Source: an optimization exercise on an open RTL-to-GDS flow (aim: small area and a short achievable clock period). Production flows keep margins and buffers that such runs may drop. Function was checked by simulation only, so behaviour that the tests miss may differ from the original. Not every run is shown, and edits may drop behaviour that the tests do not exercise. Power and IR drop assume default switching activity.

==> design/flow/design.v <==
module mux2x1 #(parameter bit_size=32) 
	(
	input [bit_size-1:0] a,    
	input [bit_size-1:0] b, 
	input select,
	output [bit_size-1:0] c 
	);
assign c=(select==1)?b:a;
endmodule 
module adder (
	input [31:0]a,     
	input [31:0]b,  
	output [31:0]c   
);
assign c=a+b;
endmodule
module DFF (
	input clk,    
	input rst, 
	input [31:0] d,
	output reg[31:0] q
);
always @(posedge clk or posedge rst) 
	begin 
	if(rst)
		 q<=0;
	else 
		 q<=d;
	end
endmodule
module sign_extend (
	input[15:0] A,    
	output[31:0] extend
);
assign extend={{16{A[15]}},A[15:0]};
endmodule 
module shift2 (
	input [31:0] A,     
	output [31:0] shifted
);
assign shifted=A<<2;
endmodule 
module ALU (
	input[31:0] A,
	input[31:0] B,
	input [2:0] opcode,
	output reg[31:0] C
);
  always@(*)
  begin
  		casex (opcode)
		3'b000: C=A&B;
		3'b001: C=A|B;
		3'b010: C=A+B;
		3'b110: C=A-B;
		3'b111: C=(A<B)?1:0 ;
		default: C=0;
       endcase
  end
endmodule 
module register_file (
	input clk,     
	input rst,
	input WE3,
	input[4:0] A1,
	input[4:0] A2,
	input[4:0] A3,
	output [31:0] RD1,
	output [31:0] RD2,
	input [31:0] WD3
);
reg[31:0]reg_file[31:0];
integer i;
assign RD1=(A1!=0)? reg_file[A1]:0;
assign RD2=(A2!=0)? reg_file[A2]:0;
always @(posedge clk or posedge rst) 
	begin 
	if(rst) 
	begin
	for (i = 0; i < 32; i=i+1) 
		reg_file[i]<=0;
	end 
	else if(WE3==1)
		reg_file[A3]<=WD3;
end
endmodule 
module maindic(
input [5:0]op,
output memtoreg,
output memwrite,
output alusrc,
output regdst,
output regwrite,
output branch,
output jump,
output[1:0]alu_op
);
reg [9:0] temp;
assign {regwrite,regdst,alusrc,branch,memwrite,memtoreg,jump,alu_op}=temp;
always @(*) 
	begin 
	case (op)
		6'b000000:begin temp=10'b110000010; end
		6'b100011:begin temp=10'b101001000; end
		6'b101011:begin temp=10'b001010000; end
		6'b000100:begin temp=10'b000100001; end
		6'b001000:begin temp=10'b101000000; end
		6'b000010:begin temp=10'b000000100; end
		default : begin temp=10'b000000000; end
	endcase
	end
endmodule
module aludec(
input[1:0] alu_op,
input [5:0] funct,
output reg [2:0] alucontrol
);
always @(*) 
	begin 
	if(alu_op==2'b00)
	   alucontrol=3'b010;
	else if(alu_op==2'b01)
	   alucontrol=3'b110;
	else
		begin
			if(funct==6'b100000)
				alucontrol=3'b010;
			else if (funct==6'b100010)
				alucontrol=3'b110;
			else if (funct==6'b100100)
				alucontrol=3'b000;
			else if (funct==6'b100101)
				alucontrol=3'b001;
			else if (funct==6'b101010)
				alucontrol=3'b111;
			else
				alucontrol=3'b000;
		end
	end
endmodule
 module controller(
 input [5:0]op,funct,
 input zero,
 output memtoreg,memwrite,
 output pcsrc,alusrc,
 output regdst,regwrite,
 output jump,
 output[2:0]alucontrol
 );
wire [1:0] alu_op;
wire branch;
maindic m(op,memtoreg,memwrite,alusrc,regdst,regwrite,branch,jump,alu_op);
aludec  a(alu_op,funct,alucontrol);
assign pcsrc =branch&zero;
endmodule 
module datapath (
	input clk,     
	input rst,
	input memtoreg,
 	input pcsrc,alusrc,
 	input regdst,regwrite,
 	input jump,
 	input[2:0]alucontrol,
 	input [31:0] reg_file_from_mem,
 	input [31:0] instr,
 	output [31:0] pc_val,
 	output [31:0] ALU_Result,
	output [31:0] mem_write_data,
	output zero_flag,
	output [5:0] funct, 
	output [5:0] op_code
);
wire [31:0] PCPLUS4;
adder pc_4(pc_val,4,PCPLUS4);
wire[31:0] PCBranch;
wire[31:0] pc_d;
mux2x1 #(.bit_size(32)) mux_pc(PCPLUS4,PCBranch,pcsrc,pc_d);
wire [31:0] jump_address;
assign jump_address={PCPLUS4[31:28],instr[25:0],2'b00};
wire [31:0] pc_dff;
mux2x1 #(.bit_size(32)) pc_input(pc_d,jump_address,jump,pc_dff);
DFF pc_dff_obj(clk,rst,pc_dff,pc_val);
wire [31:0] SignImm;
sign_extend sign_ex(instr[15:0],SignImm);
wire [31:0] SignImmx4;
shift2 inst_numx4(SignImm,SignImmx4);
adder pc_brunch(SignImmx4,PCPLUS4,PCBranch);
wire [4:0] write_into_reg;
wire [31:0] RD1;
wire [31:0] RD2;
wire [31:0] WD3;
register_file regs (clk,rst,regwrite,instr[25:21],instr[20:16],write_into_reg,RD1,RD2,WD3);
mux2x1 #(.bit_size(5)) mux_pc_reg_file(instr[20:16],instr[15:11],regdst,write_into_reg);
mux2x1 #(.bit_size(32)) write_reg_input(ALU_Result,reg_file_from_mem,memtoreg,WD3);
wire [31:0] SRCB;
mux2x1 #(.bit_size(32)) SRCB_mux(RD2,SignImm,alusrc,SRCB);
ALU ALU_cpu(RD1,SRCB,alucontrol,ALU_Result);
assign zero_flag=(ALU_Result==0)?1:0;
assign op_code=instr[31:26];
assign funct=instr[5:0];
assign mem_write_data=RD2;
endmodule 
module MIPS (
	input clk,     
	input rst,
	input [31:0] instr,
	input [31:0] read_mem_data,
	output [31:0] pc,
	output [31:0] data_mem_addr,
	output Mem_Write,
	output [31:0] write_mem_data
);
wire memtoreg,pcsrc,alusrc,regdst,regwrite,jump;
wire [2:0]alucontrol;
wire [5:0]op,funct;
wire zeroFlag;
controller cont_obj(op,funct,zeroFlag,memtoreg,Mem_Write,pcsrc,alusrc,regdst,regwrite,jump,alucontrol);
datapath data_obj(clk,rst,memtoreg,pcsrc,alusrc,regdst,regwrite,jump,alucontrol,read_mem_data,instr,pc,data_mem_addr,write_mem_data,zeroFlag,funct,op);
endmodule
==> design/flow/run.sh <==
#!/bin/bash
# synth_recipe.tcl (not shown) runs the flow's synth.tcl, then flattens the netlist and writes it again
# the make line also repeats each setting of config.mk as NAME=value (left out here)
make -C /OpenROAD-flow-scripts/flow DESIGN_CONFIG=/design/flow/config.mk WORK_HOME=/design/flow/orfs CLKGATE_MAP_FILE= SYNTH_SCRIPT=/design/flow/synth_recipe.tcl finish
==> design/flow/config.mk <==
export PLATFORM = sky130hd
export DESIGN_NAME = MIPS
export DESIGN_NICKNAME = MIPS
export VERILOG_FILES = /design/flow/design.v
export SDC_FILE = /design/flow/constraint.sdc
export NUM_CORES = 4
export LEC_CHECK = 0
export CAP_MARGIN = 20
export CORE_MARGIN = 2
export CORE_UTILIZATION = 40
export SETUP_SLACK_MARGIN = 0.3
export SLEW_MARGIN = 20
==> design/flow/constraint.sdc <==
create_clock -name core_clock -period 12.5 [get_ports {clk}]
set_input_delay 2.5000 -clock core_clock [delete_from_list [all_inputs] [get_ports {clk}]]
set_output_delay 2.5000 -clock core_clock [all_outputs]
set_load 0.01 [all_outputs]
Fig. 1: run 1, sizing map
(1.5 px per um)
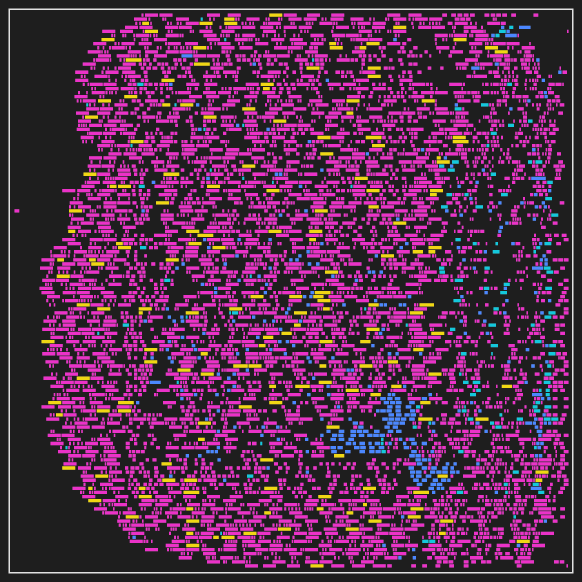
size	colour	cells
drive 6 and up	yellow	178
drive 3 to 4	blue	366
drive 1 or less	magenta	5,628
drive 2	cyan	124
Syn-to-layout area delta: 16.1%
design area: 63,800 um2
Repair and plain buffers: 430
slack of the critical path: 0.302 ns

Fig. 2: run 1, pin map
(1 px per um) Pins as bars across the die edge, other pins in grey.
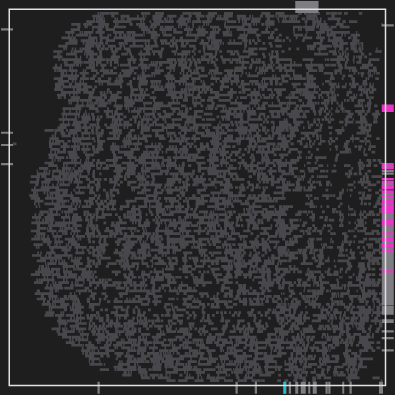
port	colour	pins	direction	edge
data_mem_addr	magenta	32	output	east
rst	cyan	1	input	south

Fig. 3: run 1, static IR drop
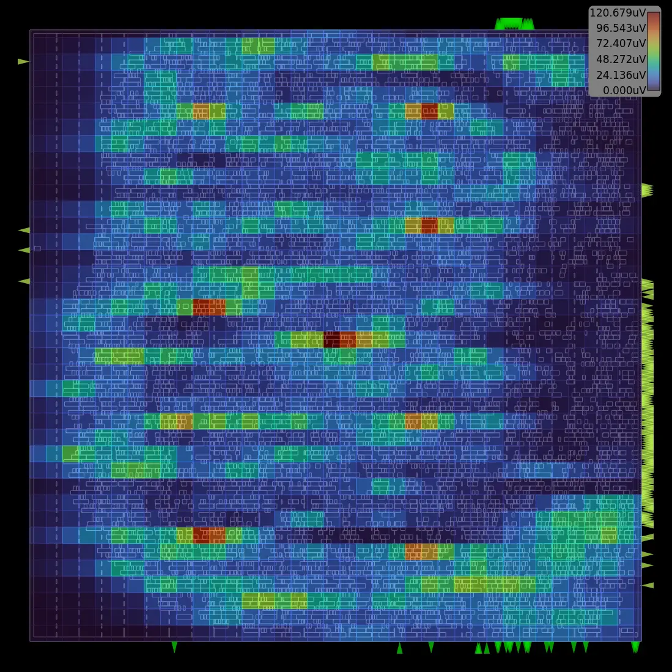
Switching Power: 2.25 mW
Power Total: 8.04 mW
PD cells: 126 nW/um2
Int Pwr: 5.79 mW

==> flow_metrics.tcl, run 1 <==
set metrics [dict create \
    status "no timing/DRC/antenna violations" \
    cts_tree "done" \
    min-delay-start "data_obj.regs.reg_file[27][14]" \
    synth_area_leaders "dfrtp_1 (47%), o21ai_0 (9.6%), a22oi_1 (8.4%)" \
    numCtsBuffers 110 \
    synth-main-ff-cell "dfrtp_1" \
    crit_required_ns 10.00 \
    yosysMostFrequentCell "nand2_1" \
    drc_errors 0 \
    hold_class "register to register" \
    cp_max_fo 17 \
    p_leak_nw 27.1 \
    drive_gt1_frac 0.106 \
    start_util 0.401 \
    wl_mm 300 \
    reg2reg_from "data_obj.regs.reg_file[3][22]" \
    synth_common_cells "nand2_1 (1,147), o21ai_0 (1,059), dfrtp_1 (1,022)" \
    regToRegSetupSlack_ns 4.96 \
    ys_warn_count 6 \
    cts.clk_slew.worst_paths_ns 0.06 \
    slowest_delay_ns 0.94 \
    dieWidth_um 375 \
    cts_root_buf "clkbuf_16" \
    slew_violations 0 \
    cp_top_family "simple AND/OR/NAND/NOR gates" \
    final_cell_mix "nand2_1 (1,115), o21ai_0 (1,053), dfrtp_1 (1,022)" \
    place_congestion 1.00 \
    clockBufferDepth 3 \
    via_count 56711 \
    cp_num_buf_inv 6 \
    synth_edf_count 0 \
    whs_endpoint "data_obj.regs.reg_file[27][14]" \
    register_area_um2 25600 \
    die-area_um2 140000 \
    grt_use_total 0.418 \
    syn_inst 6215 \
    fmax_mhz 82.0 \
    grt_overflow 0 \
    finClkSkew_ns 0.0485 \
    ys_async_sr_fraction 1.00 \
    antenna_found_initial 16 \
    drtPass1Iterations 9 \
    nNetsFinal 6398 \
    period_share 0.976 \
    synth_top_area_frac 0.465 \
    r2r_end "data_obj.pc_dff_obj.q[7]" \
    row_count 136 \
    io_buffers 160 \
    place_ws_ns 0.399 \
    yosysUniqueCellTypes 98 \
    peakVddDrop_mv 0.0985 \
    grt_start_max_net_pins 166 \
    cp_cell_sequence "clkdlybuf4s50_1 -> or3b_2 -> nor2_4 -> buf_4 -> a22oi_1 -> nand4_1 -> nor4_1 -> buf_4 -> inv_1 -> ha_1 -> nor4_1 -> buf_4 -> o21ai_0 -> nand2_1 -> a311oi_2 -> nor3_1 -> nor3_1 -> o21ai_0 -> mux2i_1 -> o211ai_1 -> and2_1 -> clkdlybuf4s50_1" \
    grt_pass1_vias 52989 \
    io_pins 163 \
    synth_top_area_cell "dfrtp_1" \
    tightestPinTransition_ns 1.27 \
    insertion_delay_ns 0.76 \
    rr_worst_depth 19 \
    setup.worst_path.end_class "output port" \
    post_drt_wl_per_cell_um 37.1 \
    setup_violations 0 \
    max_cap_viol_count 0 \
    ys_ff_latch 1022 \
    yosysSeqAreaShare 0.465 \
    core_area_um2 137000 \
    layout_commonest_cell "nand2_1" \
    clock-sinks 1022 \
    relSlewSlack 0.154 \
    synth.avg_cell_area_um2 8.84 \
    slowest_stage "nor2_4" \
    min_path_cells 2 \
    viasPerCell 7.00 \
    period_minus_slack_ns 12.20 \
    die_y_um 375 \
    fillers 13176 \
    first_iter_violations 9707 \
    cts-htree-levels 3 \
    multiInputGateArea_um2 27800 \
    grt_pass1_wl_mm 419 \
    crit_path_frequent_cell "buf_4" \
    syn_area_um2 55000 \
    ant_nets 0 \
    crit_type "input port to output port" \
    start_kind "input port" \
    rsz0062_at_grt "no" \
    hold_viol_final 0 \
    dp_hpwl_mm 189 \
    arrival_ns 9.70 \
]
[run 1: metrics by stage]
step / utilization / area [um2] / TNS [ns] / hold WS [ns] / std cells
after floorplan: - / 55000 / -4175.85 / 0.470 / 6216
after global placement: 0.436 / 59700 / 0 / 0.485 / 7877
after detailed placement: 0.436 / 59800 / 0 / 0.497 / 7879
after CTS: 0.464 / 63600 / 0 / 0.511 / 8084
after global routing: 0.465 / 63800 / 0 / 0.525 / 8092
final: 0.466 / 63800 / 0 / 0.510 / 8103
[run 1: report_power, final]
| part | total [mW] | switching, mW | internal (mW) |
|---|---|---|---|
| combinational | 1.06 | 0.664 | 0.394 |
| sequential | 3.44 | 0.0771 | 3.37 |
| clock | 3.54 | 1.51 | 2.03 |
[run 1: registers in the layout, indices dropped and copies added, names as in the netlist]
| signal | count |
|---|---|
| data_obj.regs.reg_file | 992 |
| data_obj.pc_dff_obj.q | 30 |
[run 1: logic make-up after synthesis]
family / Yosys count / share of synthesized area
compound gates: 2387 / 0.287
simple gates: 1912 / 0.154
flops: 1022 / 0.465
xor+xnor: 56 / 0.00892
fa+ha+maj: 129 / 0.0298
mux: 50 / 0.00940
buf+inv: 658 / 0.0463
other cells: 1 / 0.0000682
[run 1: repair_timing]
item / CTS / global route
hold buffers: 0 / 0
setup endpoints to repair: 0 / 6
buffers inserted: 0 / 3
gates resized for setup: 0 / 4
[run 1: area by class of cell]
cell class	count	area share
Antenna cell	13	0.000510
Clock buffer	155	0.0510
Clock inverter	50	0.00941
Inverter	103	0.00612
Multi-Input combinational cell	4536	0.436
Sequential cell	1022	0.401
Tap cell	1794	0.0352
Timing Repair Buffer	430	0.0607
[run 1: layer usage]
layer  part of all wire  GRT usage  up-vias
met1               0.38      0.538    27555
met4              0.071      0.227       20
met5             0.0012          0        -
li1                   -          -    22935
met3               0.14      0.163     1450
met2               0.41      0.600     4751
[run 1: worst max-delay path by stage]
stage | to | slack, ns | start | cells past startpoint
after floorplan | data_obj.pc_dff_obj.q[10] | -4.09 | rst | 1
after global placement | data_mem_addr[26] | 0.48 | instr[19] | 23
after detailed placement | data_mem_addr[26] | 0.40 | instr[19] | 23
after CTS | data_mem_addr[26] | 0.40 | instr[19] | 23
after global routing | data_mem_addr[28] | 0.31 | instr[17] | 18
final | data_mem_addr[26] | 0.30 | instr[22] | 22
==> run 2: changes to the inputs <==
==> design/flow/design.v (replaced) <==
module ALU (
	input  [31:0] A,
	input  [31:0] B,
	input  [5:0]  funct,
	output reg [31:0] C,
	output eq
);
wire        sub = funct[1];
wire [32:0] s   = {1'b0, A} + {1'b0, B ^ {32{sub}}} + {32'd0, sub};
wire        ltu = ~s[32];
assign eq = (A == B);
always @(*)
	case (funct)
	6'h20, 6'h22: C = s[31:0];
	6'h25:        C = A | B;
	6'h2a:        C = {31'd0, ltu};
	default:      C = A & B;
	endcase
endmodule
module register_file (
	input clk,
	input rst,
	input WE3,
	input  [4:0] A1,
	input  [4:0] A2,
	input  [4:0] A3,
	output [31:0] RD1,
	output [31:0] RD2,
	input  [31:0] WD3
);
reg [31:0] data [1:31];
reg [31:1] valid;
wire [31:1] wsel;
genvar i;
generate
	for (i = 1; i < 32; i = i + 1) begin : g
		assign wsel[i] = WE3 & (A3 == i);
		always @(posedge clk)
			data[i] <= (WD3 & {32{wsel[i]}}) | (data[i] & {32{~wsel[i]}});
	end
endgenerate
always @(posedge clk or posedge rst)
	if (rst) valid <= 31'd0;
	else     valid <= valid | wsel;
reg [31:0] r1, r2;
integer k;
always @(*) begin
	r1 = 32'd0;
	r2 = 32'd0;
	for (k = 1; k < 32; k = k + 1) begin
		r1 = r1 | (data[k] & {32{valid[k] & (A1 == k)}});
		r2 = r2 | (data[k] & {32{valid[k] & (A2 == k)}});
	end
end
assign RD1 = r1;
assign RD2 = r2;
endmodule
module MIPS (
	input clk,     
	input rst,
	input [31:0] instr,
	input [31:0] read_mem_data,
	output [31:0] pc,
	output [31:0] data_mem_addr,
	output Mem_Write,
	output [31:0] write_mem_data
);
wire [5:0] op    = instr[31:26];
wire [4:0] rs    = instr[25:21];
wire [4:0] rt    = instr[20:16];
wire [4:0] rd    = instr[15:11];
wire [31:0] imm  = {{16{instr[15]}}, instr[15:0]};
wire is_r    = (op == 6'b000000);
wire is_addi = (op == 6'b001000);
wire is_lw   = (op == 6'b100011);
wire is_sw   = (op == 6'b101011);
wire is_beq  = (op == 6'b000100);
wire is_j    = (op == 6'b000010);
wire [31:0] RD1, RD2;
wire        we    = is_r | is_addi | is_lw;
wire [4:0]  waddr = is_r ? rd : rt;
wire [31:0] wdata;
register_file regs (
	.clk(clk), .rst(rst), .WE3(we), .A1(rs), .A2(rt), .A3(waddr),
	.RD1(RD1), .RD2(RD2), .WD3(wdata)
);
wire [31:0] addr_sum = RD1 + imm;
wire [31:0] alu_out;
wire        eq;
ALU alu (.A(RD1), .B(RD2), .funct(instr[5:0]), .C(alu_out), .eq(eq));
assign wdata = is_lw ? read_mem_data : (is_r ? alu_out : addr_sum);
assign data_mem_addr  = addr_sum;
assign write_mem_data = RD2;
assign Mem_Write      = is_sw;
reg  [29:0] pcw;
wire [29:0] pc4w   = pcw + 30'd1;
wire [30:0] br_sum = {pcw, 1'b1} + {imm[29:0], 1'b1};
wire [29:0] brw    = br_sum[30:1];
wire [29:0] pc_next = is_j ? {pc4w[29:26], instr[25:0]} :
                      (is_beq & eq) ? brw : pc4w;
always @(posedge clk or posedge rst)
	if (rst) pcw <= 30'd0;
	else     pcw <= pc_next;
assign pc = {pcw, 2'b00};
endmodule
==> flow_metrics.tcl, run 2 <==
set metrics [dict create \
    status "no timing/DRC/antenna violations" \
    whs_endpoint "regs.valid[1]" \
    post_drt_wl_per_cell_um 43.4 \
    ys_warn_count 4 \
    place_ws_ns 0.283 \
    die-area_um2 132000 \
    layout_commonest_cell "edfxtp_1" \
    ys_async_sr_fraction 0.0579 \
    grt_pass1_vias 42566 \
    rr_worst_depth 18 \
    peakVddDrop_mv 0.107 \
    drive_gt1_frac 0.127 \
    place_congestion 0.991 \
    crit_type "input port to output port" \
    drtPass1Iterations 13 \
    synth_top_area_frac 0.578 \
    period_share 0.976 \
    multiInputGateArea_um2 19400 \
    cp_top_family "simple AND/OR/NAND/NOR gates" \
    start_kind "input port" \
    final_cell_mix "edfxtp_1 (992), a22oi_1 (364), a221oi_1 (234)" \
    p_leak_nw 20.5 \
    drc_errors 0 \
    cp_max_fo 21 \
    core_area_um2 128000 \
    ant_nets 0 \
    ys_ff_latch 1053 \
    nNetsFinal 4466 \
    min_path_cells 1 \
    startpoint "instr[22]" \
    max_cap_viol_count 0 \
    grt_start_max_net_pins 62 \
    crit_required_ns 10.00 \
    cp_cell_sequence "clkdlybuf4s50_1 -> nor2b_1 -> and3_2 -> a22oi_1 -> and4_1 -> nand3_1 -> ha_1 -> a21o_1 -> a21o_1 -> a21oi_1 -> o21ai_0 -> a2111oi_1 -> buf_4 -> o21ai_0 -> a41oi_1 -> nand2b_1 -> a21oi_1 -> xnor2_1 -> clkdlybuf4s50_1" \
    yosysUniqueCellTypes 80 \
    hold_class "register to register" \
    viasPerCell 7.69 \
    insertion_delay_ns 0.75 \
    finClkSkew_ns 0.0288 \
    die_y_um 363 \
    fillers 11174 \
    rsz0062_at_grt "no" \
    slew_violations 0 \
    numCtsBuffers 109 \
    fmax_mhz 82.0 \
    reg2reg_from "regs.valid[11]" \
    cts_setup_buffers 0 \
    synth_area_leaders "edfxtp_1 (58%), a22oi_1 (5.3%), a221oi_1 (4.0%)" \
    synth_common_cells "edfxtp_1 (992), a22oi_1 (364), a221oi_1 (234)" \
    relSlewSlack 0.132 \
    cts_hold_buf 0 \
    first_iter_violations 11390 \
    stdcell_count 6002 \
    row_count 131 \
    setup_violations 0 \
    synth_top_area_cell "edfxtp_1" \
    yosysSeqAreaShare 0.608 \
    register_area_um2 31300 \
    fin_ws_ns 0.305 \
    syn_inst 4040 \
    dp_cells 5788 \
    min-delay-start "regs.valid[1]" \
    grt_pass1_wl_mm 349 \
    syn_area_um2 51500 \
    period_minus_slack_ns 12.19 \
    cts.clk_slew.worst_paths_ns 0.06 \
    dieWidth_um 363 \
    slowest_delay_ns 1.16 \
    grt_use_total 0.383 \
    fin_util 0.471 \
    powerDensity_nw_per_um2 148 \
    dp_hpwl_mm 155 \
    cp_num_buf_inv 3 \
    synth.avg_cell_area_um2 12.8 \
    setup.worst_path.end_class "output port" \
    io_pins 163 \
    regToRegSetupSlack_ns 5.26 \
    cts_tree "done" \
    tightestPinTransition_ns 1.30 \
    slowest_stage "and3_2" \
    yosysMostFrequentCell "edfxtp_1" \
    hold_viol_final 0 \
    start_util 0.404 \
    antenna_found_initial 7 \
    io_buffers 160 \
    synth-main-ff-cell "edfxtp_1" \
    synth_edf_count 992 \
    final.setup.tns_ns 0 \
    hold_ws_ns 0.501 \
    cts_root_buf "clkbuf_16" \
    grt_overflow 0 \
    arrival_ns 9.69 \
    clockBufferDepth 3 \
    cts-htree-levels 3 \
    clock-sinks 1053 \
]
run 2: cell types whose count changed after synthesis, moves of 38 or more:
cell and delta:
xnor2_1 +51, a221oi_1 +79, a22o_1 +80, a22oi_1 -248, nor4_1 -38, edfxtp_1 +992, a21oi_1 +44, dfrtp_1 -961
nor2_1 -46, and3_1 +75, clkbuf_1 -311, nand2_1 -983, o21ai_0 -935
run 2: what timing repair did:
item | in CTS | in global routing
endpoints found under the setup margin | 1 | 3
gates resized for setup | 1 | 8
pin swaps | 0 | 0
run 2: cell families after synthesis:
kind of cell	share of synthesized area
XOR/XNOR	0.0219
adder cells (fa/ha/maj)	0.0390
AND/OR/NAND/NOR	0.0947
flip-flops	0.608
multiplexers	0.00240
buffers and inverters	0.0271
AO/OA/AOI/OAI	0.207
other	0.0000728
run 2: per-layer routing:
metal / part of all wire / up-vias / wire (um) / global-route usage
met2: 0.40 / 5165 / 103000 / 0.536
li1: - / 17059 / - / -
met1: 0.34 / 22415 / 88500 / 0.474
met4: 0.086 / 12 / 22400 / 0.245
met5: 0.0014 / - / 374 / 0.00654
met3: 0.18 / 1524 / 45900 / 0.177
run 2: stage by stage:
step,power (mW),area [um2]
2_1_floorplan,4.91,51500
3_3_place_gp,5.41,56200
3_5_place_dp,5.42,56200
4_1_cts,8.84,60000
5_1_grt,9.12,60100
6_report,8.89,60100
run 2: area by class of cell:
class	instances	share of cell area
clock inverter	84	0.0164
antenna	5	0.000208
tap	1662	0.0346
multi-input combinational	2625	0.323
clock buffer	121	0.0468
inverter	104	0.00650
timing repair buffer	348	0.0513
sequential	1053	0.521
run 2: worst max-delay path by stage:
stage / to / cells past startpoint
after floorplan: data_mem_addr[31] / 21
after global placement: data_mem_addr[28] / 22
after detailed placement: data_mem_addr[28] / 22
after CTS: data_mem_addr[28] / 21
after global routing: data_mem_addr[28] / 22
final: data_mem_addr[28] / 19
run 2: report_power, final:
part           internal, mW  switching [mW]
clock network          2.02            1.48
registers              4.02          0.0878
logic                 0.496           0.783
total                  6.54            2.35
Fig. 4: run 2, selected gate families
(1.5 px per um)
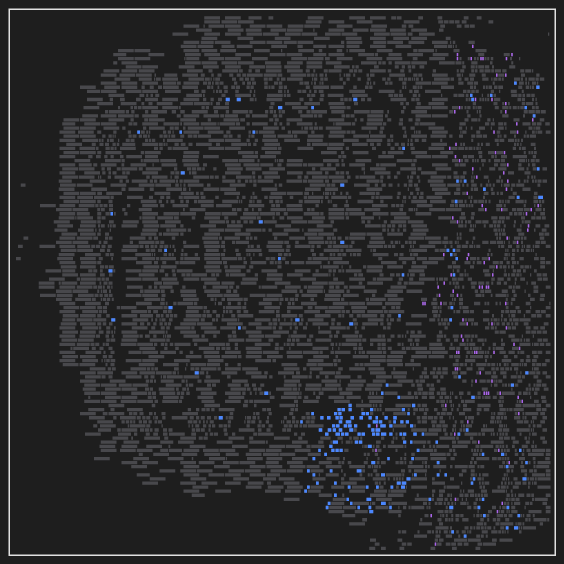
family	colour	cells	most used
AND and OR gates	blue	187	and3_2
inverters	purple	104	inv_1

Fig. 5: run 2, met3 routing
(1 px per um) Cells faint in the background.
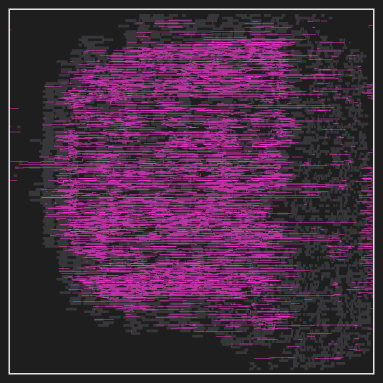
nets with wire on the layer	994
longest straight run	285 um
share of all routed wire	18%
DRT Wirelength: 261 mm
Via Count: 46.2k
M3 GR Usage: 0.177

Fig. 6: run 2, sizing map
(1.5 px per um)
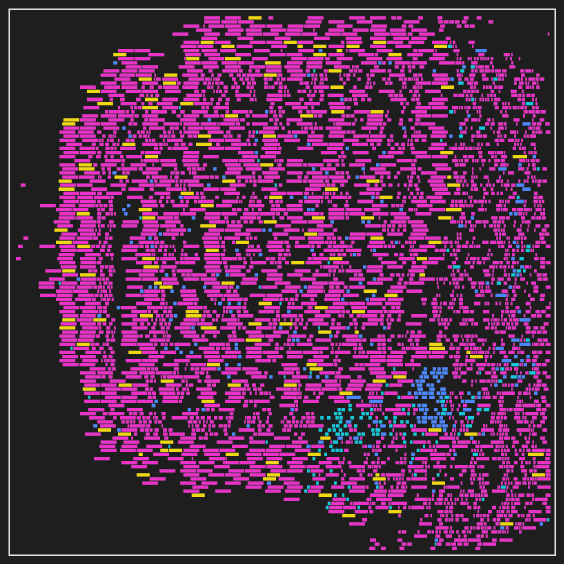
Repair and plain buffers: 348
Syn-to-layout area delta: 16.6%
design area: 60,100 um2

==> run 3: changes to the inputs <==
--- a/design/flow/design.v
+++ b/design/flow/design.v
@@ -86,3 +86,14 @@
 );
-wire [31:0] addr_sum = RD1 + imm;
+wire [16:0] lo_sum = {1'b0, RD1[15:0]} + {1'b0, instr[15:0]};
+wire        c16    = lo_sum[16];
+wire        sg     = instr[15];
+wire [15:0] hi     = RD1[31:16];
+reg  [15:0] hi_inc, hi_dec;
+integer k;
+always @(*)
+	for (k = 0; k < 16; k = k + 1) begin
+		hi_inc[k] = hi[k] ^ ((hi & ((16'd1 << k) - 16'd1)) == ((16'd1 << k) - 16'd1));
+		hi_dec[k] = hi[k] ^ ((hi & ((16'd1 << k) - 16'd1)) == 16'd0);
+	end
+wire [31:0] addr_sum = {(c16 == sg) ? hi : (c16 ? hi_inc : hi_dec), lo_sum[15:0]};
 wire [31:0] alu_out;
--- a/design/flow/config.mk
+++ b/design/flow/config.mk
@@ -10,3 +10,6 @@
 export CORE_UTILIZATION = 40
-export SETUP_SLACK_MARGIN = 0.3
+export CTS_BUF_LIST = sky130_fd_sc_hd__clkbuf_8
+export PLACE_DENSITY = 0.45
+export SETUP_SLACK_MARGIN = 3.5
 export SLEW_MARGIN = 20
+export TNS_END_PERCENT = 5
==> flow_metrics.tcl, run 3 <==
set metrics [dict create \
    yosysSeqAreaShare 0.611 \
    power_mw 8.62 \
    synth_area_leaders "edfxtp_1 (58%), a22oi_1 (9.9%), ha_1 (3.4%)" \
    rr_worst_depth 20 \
    stdcell_count 6356 \
    clockBufferDepth 3 \
    rsz0062_at_grt "yes" \
    whs_endpoint "pcw[29]" \
    dp_cells 5839 \
    layout_commonest_cell "edfxtp_1" \
    nNetsFinal 4743 \
    arrival_ns 6.98 \
    hold_class "register to register" \
    powerDensity_nw_per_um2 139 \
    core_area_um2 127000 \
    status "no timing/DRC/antenna violations" \
    final.setup.tns_ns 0 \
    synth_edf_count 992 \
    regToRegSetupSlack_ns 5.11 \
    numCtsBuffers 179 \
    min_path_cells 1 \
    startpoint "instr[22]" \
    crit_end "data_mem_addr[29]" \
    viasPerCell 7.45 \
    insertion_delay_ns 0.96 \
    cts.clk_slew.worst_paths_ns 0.06 \
    wl_mm 295 \
    fmax_mhz 105 \
    first_iter_violations 10632 \
    fin_util 0.488 \
    cts_tree "done" \
    setup_violations 0 \
    start_kind "input port" \
    cts_root_buf "clkbuf_8" \
    ys_warn_count 4 \
    synth_top_area_frac 0.581 \
    yosysMostFrequentCell "edfxtp_1" \
    drc_errors 0 \
    syn_area_um2 51300 \
    ctsResizeCount 298 \
    reg2reg_from "regs.valid[19]" \
    cts_setup_buffers 136 \
    relSlewSlack 0.185 \
    dp_hpwl_mm 177 \
    antenna_found_initial 14 \
    drive_gt1_frac 0.205 \
    finClkSkew_ns 0.0659 \
    die_y_um 362 \
    start_util 0.403 \
    tightestPinTransition_ns 1.22 \
    fillers 11277 \
    p_leak_nw 22.5 \
    synth_top_area_cell "edfxtp_1" \
    cts_hold_buf 0 \
    row_count 131 \
    crit_type "input port to output port" \
    drtPass1Iterations 14 \
    dieWidth_um 362 \
    min-delay-start "pcw[29]" \
    io_pins 163 \
    grt_pass1_wl_mm 388 \
    crit_required_ns 10.00 \
    peakVddDrop_mv 0.124 \
    grt_pass1_vias 44200 \
    grt_overflow 0 \
    period_minus_slack_ns 9.48 \
    yosysUniqueCellTypes 88 \
    post_drt_wl_per_cell_um 46.5 \
    period_share 0.759 \
    cp_max_fo 16 \
    hold_viol_final 0 \
    clock-sinks 1053 \
    ys_async_sr_fraction 0.0579 \
    slew_violations 0 \
    io_buffers 160 \
    max_cap_viol_count 0 \
    synth.avg_cell_area_um2 12.6 \
    syn_inst 4062 \
    grt_start_max_net_pins 62 \
    synth_common_cells "edfxtp_1 (992), a22oi_1 (674), nand2_1 (283)" \
    grt_use_total 0.438 \
    place_congestion 0.984 \
    final_cell_mix "edfxtp_1 (992), a22oi_1 (671), buf_4 (328)" \
    die-area_um2 131000 \
    setup.worst_path.end_class "output port" \
    synth-main-ff-cell "edfxtp_1" \
    ys_ff_latch 1053 \
    ant_nets 0 \
    cts-htree-levels 4 \
]
==> run 3: cell count changes after synthesis, moves of 29 or more <==
cell / before / now
a221oi_1: 234 / 38
nand2_1: 164 / 283
a221o_1: 7 / 52
nor4_1: 13 / 42
clkbuf_1: 201 / 159
a21oi_1: 150 / 110
a222oi_1: 92 / 57
a22o_1: 225 / 98
nor2_1: 155 / 124
nand3_1: 174 / 130
a22oi_1: 364 / 674
==> run 3: power breakdown <==
| part | switching [mW] | total [mW] | internal [mW] | leakage, nW |
|---|---|---|---|---|
| Sequential | 0.108 | 4.17 | 4.06 | 9.71 |
| Combinational | 0.860 | 1.40 | 0.540 | 10.9 |
| Clock | 1.55 | 3.05 | 1.50 | 1.92 |
| Total | 2.52 | 8.62 | 6.10 | 22.5 |
==> run 3: worst max-delay path, cell delays in order <==
cell and delay, ns:
buf_8 0.13, nor3b_4 0.20, and3_4 0.27, buf_4 0.33, a2111oi_1 0.94, nand3_1 0.13
or4_1 0.82, nor4_4 0.48, nand4_4 0.20, nor4_4 0.29, buf_4 0.17, a21oi_2 0.03
xnor2_1 0.26, inv_1 0.06, buf_2 0.14
==> run 3: layer usage <==
layer	up-vias	track usage	wire, um
li1	17458	-	-
met2	5094	0.618	121000
met5	-	0	48
met3	1312	0.185	48400
met1	23486	0.555	104000
met4	6	0.263	21800
==> run 3: logic make-up after synthesis <==
kind of cell / Yosys count / share of synthesized area
other: 1 / 0.0000731
multiplexers: 10 / 0.00200
buffers and inverters: 369 / 0.0295
XOR/XNOR: 138 / 0.0236
AO/OA/AOI/OAI: 1319 / 0.193
flip-flops: 1053 / 0.611
adder cells (fa/ha/maj): 144 / 0.0356
AND/OR/NAND/NOR: 1028 / 0.106
==> run 3: area by class of cell <==
class	instances	area (um2)	share of cell area
Antenna cell	16	40.0	0.000644
Clock buffer	182	2500	0.0403
Clock inverter	144	863	0.0139
Inverter	108	405	0.00652
Multi-Input combinational cell	2645	20000	0.321
Sequential cell	1053	31300	0.503
Tap cell	1662	2080	0.0334
Timing Repair Buffer	546	5020	0.0806
==> run 3: metrics by stage <==
stage          worst slack (ns)  instance area (um2)  hold slack (ns)
2_1_floorplan              3.47                51400            0.461
3_3_place_gp              0.683                56100            0.470
3_5_place_dp              0.688                56100            0.468
4_1_cts                    3.23                61500            0.478
5_1_grt                    3.03                62200            0.498
6_report                   3.02                62200            0.473
Fig. 7: run 3, sizing map
(1.5 px per um)
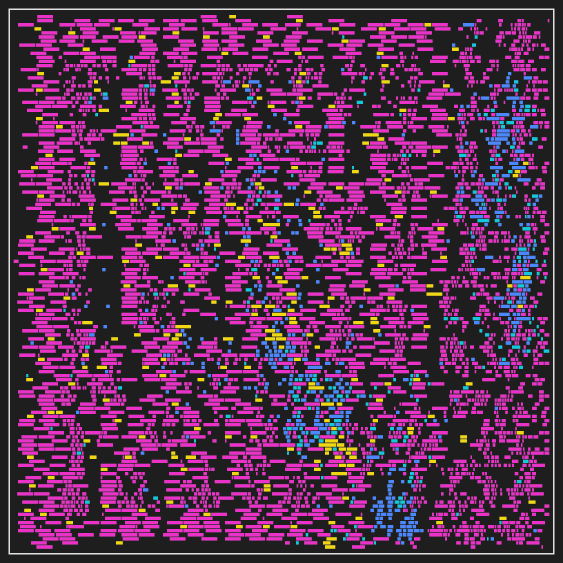
Repair and plain buffers: 546
Syn-to-layout area delta: 21.3%
slack of the critical path: 3.02 ns
design area: 62,200 um2

Fig. 8: run 3, pin map
(1 px per um) Pins as bars across the die edge, other pins in grey.
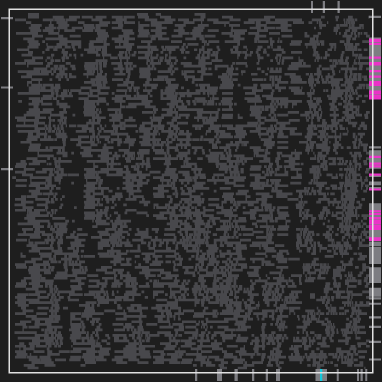
port	colour	pins	direction	edge
data_mem_addr	magenta	32	output	east
rst	cyan	1	input	south
all pins by edge	131 east, 26 south, 3 west, 3 north

Fig. 9: run 3, wires after detailed routing
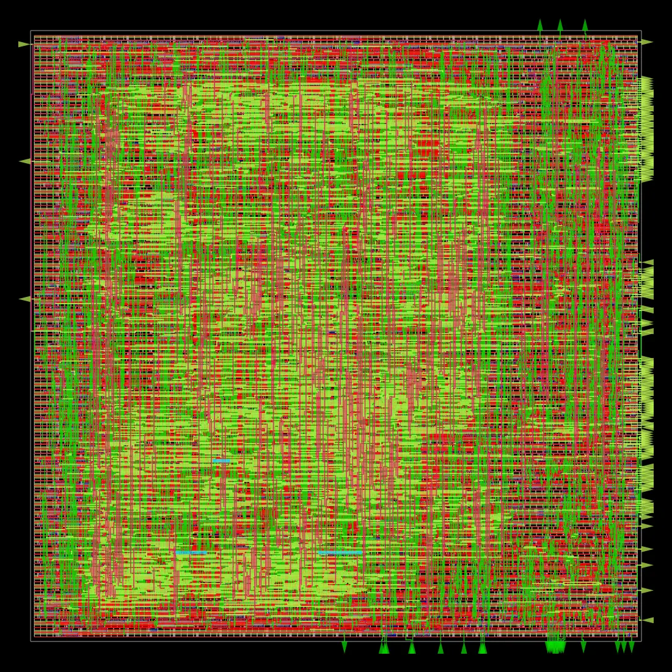
Via Count: 47.4k
met3 routed WL: 48.4 mm

==> run 4: changes to the inputs <==
--- a/design/flow/design.v
+++ b/design/flow/design.v
@@ -30,4 +30,4 @@
 );
-reg [31:0] data [1:31];
-reg [31:1] valid;
+reg  [31:1] valid;
+wire [31:0] data [1:31];
 wire [31:1] wsel;
@@ -36,5 +36,7 @@
 	for (i = 1; i < 32; i = i + 1) begin : g
+		reg [31:0] r;
 		assign wsel[i] = WE3 & (A3 == i);
 		always @(posedge clk)
-			data[i] <= (WD3 & {32{wsel[i]}}) | (data[i] & {32{~wsel[i]}});
+			if (wsel[i]) r <= WD3;
+		assign data[i] = r;
 	end
@@ -44,14 +46,21 @@
 	else     valid <= valid | wsel;
-reg [31:0] r1, r2;
-integer k;
-always @(*) begin
-	r1 = 32'd0;
-	r2 = 32'd0;
-	for (k = 1; k < 32; k = k + 1) begin
-		r1 = r1 | (data[k] & {32{valid[k] & (A1 == k)}});
-		r2 = r2 | (data[k] & {32{valid[k] & (A2 == k)}});
+wire [31:1] sel1, sel2;
+generate
+	for (i = 1; i < 32; i = i + 1) begin : s
+		assign sel1[i] = valid[i] & (A1 == i);
+		assign sel2[i] = valid[i] & (A2 == i);
 	end
-end
-assign RD1 = r1;
-assign RD2 = r2;
+endgenerate
+genvar b;
+generate
+	for (b = 0; b < 32; b = b + 1) begin : rb
+		wire [31:1] t1, t2;
+		for (i = 1; i < 32; i = i + 1) begin : t
+			assign t1[i] = data[i][b] & sel1[i];
+			assign t2[i] = data[i][b] & sel2[i];
+		end
+		assign RD1[b] = |t1;
+		assign RD2[b] = |t2;
+	end
+endgenerate
 endmodule
@@ -86,14 +95,3 @@
 );
-wire [16:0] lo_sum = {1'b0, RD1[15:0]} + {1'b0, instr[15:0]};
-wire        c16    = lo_sum[16];
-wire        sg     = instr[15];
-wire [15:0] hi     = RD1[31:16];
-reg  [15:0] hi_inc, hi_dec;
-integer k;
-always @(*)
-	for (k = 0; k < 16; k = k + 1) begin
-		hi_inc[k] = hi[k] ^ ((hi & ((16'd1 << k) - 16'd1)) == ((16'd1 << k) - 16'd1));
-		hi_dec[k] = hi[k] ^ ((hi & ((16'd1 << k) - 16'd1)) == 16'd0);
-	end
-wire [31:0] addr_sum = {(c16 == sg) ? hi : (c16 ? hi_inc : hi_dec), lo_sum[15:0]};
+wire [31:0] addr_sum = RD1 + imm;
 wire [31:0] alu_out;
==> design/flow/flow/run.sh (new file) <==
#!/bin/bash
set -euo pipefail
here=$(pwd)
rm -rf "$here/scripts_abc"
cp -r "$FLOW_HOME/scripts" "$here/scripts_abc"
cp "$here/flow/abc_speed.script" "$here/scripts_abc/abc_speed.script"
bash standard.sh SCRIPTS_DIR="$here/scripts_abc" synth > "$here/synth_make.log" 2>&1
bash standard.sh "BUFFER_PORTS_ARGS=-buffer_cell sky130_fd_sc_hd__buf_2" finish > "$here/layout_make.log" 2>&1
==> design/flow/flow/abc_speed.script (new file) <==
strash
map -D 3500
topo
stime -c
buffer -c
upsize -c
dnsize -c
strash
&get -n
&nf -p -C 32
&put
upsize -c
dnsize -c
==> design/flow/standard.sh (new file) <==
#!/bin/bash
# synth_recipe.tcl (not shown) runs the flow's synth.tcl, then flattens the netlist and writes it again
# the make line also repeats each setting of config.mk as NAME=value (left out here)
make -C /OpenROAD-flow-scripts/flow DESIGN_CONFIG=/design/flow/config.mk WORK_HOME=/design/flow/orfs CLKGATE_MAP_FILE= SYNTH_SCRIPT=/design/flow/synth_recipe.tcl "${@:-finish}"
--- a/design/flow/config.mk
+++ b/design/flow/config.mk
@@ -12,3 +12,3 @@
 export PLACE_DENSITY = 0.45
-export SETUP_SLACK_MARGIN = 3.5
+export SETUP_SLACK_MARGIN = 3.6
 export SLEW_MARGIN = 20
removed: design/flow/run.sh
==> flow_metrics.tcl, run 4 <==
set metrics [dict create \
    nNetsFinal 4899 \
    io_pins 163 \
    grt_start_max_net_pins 62 \
    r2r_end "regs.g[28].r[27]" \
    stdcell_count 6565 \
    ys_ff_latch 1053 \
    clockBufferDepth 3 \
    grt_pass1_vias 42175 \
    max_cap_viol_count 0 \
    slowest_delay_ns 0.89 \
    antenna_found_initial 10 \
    drtPass1Iterations 11 \
    synth_top_area_frac 0.574 \
    io_buffers 160 \
    top_regs "regs.g.r x992, regs.valid x31, pcw x30" \
    final.setup.tns_ns 0 \
    dp_cells 6149 \
    wl_mm 235 \
    place_congestion 0.923 \
    clock-sinks 1053 \
    dpl-instance-area_um2 56600 \
    slew_violations 0 \
    core_area_um2 129000 \
    cp_max_fo 32 \
    cts_tree "done" \
    start_kind "input port" \
    crit_type "input port to output port" \
    final_area_um2 62000 \
    hold_class "register to register" \
    insertion_delay_ns 0.93 \
    synth_edf_count 992 \
    post_drt_wl_per_cell_um 35.8 \
    largest_register_ffs 992 \
    startpoint "instr[19]" \
    period_minus_slack_ns 9.24 \
    synth_top_area_cell "edfxtp_1" \
    grt_use_total 0.347 \
    yosysSeqAreaShare 0.603 \
    start_util 0.402 \
    period_share 0.739 \
    final_cell_mix "edfxtp_1 (992), a22oi_1 (390), nand2_1 (326)" \
    rsz0062_at_grt "yes" \
    peakVddDrop_mv 0.118 \
    viasPerCell 6.68 \
    cts_root_buf "clkbuf_8" \
    cp_top_family "simple AND/OR/NAND/NOR gates" \
    rr_worst_depth 19 \
    ys_warn_count 3 \
    cts.clk_slew.worst_paths_ns 0.06 \
    whs_endpoint "regs.valid[15]" \
    finClkSkew_ns 0.0797 \
    fmax_mhz 108 \
    grt_overflow 0 \
    grt_pass1_wl_mm 322 \
    die-area_um2 133000 \
    synth_area_leaders "edfxtp_1 (57%), a22oi_1 (5.6%), a221oi_1 (3.8%)" \
    setup.worst_path.end_class "output port" \
    cts_hold_buf 0 \
    yosysMostFrequentCell "edfxtp_1" \
    ant_nets 0 \
    layout_commonest_cell "edfxtp_1" \
    ys_async_sr_fraction 0.0579 \
    syn_inst 4087 \
    first_iter_violations 5734 \
    arrival_ns 6.74 \
    slowest_stage "nor2_1" \
    drc_errors 0 \
    cp_num_buf_inv 4 \
    drive_gt1_frac 0.196 \
    fin_util 0.480 \
    numCtsBuffers 178 \
    relSlewSlack 0.180 \
    crit_required_ns 10.00 \
    dieWidth_um 364 \
    tightestPinTransition_ns 1.23 \
    status "no timing/DRC/antenna violations" \
    regMostFlops "regs.g.r" \
    row_count 132 \
    yosysUniqueCellTypes 85 \
    regToRegSetupSlack_ns 5.45 \
    die_y_um 364 \
    via_count 43839 \
    cp_cell_sequence "buf_2 -> nor2_1 -> and4_2 -> buf_4 -> a22o_1 -> a221oi_1 -> nand3_1 -> a221oi_1 -> nand4_1 -> nor2_1 -> clkinv_1 -> buf_2" \
    layout-area-overhead-vs-synth_pct 19.4 \
    path_depth 12 \
    hold_viol_final 0 \
    dp_hpwl_mm 155 \
    synth_common_cells "edfxtp_1 (992), a22oi_1 (390), nand2_1 (338)" \
    synth.avg_cell_area_um2 12.7 \
    min_path_cells 1 \
    p_leak_nw 21.1 \
    reg2reg_from "regs.valid[2]" \
    min-delay-start "regs.valid[15]" \
    synth-main-ff-cell "edfxtp_1" \
    cts-htree-levels 4 \
    syn_area_um2 51900 \
    setup_violations 0 \
]
-- run 4: changes by cell type in the layout (fill, tap and decap cells not counted), moves of 95 or more --
cell	delta
a221oi_1	+156
a22oi_1	-281
buf_2	+143
buf_4	-104
clkdlybuf4s50_1	-133
clkinv_1	+102
inv_1	-95
nand4_1	+125
-- run 4: worst max-delay path by stage --
stage | end | slack, ns
5_1_grt | data_mem_addr[28] | 3.21
3_5_place_dp | data_mem_addr[19] | 1.59
4_1_cts | write_mem_data[27] | 3.30
6_report | write_mem_data[13] | 3.26
3_3_place_gp | data_mem_addr[19] | 1.64
2_1_floorplan | regs.g[10].r[16] | 3.83
-- run 4: power by group --
part           total (mW)  internal (mW)  switching (mW)  leakage [nW]
clock network        2.97           1.44            1.53          1.91
registers            4.17           4.08          0.0968          9.65
logic                1.61          0.474            1.13          9.58
-- run 4: timing repair --
item	CTS	global route
resized for setup	249	42
endpoints found under the setup margin	59	298
pin swaps	90	20
setup buffers	79	4
cloned	3	1
endpoints found under the hold margin	0	0
-- run 4: per-stage QoR --
stage / setup WS, ns / hold slack, ns
after floorplan: 3.83 / 0.466
after global placement: 1.64 / 0.494
after detailed placement: 1.59 / 0.501
after CTS: 3.30 / 0.515
after global routing: 3.21 / 0.550
final: 3.26 / 0.515
-- run 4: area by class of cell --
cell class | instances | area (um2)
Clock inverter | 144 | 855
Tap cell | 1742 | 2180
Multi-Input combinational cell | 2922 | 21800
Antenna cell | 6 | 15.0
Sequential cell | 1053 | 31300
Clock buffer | 179 | 2460
Timing Repair Buffer | 406 | 2890
Fill cell | 11877 | 67200
Inverter | 113 | 455
-- run 4: kinds of logic after synthesis --
logic type | synth area share
buf+inv | 0.00902
other cells | 0.0000723
fa+ha+maj | 0.0388
simple gates | 0.118
xor+xnor | 0.0238
mux | 0.00272
compound gates | 0.204
flops | 0.603
-- run 4: per-layer routing --
metal,share of wire,vias to the layer above,global-route usage
met5,0.000094,-,0
met4,0.038,4,0.131
met3,0.098,439,0.0711
met2,0.45,2468,0.546
met1,0.41,22430,0.473
li1,-,18498,-
Fig. 10: run 4, static IR drop
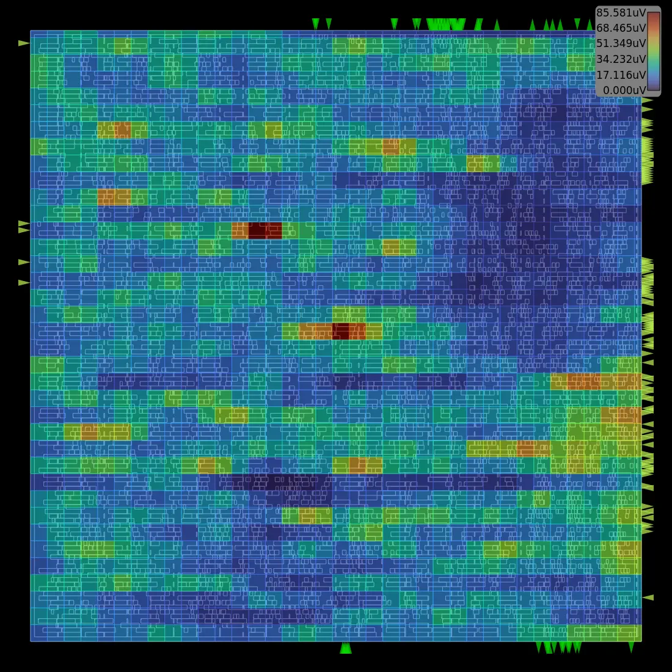
Switching Power: 2.76 mW
Int Pwr: 5.99 mW
PD cells: 141 nW/um2
Power Total: 8.75 mW

Fig. 11: run 4, wires after detailed routing
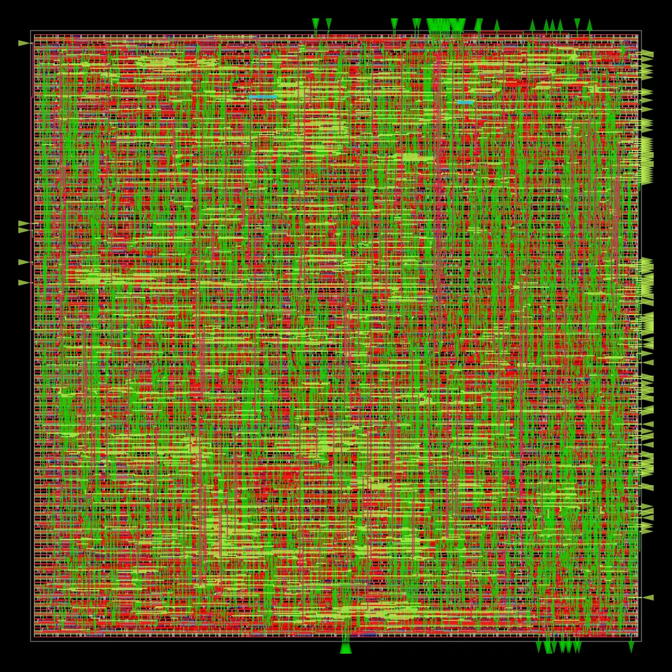
DRT met1 WL: 96.5 mm
Max Used Layer: met5

Fig. 12: run 4, met3 routing
(1 px per um) Cells faint in the background.
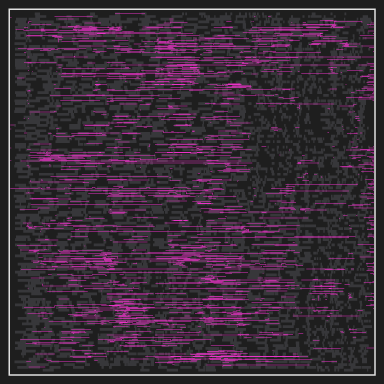
share of all routed wire	9.8%
longest straight run	249 um
nets with wire on the layer	700
wire length on this layer	23.0 mm
main direction	horizontal

==> run 5: changes to the inputs <==
--- a/design/flow/design.v
+++ b/design/flow/design.v
@@ -4,2 +4,3 @@
 	input  [5:0]  funct,
+	input         op_beq,
 	output reg [31:0] C,
@@ -7,6 +8,6 @@
 );
-wire        sub = funct[1];
+wire        sub = funct[1] | op_beq;
 wire [32:0] s   = {1'b0, A} + {1'b0, B ^ {32{sub}}} + {32'd0, sub};
 wire        ltu = ~s[32];
-assign eq = (A == B);
+assign eq = (s[31:0] == 32'd0);
 always @(*)
@@ -98,3 +99,3 @@
 wire        eq;
-ALU alu (.A(RD1), .B(RD2), .funct(instr[5:0]), .C(alu_out), .eq(eq));
+ALU alu (.A(RD1), .B(RD2), .funct(instr[5:0]), .op_beq(is_beq), .C(alu_out), .eq(eq));
 assign wdata = is_lw ? read_mem_data : (is_r ? alu_out : addr_sum);
--- a/design/flow/config.mk
+++ b/design/flow/config.mk
@@ -9,5 +9,5 @@
 export CORE_MARGIN = 2
-export CORE_UTILIZATION = 40
+export CORE_UTILIZATION = 50
 export CTS_BUF_LIST = sky130_fd_sc_hd__clkbuf_8
-export PLACE_DENSITY = 0.45
+export PLACE_DENSITY = 0.6
 export SETUP_SLACK_MARGIN = 3.6
==> flow_metrics.tcl, run 5 <==
set metrics [dict create \
    synth_fa_ha_area_frac 0.0240 \
    crit_required_ns 10.00 \
    slowest_stage "nor4_4" \
    fin_util 0.602 \
    start_util 0.505 \
    powerDensity_nw_per_um2 132 \
    layout-area-overhead-vs-synth_pct 19.1 \
    fmax_mhz 109 \
    hold_viol_final 0 \
    synth_top_family_by_area "compound AO/OA/AOI/OAI gates" \
    synth.avg_cell_area_um2 12.6 \
    viasPerCell 7.53 \
    p_seq_frac 0.502 \
    cts-htree-levels 4 \
    place_congestion 1.00 \
    cp_cell_sequence "buf_6 -> nor2b_2 -> and3_4 -> buf_4 -> a22oi_1 -> nand4_1 -> nor4_4 -> clkinv_2 -> ha_4 -> a21oi_4 -> o21a_1 -> nor2_2 -> a2111oi_4 -> o311ai_1 -> xnor2_1 -> buf_2" \
    yosysUniqueCellTypes 86 \
    cts_tree "done" \
    ys_async_sr_fraction 0.0579 \
    nNetsFinal 4852 \
    synth_area_leaders "edfxtp_1 (58%), a22oi_1 (10%), nand4_1 (3.5%)" \
    peakVddDrop_mv 0.110 \
    io_buffers 160 \
    finClkSkew_ns 0.0555 \
    grt_overflow 0 \
    antenna_found_initial 10 \
    grt_pass1_vias 43987 \
    syn_inst 4092 \
    slowest_delay_ns 0.75 \
    synthXorXnorAreaFrac 0.0240 \
    sw_frac_of_total 0.291 \
    arrival_ns 6.68 \
    p_int_mw 5.77 \
    dp_hpwl_mm 150 \
    syn_area_um2 51500 \
    ys_warn_count 3 \
    numCtsBuffers 171 \
    power_frac_clock 0.345 \
    drive_gt1_frac 0.198 \
    die-area_um2 106000 \
    grt_busiest_layer "met2" \
    synth_compound_area_frac 0.206 \
    first_iter_violations 8455 \
    period_share 0.735 \
    row_count 117 \
    power_mw 8.13 \
    regMostFlops "regs.g.r" \
    cts.clk_slew.worst_paths_ns 0.06 \
    grt_use_met1 0.540 \
    largest_register_ffs 992 \
    max_cap_viol_count 0 \
    post_drt_wl_per_cell_um 39.1 \
    stdcell_count 6190 \
    synth_common_cells "edfxtp_1 (992), a22oi_1 (700), nand2_1 (337)" \
    drc_errors 0 \
    clockBufferDepth 3 \
    synth_top_area_frac 0.578 \
    die_y_um 325 \
    period_minus_slack_ns 9.18 \
    cp_max_fo 17 \
    ys_ff_latch 1053 \
    start_kind "input port" \
    dp_cells 5801 \
    top_regs "regs.g.r x992, regs.valid x31, pcw x30" \
    cts_root_buf "clkbuf_8" \
    combPwrFrac 0.153 \
    synth-simple-area-share 0.128 \
    p_sw_mw 2.37 \
    place_ws_ns 1.65 \
    setup.worst_path.end_class "output port" \
    p_leak_nw 20.5 \
    layout_commonest_cell "edfxtp_1" \
    synth-main-ff-cell "edfxtp_1" \
    final.setup.tns_ns 0 \
    status "no timing/DRC/antenna violations" \
    synth_mux_area_frac 0.00117 \
    final_cell_mix "edfxtp_1 (992), a22oi_1 (700), nand2_1 (323)" \
    clock-sinks 1053 \
    grt_pass1_wl_mm 329 \
    slew_violations 0 \
    yosysMostFrequentCell "edfxtp_1" \
    setup_violations 0 \
    drtPass1Iterations 7 \
    fin_ws_ns 3.32 \
    core_area_um2 102000 \
    dieWidth_um 325 \
    insertion_delay_ns 0.89 \
    final_area_um2 61400 \
    crit_type "input port to output port" \
    yosysSeqAreaShare 0.608 \
    relSlewSlack 0.152 \
    dpl-instance-area_um2 56200 \
    hold_class "register to register" \
    hold_ws_ns 0.523 \
    io_pins 163 \
    rsz0062_at_grt "yes" \
]
[run 5: changes by cell type after synthesis, sizes merged, moves of 53 or more]
cell	before	now
ha	156	94
nand3	177	118
a22o	167	56
nor2	232	179
a221oi	224	82
nand4	211	290
a22oi	392	700
nor4	22	85
[run 5: final timing paths]
path	slack, ns	startpoint	cells past startpoint	endpoint
worst min-delay path	0.52	regs.valid[31]	1	regs.valid[31]
worst max register to register	5.55	regs.valid[25]	20	pcw[20]
worst max-delay path	3.32	instr[24]	16	data_mem_addr[31]
max in group asynchronous	9.93	rst	3	pcw[15]
min in group asynchronous	1.92	rst	3	regs.valid[3]
worst min register to register	0.52	regs.valid[31]	1	regs.valid[31]
[run 5: worst max-delay path: cells and delay by family]
family,cells,cell delay (ns)
AO/OA/AOI/OAI,5,1.07
buffers and inverters,4,0.85
adder cells (fa/ha/maj),1,0.32
AND/OR/NAND/NOR,5,1.57
XOR/XNOR,1,0.33
[run 5: metal layers]
| metal | vias up | share of wire |
|---|---|---|
| met1 | 22862 | 0.35 |
| li1 | 18697 | - |
| met4 | 8 | 0.077 |
| met5 | - | 0.00040 |
| met3 | 979 | 0.15 |
| met2 | 4040 | 0.43 |
[run 5: power by group through the flow]
stage | clock (mW) | sequential [mW] | combinational (mW)
2_1_floorplan | 0 | 4.14 | 0.654
3_3_place_gp | 0 | 4.15 | 1.14
3_5_place_dp | 0 | 4.15 | 1.13
4_1_cts | 2.80 | 4.07 | 1.18
5_1_grt | 2.95 | 4.08 | 1.31
6_report | 2.81 | 4.08 | 1.25
[run 5: repair_timing]
item / in CTS / in global routing
pin swaps: 50 / 22
endpoints found under the setup margin: 278 / 260
buffers inserted: 63 / 13
gates cloned: 3 / 4
hold buffers: 0 / 0
hold endpoints to repair: 0 / 0
resized for setup: 208 / 70
[run 5: layout make-up]
| class | instances | area (um2) | area share |
|---|---|---|---|
| diodes | 8 | 20.0 | 0.000326 |
| clock buffers | 181 | 2490 | 0.0406 |
| clock inverters | 117 | 604 | 0.00984 |
| inverters | 111 | 478 | 0.00778 |
| multi-input cells | 2929 | 21600 | 0.352 |
| flip-flops and latches | 1053 | 31300 | 0.510 |
| well taps | 1368 | 1710 | 0.0279 |
| repair buffers | 422 | 3130 | 0.0510 |
| repair inverters | 1 | 11.3 | 0.000183 |
Fig. 13: run 5, sizing map
(2 px per um)
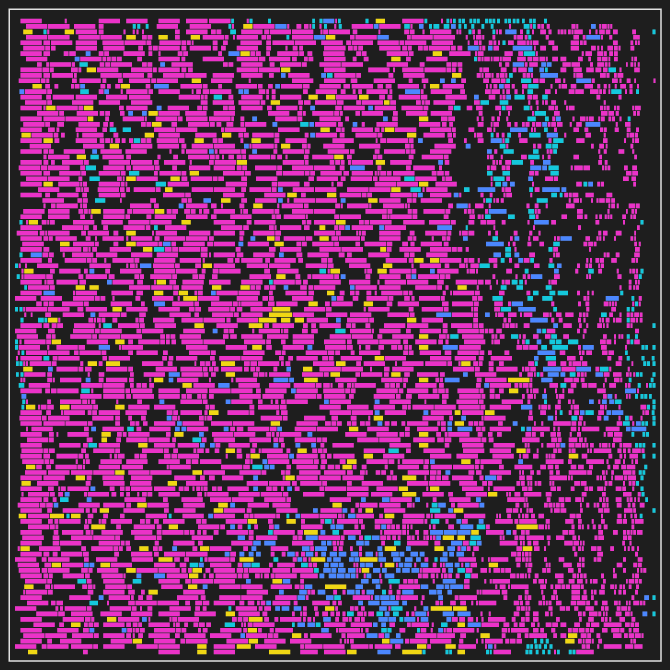
size	colour	cells
drive 2	cyan	336
drive 1 or less	magenta	3,861
drive 3 to 4	blue	389
drive 6 and up	yellow	228

Fig. 14: run 5, wires after detailed routing
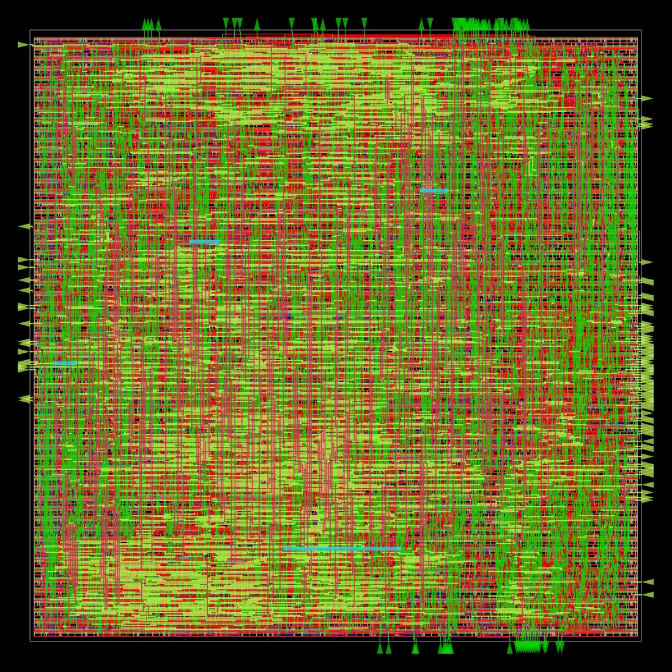
met3 routed WL: 35.2 mm
Via Count: 46.6k
total global-route track usage: 0.443

Fig. 15: run 5, met3 routing
(1.5 px per um) Cells faint in the background.
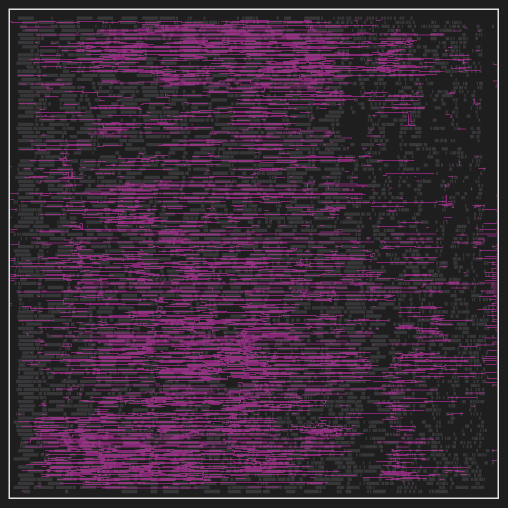
nets with wire on the layer	839
longest straight run	269 um
DRT Wirelength: 242 mm
M3 GR Usage: 0.166

==> run 6: changes to the inputs <==
--- a/design/flow/config.mk
+++ b/design/flow/config.mk
@@ -9,5 +9,5 @@
 export CORE_MARGIN = 2
-export CORE_UTILIZATION = 50
+export CORE_UTILIZATION = 60
 export CTS_BUF_LIST = sky130_fd_sc_hd__clkbuf_8
-export PLACE_DENSITY = 0.6
+export PLACE_DENSITY = 0.7
 export SETUP_SLACK_MARGIN = 3.6
==> flow_metrics.tcl, run 6 <==
set metrics [dict create \
    io_pins 163 \
    p_sw_mw 2.34 \
    regToRegSetupSlack_ns 5.59 \
    synth_common_cells "edfxtp_1 (992), a22oi_1 (700), nand2_1 (337)" \
    status "no timing/DRC/antenna violations" \
    max_cap_viol_count 0 \
    p_leak_nw 20.6 \
    relSlewSlack 0.165 \
    tightestPinTransition_ns 1.24 \
    sw_frac_of_total 0.290 \
    ys_async_sr_fraction 0.0579 \
    pg_seq_mw 4.08 \
    largest_register_ffs 992 \
    post_drt_wl_per_cell_um 37.4 \
    period_share 0.720 \
    cts-htree-levels 4 \
    synth_edf_count 992 \
    fillers 5892 \
    core_area_um2 85100 \
    numCtsBuffers 165 \
    antenna_found_initial 12 \
    drive_gt1_frac 0.207 \
    rsz0062_at_grt "yes" \
    combPwrFrac 0.155 \
    dp_hpwl_mm 141 \
    die-area_um2 88300 \
    clock-sinks 1053 \
    row_count 107 \
    powerComb_mw 1.25 \
    final.setup.tns_ns 0 \
    viasPerCell 7.92 \
    top_regs "regs.g.r x992, regs.valid x31, pcw x30" \
    yosysMostFrequentCell "edfxtp_1" \
    insertion_delay_ns 0.86 \
    synth_area_leaders "edfxtp_1 (58%), a22oi_1 (10%), nand4_1 (3.5%)" \
    yosysSeqAreaShare 0.608 \
    finClkSkew_ns 0.0509 \
    clockBufferDepth 3 \
    dieWidth_um 297 \
    die_y_um 297 \
    drc_errors 0 \
    setup.worst_path.end_class "register" \
    cts_root_buf "clkbuf_8" \
    period_minus_slack_ns 9.00 \
    crit_type "input port to register" \
    fin_util 0.721 \
    slew_violations 0 \
    nNetsFinal 4836 \
    grt_start_max_net_pins 62 \
    grt_pass1_vias 45119 \
    arrival_ns 9.45 \
    powerDensity_nw_per_um2 131 \
    hold_class "register to register" \
    start_kind "input port" \
    cp_max_fo 35 \
    grt_pass1_wl_mm 311 \
    ys_warn_count 3 \
    start_util 0.605 \
    hold_viol_final 0 \
    synth_top_area_frac 0.578 \
    synth_top_area_cell "edfxtp_1" \
    setup_violations 0 \
    crit_required_ns 12.95 \
    syn_area_um2 51500 \
    grt_overflow 0 \
    peakVddDrop_mv 0.149 \
    ys_ff_latch 1053 \
    synth-main-ff-cell "edfxtp_1" \
    io_buffers 160 \
    p_seq_frac 0.505 \
    yosysUniqueCellTypes 86 \
    synth.avg_cell_area_um2 12.6 \
    fmax_mhz 111 \
    regMostFlops "regs.g.r" \
    p_int_mw 5.73 \
    ant_nets 0 \
    final_cell_mix "edfxtp_1 (992), a22oi_1 (696), nand2_1 (310)" \
    power_frac_clock 0.340 \
    cts.clk_slew.worst_paths_ns 0.06 \
    maxPowerGroup "sequential cells" \
    place_congestion 1.01 \
    first_iter_violations 9077 \
    syn_inst 4092 \
    drtPass1Iterations 10 \
    cts_tree "done" \
    clk-power_mw 2.75 \
]
## run 6: cell families after synthesis
family	count (synthesis)	share of synthesized area
AOI/OAI and AO/OA	1434	0.206
and+or+nand+nor	1247	0.128
DFF	1053	0.608
xor gates and xnor gates	141	0.0240
buffers and inverters	113	0.00893
adders and majority gates	97	0.0240
muxes	6	0.00117
other	1	0.0000728
## run 6: layout make-up
class,instances,area (um2),area share
Antenna cell,10,25.0,0.000407
Clock buffer,167,2300,0.0374
Clock inverter,134,757,0.0123
Inverter,111,503,0.00819
Multi-Input combinational cell,2928,22200,0.361
Sequential cell,1053,31300,0.510
Tap cell,1144,1430,0.0233
Timing Repair Buffer,414,2940,0.0479
## run 6: path summary, 6_finish.rpt
| check | from | endpoint | cells after the start |
|---|---|---|---|
| worst max-delay path | instr[20] | regs.g[18].r[20] | 18 |
| worst min-delay path | regs.valid[10] | regs.valid[10] | 1 |
| worst max register to register | regs.valid[30] | regs.g[18].r[20] | 16 |
| worst min register to register | regs.valid[10] | regs.valid[10] | 1 |
| max in group asynchronous | rst | regs.valid[23] | 3 |
| min in group asynchronous | rst | pcw[27] | 3 |
## run 6: timing repair
item                                    4_1_cts  5_1_grt
gates cloned                                  1        2
endpoints found under the setup margin      402      103
hold buffers                                  0        0
setup buffers                                50       20
pin swaps                                    69       71
resized for setup                           288      117
## run 6: through the flow
step	hold slack (ns)	std cells	total power [mW]	area, um2	worst slack, ns
finish	0.516	5961	8.08	61400	3.50
global route	0.525	5953	8.28	61400	3.47
CTS	0.503	5929	7.97	60500	3.56
detailed placement	0.482	5577	5.25	55800	1.29
global placement	0.473	5575	5.24	55700	1.31
floorplan	0.450	4093	4.79	51600	3.59
## run 6: per-layer routing
layer,GRT usage,share of wire,vias up,routed length (um)
met5,0,0.00075,-,168
met1,0.580,0.32,22518,70400
met2,0.743,0.44,4748,97000
li1,-,-,18654,-
met4,0.334,0.085,10,18900
met3,0.205,0.16,1255,36500
## run 6: critical path, cell delays in order
cell and delay, ns:
buf_2 0.63, bufinv_16 0.30, and4_1 0.50, buf_4 0.33, a22oi_1 0.19, nand4_1 0.15
nor4_2 1.02, xnor2_1 0.16, ha_1 0.50, a21oi_1 0.29, o21ai_0 0.14, a21oi_1 0.33
o211ai_1 0.27, xnor2_1 0.25, a2bb2oi_1 0.17, o311ai_0 0.21, o21ai_0 0.47, o21ai_2 1.00
Fig. 16: run 6, sizing map
(2 px per um)
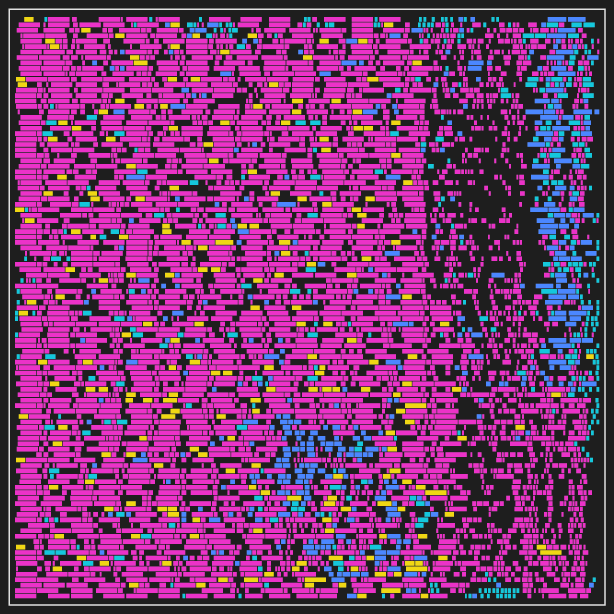
design area: 61,400 um2
Repair and plain buffers: 414
Syn-to-layout area delta: 19.2%

Fig. 17: run 6, wires after detailed routing
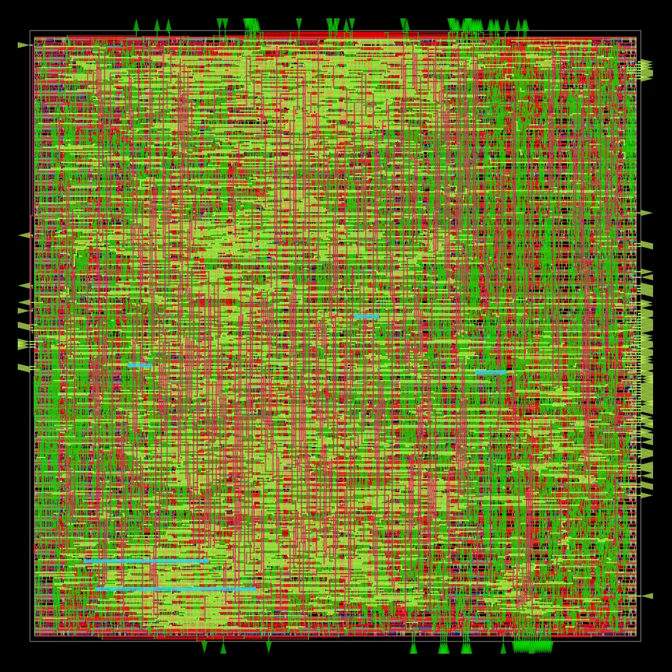
DRT met1 WL: 70.4 mm
Via Count: 47.2k
total global-route track usage: 0.494
met3 routed WL: 36.5 mm
DRT Wirelength: 223 mm

Fig. 18: run 6, selected gate families
(2 px per um)
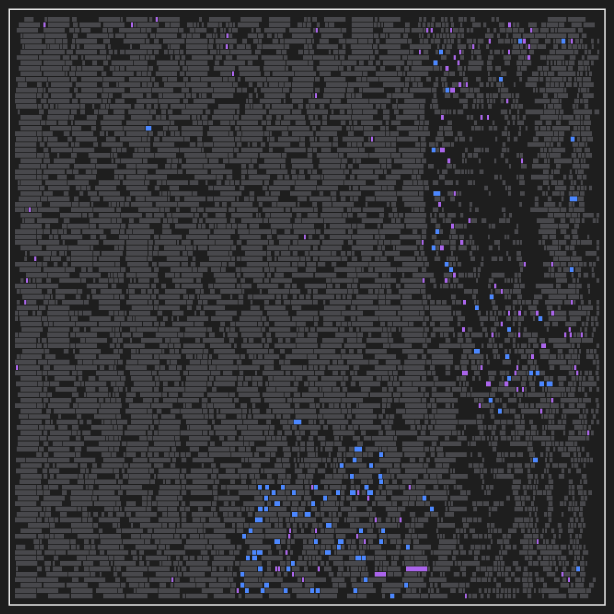
multi-input combinational area share: 0.361
commonest non-fill, non-tap cell in the layout: edfxtp_1

==> run 7: changes to the inputs <==
--- a/design/flow/config.mk
+++ b/design/flow/config.mk
@@ -10,3 +10,5 @@
 export CORE_UTILIZATION = 60
-export CTS_BUF_LIST = sky130_fd_sc_hd__clkbuf_8
+export CTS_BUF_LIST = sky130_fd_sc_hd__clkbuf_16
+export CTS_CLUSTER_DIAMETER = 80
+export CTS_CLUSTER_SIZE = 24
 export PLACE_DENSITY = 0.7
==> flow_metrics.tcl, run 7 <==
set metrics [dict create \
    status "no timing/DRC/antenna violations" \
    clock-sinks 1053 \
    place_ws_ns 1.29 \
    drtPass1Iterations 10 \
    yosysMostFrequentCell "edfxtp_1" \
    arrival_ns 6.46 \
    yosysUniqueCellTypes 86 \
    antenna_found_initial 6 \
    drc_errors 0 \
    cts.clk_slew.worst_paths_ns 0.10 \
    dieWidth_um 297 \
    synth_area_leaders "edfxtp_1 (58%), a22oi_1 (10%), nand4_1 (3.5%)" \
    nNetsFinal 4734 \
    tightestPinTransition_ns 1.25 \
    dpl-instance-area_um2 55800 \
    hold_ws_ns 0.505 \
    synth_common_cells "edfxtp_1 (992), a22oi_1 (700), nand2_1 (337)" \
    drive_gt1_frac 0.190 \
    final_area_um2 60100 \
    ys_ff_latch 1053 \
    synth_top_area_cell "edfxtp_1" \
    row_count 107 \
    cts-htree-levels 2 \
    synth-main-ff-cell "edfxtp_1" \
    fmax_mhz 112 \
    grt_use_met1 0.573 \
    grt_busiest_layer "met2" \
    rsz0062_at_grt "yes" \
    setup_violations 0 \
    hold_class "register to register" \
    final_cell_mix "edfxtp_1 (992), a22oi_1 (697), nand2_1 (306)" \
    p_leak_nw 19.7 \
    syn_inst 4092 \
    ys_async_sr_fraction 0.0579 \
    crit_type "input port to output port" \
    grt.met3_usage 0.191 \
    synth_edf_count 992 \
    top_regs "regs.g.r x992, regs.valid x31, pcw x30" \
    slew_violations 0 \
    via_count 46155 \
    crit_required_ns 10.00 \
    first_iter_violations 8974 \
    grt_pass1_vias 44137 \
    place_congestion 1.01 \
    yosysSeqAreaShare 0.608 \
    cp_max_fo 31 \
    powerDensity_nw_per_um2 121 \
    viasPerCell 8.04 \
    peakVddDrop_mv 0.127 \
    io_pins 163 \
    io_buffers 160 \
    grt_start_max_net_pins 62 \
    largest_register_ffs 992 \
    numCtsBuffers 52 \
    die-area_um2 88300 \
    clockBufferDepth 3 \
    stdcell_count 5743 \
    hold_viol_final 0 \
    wl_mm 221 \
    die_y_um 297 \
    setup.worst_path.end_class "output port" \
    dp_hpwl_mm 141 \
    period_share 0.717 \
    start_kind "input port" \
    cts_hold_buf 0 \
    ctsResizeCount 308 \
    insertion_delay_ns 0.70 \
    grt_overflow 0 \
    regMostFlops "regs.g.r" \
    cts_setup_buffers 60 \
    ys_warn_count 3 \
    core_area_um2 85100 \
    cts_tree "done" \
    synth_top_area_frac 0.578 \
    start_util 0.605 \
    grt_pass1_wl_mm 307 \
    period_minus_slack_ns 8.96 \
    final.setup.tns_ns 0 \
    cts_root_buf "clkbuf_16" \
    syn_area_um2 51500 \
    finClkSkew_ns 0.0465 \
    ant_nets 0 \
    layout_commonest_cell "edfxtp_1" \
    grtUsageMet2 0.737 \
    relSlewSlack 0.166 \
    synth.avg_cell_area_um2 12.6 \
    dp_cells 5577 \
    max_cap_viol_count 0 \
]
==> run 7: report_power, final <==
group / internal (mW) / total (mW) / switching [mW]
Combinational: 0.400 / 1.26 / 0.856
Clock: 0.826 / 1.95 / 1.13
Sequential: 3.98 / 4.07 / 0.0867
Total: 5.21 / 7.28 / 2.07
==> run 7: cell type report <==
| cell class | count | area [um2] |
|---|---|---|
| inverters | 111 | 495 |
| clock buffers | 53 | 1330 |
| multi-input cells | 2928 | 22200 |
| flip-flops and latches | 1053 | 31300 |
| repair buffers | 425 | 3070 |
| diodes | 4 | 10.0 |
| well taps | 1144 | 1430 |
| clock inverters | 25 | 240 |
| fillers | 5979 | 25100 |
==> run 7: worst max-delay path, cell delays in order <==
cell and delay (ns):
buf_6 0.13, nand2_2 0.10, nor3_1 0.09, and3_1 0.16, buf_6 0.19, a221o_1 0.43, a221oi_2 0.22, nand2_2 0.15
nor4_4 0.33, buf_4 0.20, clkinv_2 0.09, ha_4 0.28, a21oi_4 0.22, o21ai_4 0.09, a21oi_2 0.16, a21boi_4 0.25
nand4b_1 0.19, o311ai_4 0.14, xnor2_1 0.23, buf_2 0.17
==> run 7: through the flow <==
stage	total power, mW	util
CTS	7.17	0.696
detailed placement	5.25	0.655
finish	7.28	0.706
global route	7.45	0.706
floorplan	4.79	-
global placement	5.24	0.655
==> run 7: path summary, 6_finish.rpt <==
kind,depth (start not counted),endpoint,startpoint,slack (ns)
setup / recovery,20,data_mem_addr[31],instr[21],3.54
hold / removal,1,regs.valid[10],regs.valid[10],0.50
setup reg to reg,23,pcw[20],regs.valid[10],5.72
hold reg to reg,1,regs.valid[10],regs.valid[10],0.50
max in group asynchronous,3,pcw[12],rst,9.80
min in group asynchronous,3,regs.valid[18],rst,2.08
==> run 7: cells by family (layout without fill, tap and decap cells) <==
family | after synthesis | after routing | synth area share
AO/OA/AOI/OAI | 1434 | 1434 | 0.206
XOR/XNOR | 141 | 141 | 0.0240
adder cells (fa/ha/maj) | 97 | 97 | 0.0240
buffers and inverters | 113 | 614 | 0.00893
flip-flops | 1053 | 1053 | 0.608
multiplexers | 6 | 6 | 0.00117
other | 1 | 6 | 0.0000728
AND/OR/NAND/NOR | 1247 | 1248 | 0.128
==> run 7: layer usage <==
layer,vias up,wire length [um]
met1,22172,69800
li1,18356,-
met2,4427,97000
met3,1194,35400
met4,6,18400
met5,-,92
Fig. 19: run 7, selected gate families
(2 px per um)
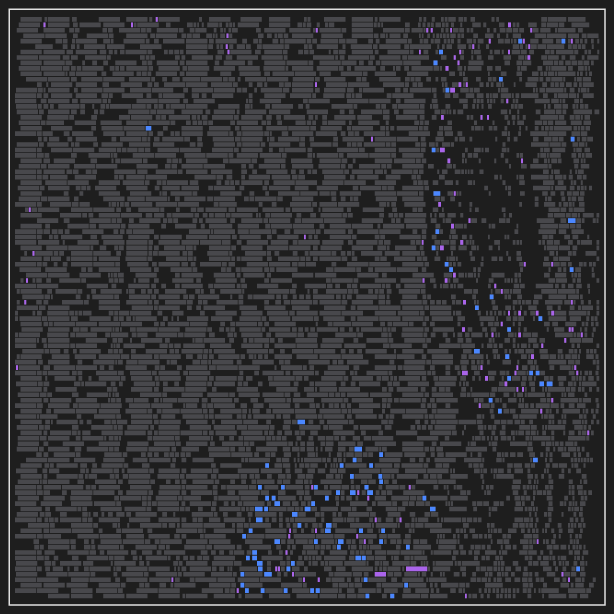
family	colour	cells	most used
AND and OR gates	blue	94	or2_0
inverters	purple	111	clkinv_1

Fig. 20: run 7, wires after detailed routing
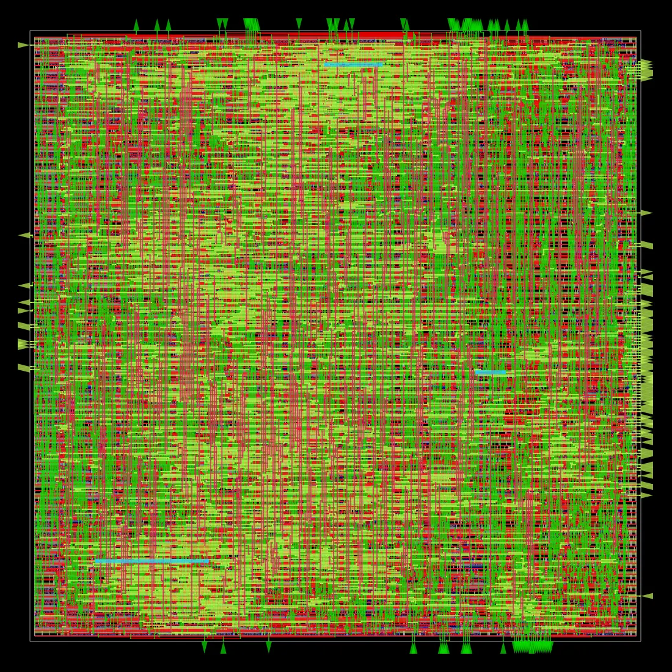
met3 routed WL: 35.4 mm
WL met2: 97.0 mm
Routed WL per cell: 38.4 um
DRT met1 WL: 69.8 mm
total global-route track usage: 0.486

Fig. 21: run 7, sizing map
(2 px per um)
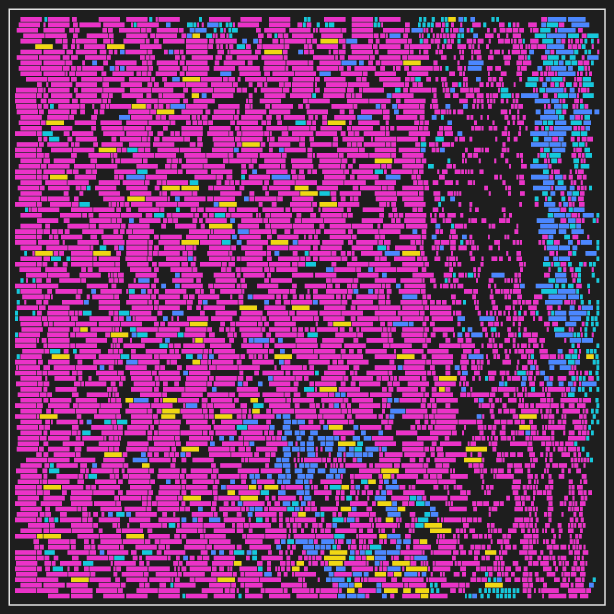
Syn-to-layout area delta: 16.6%
slack of the critical path: 3.54 ns

==> run 8: changes to the inputs <==
--- a/design/flow/config.mk
+++ b/design/flow/config.mk
@@ -7,3 +7,3 @@
 export LEC_CHECK = 0
-export CAP_MARGIN = 20
+export CAP_MARGIN = 30
 export CORE_MARGIN = 2
@@ -15,3 +15,3 @@
 export SETUP_SLACK_MARGIN = 3.6
-export SLEW_MARGIN = 20
+export SLEW_MARGIN = 30
 export TNS_END_PERCENT = 5
==> flow_metrics.tcl, run 8 <==
set metrics [dict create \
    place_congestion 1.01 \
    start_util 0.605 \
    ys_ff_latch 1053 \
    crit_required_ns 10.00 \
    nNetsFinal 4740 \
    period_minus_slack_ns 9.00 \
    yosysSeqAreaShare 0.608 \
    synth-simple-area-share 0.128 \
    grt_pass1_vias 44467 \
    grt_busiest_layer "met2" \
    insertion_delay_ns 0.68 \
    fin_util 0.707 \
    die-area_um2 88300 \
    syn_area_um2 51500 \
    final.setup.tns_ns 0 \
    synth_common_cells "edfxtp_1 (992), a22oi_1 (700), nand2_1 (337)" \
    setup.worst_path.end_class "output port" \
    largest_register_ffs 992 \
    dp_cells 5577 \
    core_area_um2 85100 \
    viasPerCell 8.10 \
    max_cap_viol_count 0 \
    cts-htree-levels 2 \
    cts_tree "done" \
    drive_gt1_frac 0.191 \
    numCtsBuffers 52 \
    power_mw 7.28 \
    clockBufferDepth 3 \
    layout-area-overhead-vs-synth_pct 16.8 \
    maxUsedRoutingLayer "met5" \
    period_share 0.720 \
    arrival_ns 6.50 \
    regMostFlops "regs.g.r" \
    drtPass1Iterations 14 \
    dp_hpwl_mm 141 \
    grt_pass1_wl_mm 308 \
    yosysMostFrequentCell "edfxtp_1" \
    cts.clk_slew.worst_paths_ns 0.10 \
    rsz0062_at_grt "yes" \
    reg2reg_from "regs.valid[15]" \
    synth_area_leaders "edfxtp_1 (58%), a22oi_1 (10%), nand4_1 (3.5%)" \
    relSlewSlack 0.239 \
    final_area_um2 60200 \
    synth_top_area_cell "edfxtp_1" \
    min_path_cells 1 \
    status "no timing/DRC/antenna violations" \
    drc_errors 0 \
    regToRegSetupSlack_ns 5.88 \
    synth_edf_count 992 \
    synth_compound_area_frac 0.206 \
    crit_type "input port to output port" \
    synth_fa_ha_area_frac 0.0240 \
    tightestPinTransition_ns 1.13 \
    min-delay-start "regs.valid[10]" \
    slew_violations 0 \
    synthXorXnorAreaFrac 0.0240 \
    powerDensity_nw_per_um2 121 \
    dpl-instance-area_um2 55900 \
    synth-main-ff-cell "edfxtp_1" \
    synth_top_area_frac 0.578 \
    clock-sinks 1053 \
    fmax_mhz 111 \
    p_leak_nw 19.8 \
    syn_inst 4092 \
    grt_start_max_net_pins 62 \
    layout_commonest_cell "edfxtp_1" \
    stdcell_count 5752 \
    synth_mux_area_frac 0.00117 \
    yosysUniqueCellTypes 86 \
    cp_max_fo 31 \
    synth.avg_cell_area_um2 12.6 \
    ys_warn_count 3 \
    hold_class "register to register" \
    first_iter_violations 9102 \
    row_count 107 \
    start_kind "input port" \
    grt_use_total 0.487 \
    setup_violations 0 \
    met1_length_mm 69.4 \
    grt_overflow 0 \
    ys_async_sr_fraction 0.0579 \
    ant_nets 0 \
    cts_root_buf "clkbuf_16" \
    synth_top_family_by_area "compound AO/OA/AOI/OAI gates" \
    antenna_found_initial 8 \
    finClkSkew_ns 0.0316 \
    final_cell_mix "edfxtp_1 (992), a22oi_1 (697), nand2_1 (313)" \
    grt_use_met1 0.568 \
    peakVddDrop_mv 0.149 \
    met3WireLength_mm 36.6 \
    rr_worst_depth 22 \
    io_pins 163 \
    whs_endpoint "regs.valid[10]" \
    grtUsageMet2 0.733 \
    hold_viol_final 0 \
    top_regs "regs.g.r x992, regs.valid x31, pcw x30" \
    r2r_end "pcw[20]" \
]
## run 8: cell counts after synthesis
Identical to the previous run, type by type.
## run 8: final cells by class
| type | instances | area [um2] |
|---|---|---|
| antenna | 8 | 20.0 |
| clock buffer | 53 | 1330 |
| clock inverter | 24 | 230 |
| fill | 6003 | 24900 |
| inverter | 111 | 499 |
| multi-input combinational | 2928 | 22200 |
| sequential | 1053 | 31300 |
| tap | 1144 | 1430 |
| timing repair buffer | 431 | 3150 |
## run 8: kinds of logic after synthesis
group,Yosys count
buffers and inverters,113
flip-flops,1053
AND/OR/NAND/NOR,1247
multiplexers,6
AO/OA/AOI/OAI,1434
XOR/XNOR,141
other,1
adder cells (fa/ha/maj),97
## run 8: worst max-delay path by stage
stage                         start           endpoint  slack [ns]  cells after the start
after CTS                 instr[25]  data_mem_addr[31]        3.51                     20
final                     instr[23]  data_mem_addr[22]        3.50                     17
after detailed placement  instr[25]  data_mem_addr[31]        1.30                     17
after global placement    instr[25]  data_mem_addr[31]        1.31                     17
after global routing      instr[22]  data_mem_addr[27]        3.46                     23
after floorplan           instr[18]   regs.g[10].r[28]        3.59                     21
## run 8: report_power, final
| part | leakage [nW] | internal (mW) | switching [mW] |
|---|---|---|---|
| Clock | 0.808 | 0.826 | 1.12 |
| Sequential | 9.70 | 3.98 | 0.0861 |
| Combinational | 9.30 | 0.405 | 0.863 |
| Total | 19.8 | 5.21 | 2.07 |
## run 8: timing repair
action	CTS	global route
endpoints found under the setup margin	495	119
pin swaps	74	67
buffers inserted	59	24
resized for setup	300	115
hold buffers	0	0
cloned	2	1
## run 8: critical path, stage by stage
cell and delay, ns:
buf_4 0.17, nand4b_1 0.38, nor3b_4 0.27, buf_4 0.64
a22oi_1 0.23, nand4_1 0.17, nor3_1 0.07, buf_4 0.19
clkinv_2 0.09, ha_2 0.31, a21oi_1 0.25, o21ai_2 0.11
a31o_4 0.24, and3_1 0.17, a211oi_4 0.29, xnor2_2 0.19
buf_2 0.19
## run 8: through the flow
| step | setup slack [ns] | hold slack, ns |
|---|---|---|
| global placement | 1.31 | 0.473 |
| finish | 3.50 | 0.510 |
| detailed placement | 1.30 | 0.482 |
| floorplan | 3.59 | 0.450 |
| CTS | 3.51 | 0.504 |
| global route | 3.46 | 0.530 |
Fig. 22: run 8, met3 routing
(1.5 px per um) Cells faint in the background.
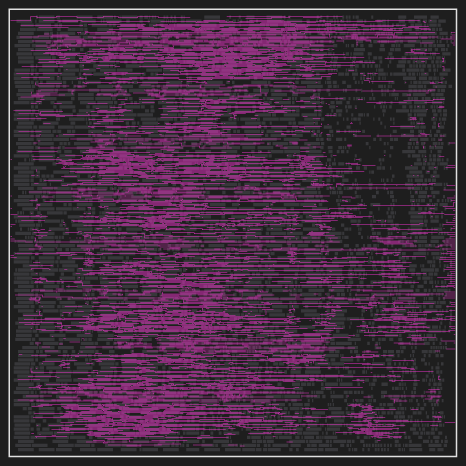
wire length on this layer	36.6 mm
longest straight run	161 um
nets with wire on the layer	939
Via Count: 46.6k
DRT Wirelength: 222 mm
M3 GR Usage: 0.206

Fig. 23: run 8, pin map
(1.5 px per um) Pins as bars across the die edge, other pins in grey.
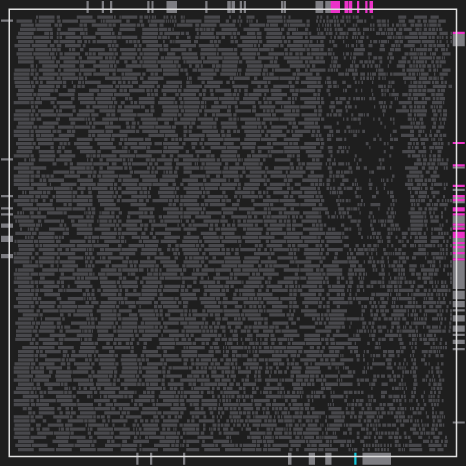
port	colour	pins	direction	edge
rst	cyan	1	input	south
data_mem_addr	magenta	32	output	18 east, 14 north
all pins by edge	73 east, 44 north, 34 south, 12 west
Die H: 297 um
chip width: 297 um
PortBufs: 160

Fig. 24: run 8, wires after detailed routing
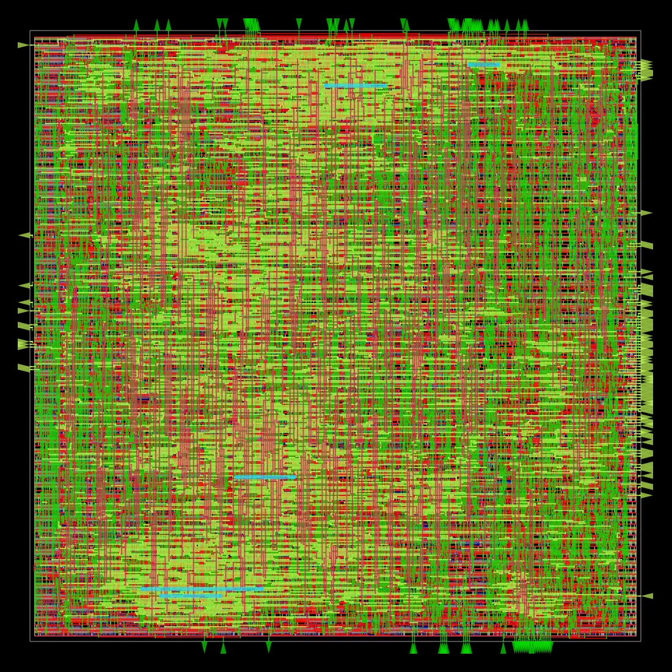
WL met2: 96.5 mm
Routed WL per cell: 38.5 um

==> run 9: changes to the inputs <==
==> design/flow/config.mk (replaced) <==
export PLATFORM = sky130hd
export DESIGN_NAME = MIPS
export DESIGN_NICKNAME = MIPS
export VERILOG_FILES = /design/flow/design.v
export SDC_FILE = /design/flow/constraint.sdc
export NUM_CORES = 4
export LEC_CHECK = 0
export CAP_MARGIN = 20
export CORE_MARGIN = 2
export CORE_UTILIZATION = 55
export CTS_BUF_LIST = sky130_fd_sc_hd__clkbuf_16
export CTS_CLUSTER_DIAMETER = 80
export CTS_CLUSTER_SIZE = 24
export PLACE_DENSITY = 0.65
export SETUP_SLACK_MARGIN = 3.45
export SLEW_MARGIN = 20
export TNS_END_PERCENT = 10
==> flow_metrics.tcl, run 9 <==
set metrics [dict create \
    synthXorXnorAreaFrac 0.0240 \
    synth_top_area_frac 0.578 \
    synth_common_cells "edfxtp_1 (992), a22oi_1 (700), nand2_1 (337)" \
    syn_inst 4092 \
    first_iter_violations 8164 \
    syn_area_um2 51500 \
    peakVddDrop_mv 0.170 \
    rr_worst_depth 18 \
    yosysSeqAreaShare 0.608 \
    synth-simple-area-share 0.128 \
    drtPass1Iterations 10 \
    largest_register_ffs 992 \
    synth.avg_cell_area_um2 12.6 \
    fin_util 0.647 \
    layout_commonest_cell "edfxtp_1" \
    dpl-instance-area_um2 56000 \
    p_leak_nw 19.7 \
    min-delay-start "regs.valid[10]" \
    io_pins 163 \
    slew_violations 0 \
    final_cell_mix "edfxtp_1 (992), a22oi_1 (691), nand2_1 (310)" \
    status "no timing/DRC/antenna violations" \
    grt_start_max_net_pins 62 \
    die_y_um 310 \
    synth-main-ff-cell "edfxtp_1" \
    dp_cells 5688 \
    hold_ws_ns 0.524 \
    ant_nets 0 \
    setup.worst_path.end_class "output port" \
    multiInputGateArea_um2 21900 \
    ys_warn_count 3 \
    nNetsFinal 4748 \
    regMostFlops "regs.g.r" \
    cts_root_buf "clkbuf_16" \
    clock-sinks 1053 \
    crit_required_ns 10.00 \
    insertion_delay_ns 0.68 \
    ys_ff_latch 1053 \
    synth_compound_area_frac 0.206 \
    final_area_um2 60200 \
    viasPerCell 7.79 \
    setup_violations 0 \
    synth_fa_ha_area_frac 0.0240 \
    reg2reg_from "regs.valid[2]" \
    tightestPinTransition_ns 1.23 \
    place_ws_ns 1.82 \
    place_congestion 1.01 \
    row_count 112 \
    fmax_mhz 108 \
    hold_viol_final 0 \
    whs_endpoint "regs.valid[10]" \
    synth_top_family_by_area "compound AO/OA/AOI/OAI gates" \
    fillers 7167 \
    register_area_um2 31300 \
    max_cap_viol_count 0 \
    drc_errors 0 \
    dieWidth_um 310 \
    drive_gt1_frac 0.189 \
    top_regs "regs.g.r x992, regs.valid x31, pcw x30" \
    period_minus_slack_ns 9.22 \
    grt_pass1_wl_mm 305 \
    io_buffers 160 \
    yosysMostFrequentCell "edfxtp_1" \
    start_util 0.554 \
    numCtsBuffers 52 \
    layout-area-overhead-vs-synth_pct 16.9 \
    regToRegSetupSlack_ns 5.66 \
    final.setup.tns_ns 0 \
    synth_area_leaders "edfxtp_1 (58%), a22oi_1 (10%), nand4_1 (3.5%)" \
    hold_class "register to register" \
    yosysUniqueCellTypes 86 \
    die-area_um2 96200 \
    antenna_found_initial 7 \
    core_area_um2 93000 \
    period_share 0.738 \
    synth_mux_area_frac 0.00117 \
    synth_top_area_cell "edfxtp_1" \
    start_kind "input port" \
    crit_type "input port to output port" \
    fin_ws_ns 3.28 \
    powerDensity_nw_per_um2 120 \
    stdcell_count 5870 \
    r2r_end "pcw[22]" \
    relSlewSlack 0.176 \
    arrival_ns 6.72 \
    clockBufferDepth 3 \
    cts.clk_slew.worst_paths_ns 0.09 \
    rsz0062_at_grt "yes" \
    cp_max_fo 31 \
    cts_tree "done" \
    cts_hold_buf 0 \
    synth_edf_count 992 \
    min_path_cells 1 \
    dp_hpwl_mm 141 \
    grt_overflow 0 \
    cts-htree-levels 2 \
    power_mw 7.26 \
    finClkSkew_ns 0.0424 \
    grt_pass1_vias 42342 \
    ys_async_sr_fraction 0.0579 \
]
run 9: cell types whose count changed in the layout (fill, tap and decap cells not counted), moves of 7 or more:
cell | before | now
o21ai_2 | 22 | 39
a221oi_1 | 54 | 69
o21ai_4 | 26 | 12
a221oi_2 | 26 | 13
ha_4 | 25 | 14
clkbuf_16 | 53 | 62
buf_12 | 9 | 17
clkinv_1 | 84 | 91
ha_1 | 64 | 71
run 9: cell families (layout without fill, tap and decap cells):
group                    Yosys count  after routing
AO/OA/AOI/OAI                   1434           1435
adder cells (fa/ha/maj)           97             97
XOR/XNOR                         141            141
flip-flops                      1053           1053
multiplexers                       6              6
AND/OR/NAND/NOR                 1247           1250
other                              1              9
buffers and inverters            113            625
run 9: worst max-delay path by stage:
stage,start,end,cells after the start
finish,instr[25],data_mem_addr[31],17
global route,instr[23],data_mem_addr[23],21
CTS,instr[20],regs.g[3].r[28],23
detailed placement,instr[25],data_mem_addr[31],17
global placement,instr[25],data_mem_addr[31],17
floorplan,instr[23],data_mem_addr[31],14
run 9: worst max-delay path: stages:
cell and delay (ns):
buf_16 0.14, clkinv_16 0.12, buf_16 0.18, and3_1 0.19
buf_8 0.20, a22oi_1 0.20, nand4_1 0.46, nor4_4 0.87
clkinv_2 0.24, ha_4 0.31, a21oi_2 0.16, o21a_1 0.17
nor2_1 0.06, a2111oi_2 0.25, o311ai_2 0.20, xnor2_1 0.24
buf_2 0.17
run 9: cell type report:
cell class,count,area share
sequential,1053,0.520
multi-input combinational,2931,0.364
timing repair buffer,436,0.0562
tap,1254,0.0260
clock buffer,54,0.0224
inverter,111,0.00822
clock inverter,24,0.00282
antenna,7,0.000291
run 9: report_power, final:
part | switching (mW) | internal, mW | total, mW | leakage, nW
clock | 1.12 | 0.794 | 1.92 | 0.801
sequential | 0.0843 | 3.98 | 4.07 | 9.70
combinational | 0.868 | 0.403 | 1.27 | 9.19
run 9: routing by layer:
| metal | vias up | global-route usage | share of wire |
|---|---|---|---|
| met4 | 8 | 0.248 | 0.072 |
| met2 | 4176 | 0.678 | 0.43 |
| li1 | 18395 | - | - |
| met3 | 909 | 0.160 | 0.16 |
| met5 | - | 0.00758 | 0.00061 |
| met1 | 22266 | 0.564 | 0.34 |
run 9: what timing repair did:
item / in CTS / in global routing
cloned: 2 / 10
resized for setup: 267 / 148
setup endpoints to repair: 92 / 149
pin swaps: 62 / 64
setup buffers: 44 / 40
Fig. 25: run 9, sizing map
(2 px per um)
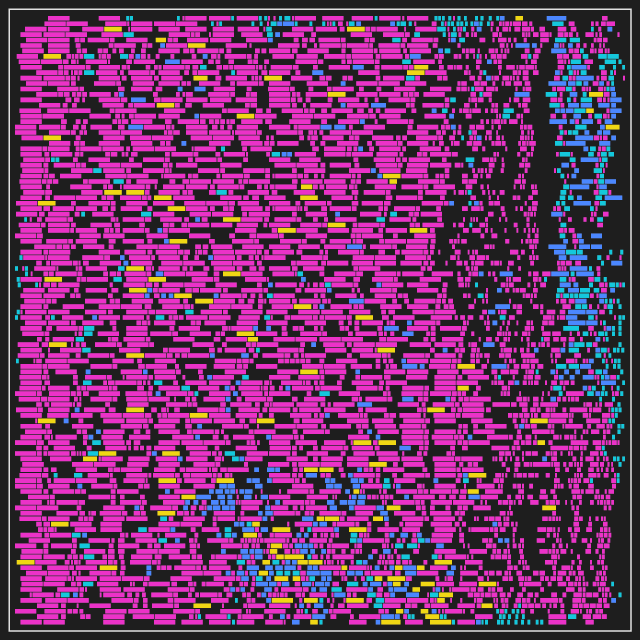
size	colour	cells
drive 6 and up	yellow	115
drive 1 or less	magenta	3,739
drive 2	cyan	366
drive 3 to 4	blue	389

Fig. 26: run 9, selected gate families
(2 px per um)
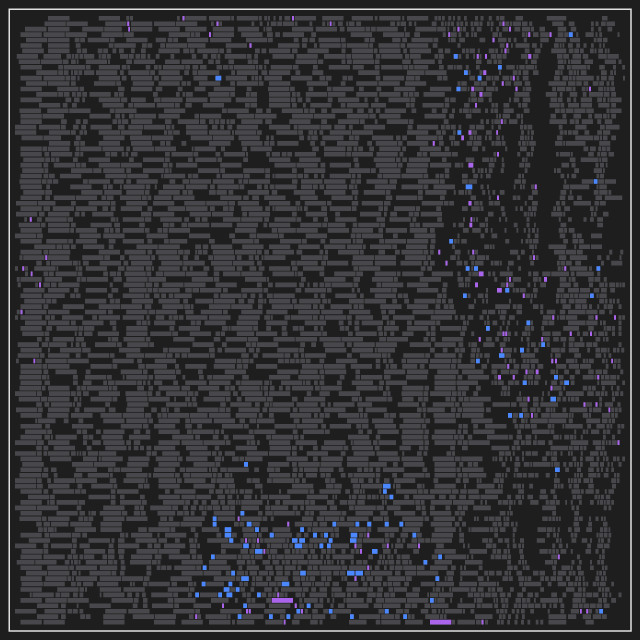
family	colour	cells	most used
inverters	purple	111	clkinv_1
AND and OR gates	blue	94	or2_0

Fig. 27: run 9, wires after detailed routing
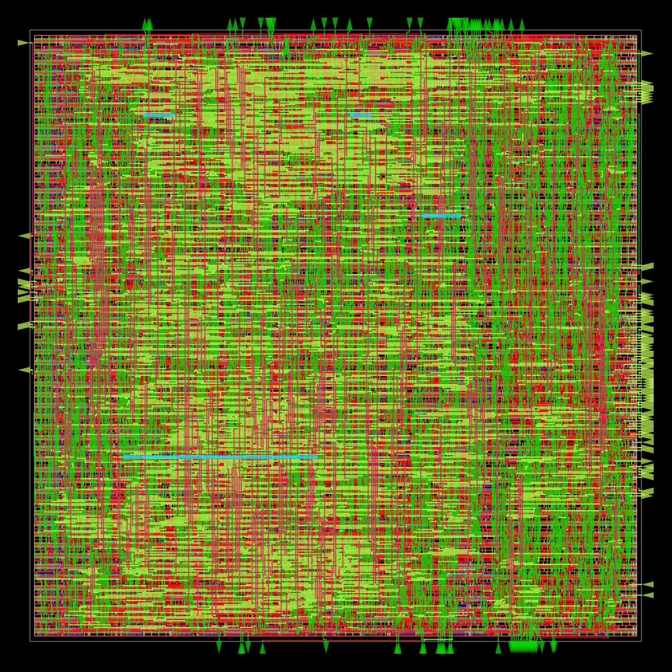
Via Count: 45.8k
DRT met1 WL: 75.6 mm
DRT Wirelength: 224 mm
total global-route track usage: 0.449
Routed WL per cell: 38.2 um


## Gallery

Pin map.
shot_01.png
(1.5 px per um) Pins as bars across the die edge, other pins in grey.
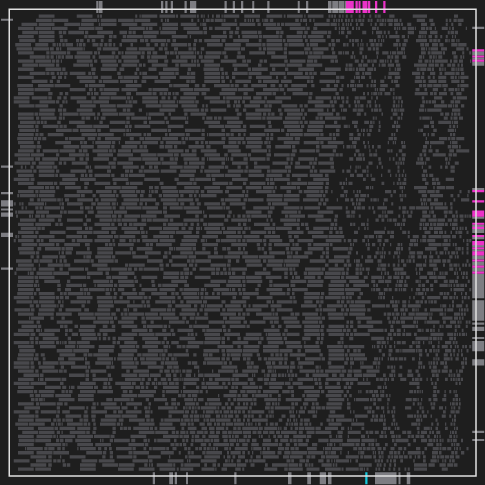
shot_02.png
(1 px per um) Pins as bars across the die edge, other pins in grey.
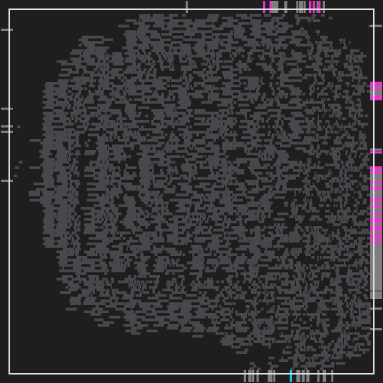
shot_03.png
(1 px per um) Pins as bars across the die edge, other pins in grey.
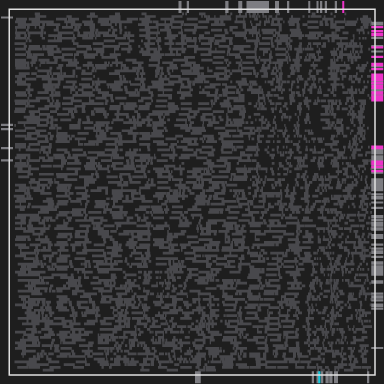
shot_03.png: run 4
shot_01.png: run 9
shot_02.png: run 2
The one with the smallest die is shot_01.png.

==> what the ideal ports hide <==
The results above use ideal ports. As a check the final layouts listed here were re-extracted and re-timed, cells and wires unchanged. Step 1 assumes that a clkbuf_16 drives the clock port and a buf_2 every other input. Step 2 moves the port delays by t, midway between the first and last clock arrival at a register: inputs arrive t later, outputs are due t later. That takes back most of the time a late clock gives input paths. a / b / c = ideal ports / drivers / drivers and shift; a / b = the first two.
run	t (ns)	slack for setup (ns)	hold WS [ns]	clock arrival spread, ns	pins driven straight from the clock port
run 1	0.816	0.302 / 0.258 / 0.258	0.510 / 0.510 / 0.510	0.048 / 0.048	1
run 2	0.812	0.305 / 0.282 / 0.282	0.501 / 0.501 / 0.501	0.028 / 0.029	1
run 3	0.996	3.016 / 2.907 / 2.263	0.473 / 0.473 / 0.473	0.065 / 0.066	1
run 4	0.962	3.258 / 3.232 / 2.566	0.515 / 0.515 / 0.515	0.079 / 0.080	1
run 5	0.932	3.318 / 3.193 / 2.796	0.523 / 0.523 / 0.523	0.055 / 0.056	1
run 6	0.905	3.500 / 3.481 / 2.643	0.516 / 0.516 / 0.516	0.050 / 0.051	1
run 7	0.748	3.542 / 3.459 / 2.992	0.505 / 0.505 / 0.505	0.046 / 0.047	1
run 8	0.737	3.504 / 3.480 / 2.905	0.510 / 0.510 / 0.510	0.031 / 0.032	1
run 9	0.723	3.279 / 3.195 / 2.692	0.524 / 0.524 / 0.524	0.043 / 0.042	1
After both steps every run listed still meets setup and hold. For run 6, which loses most, drivers alone change the setup slack by -0.019 ns; drivers and shift together by -0.857 ns.
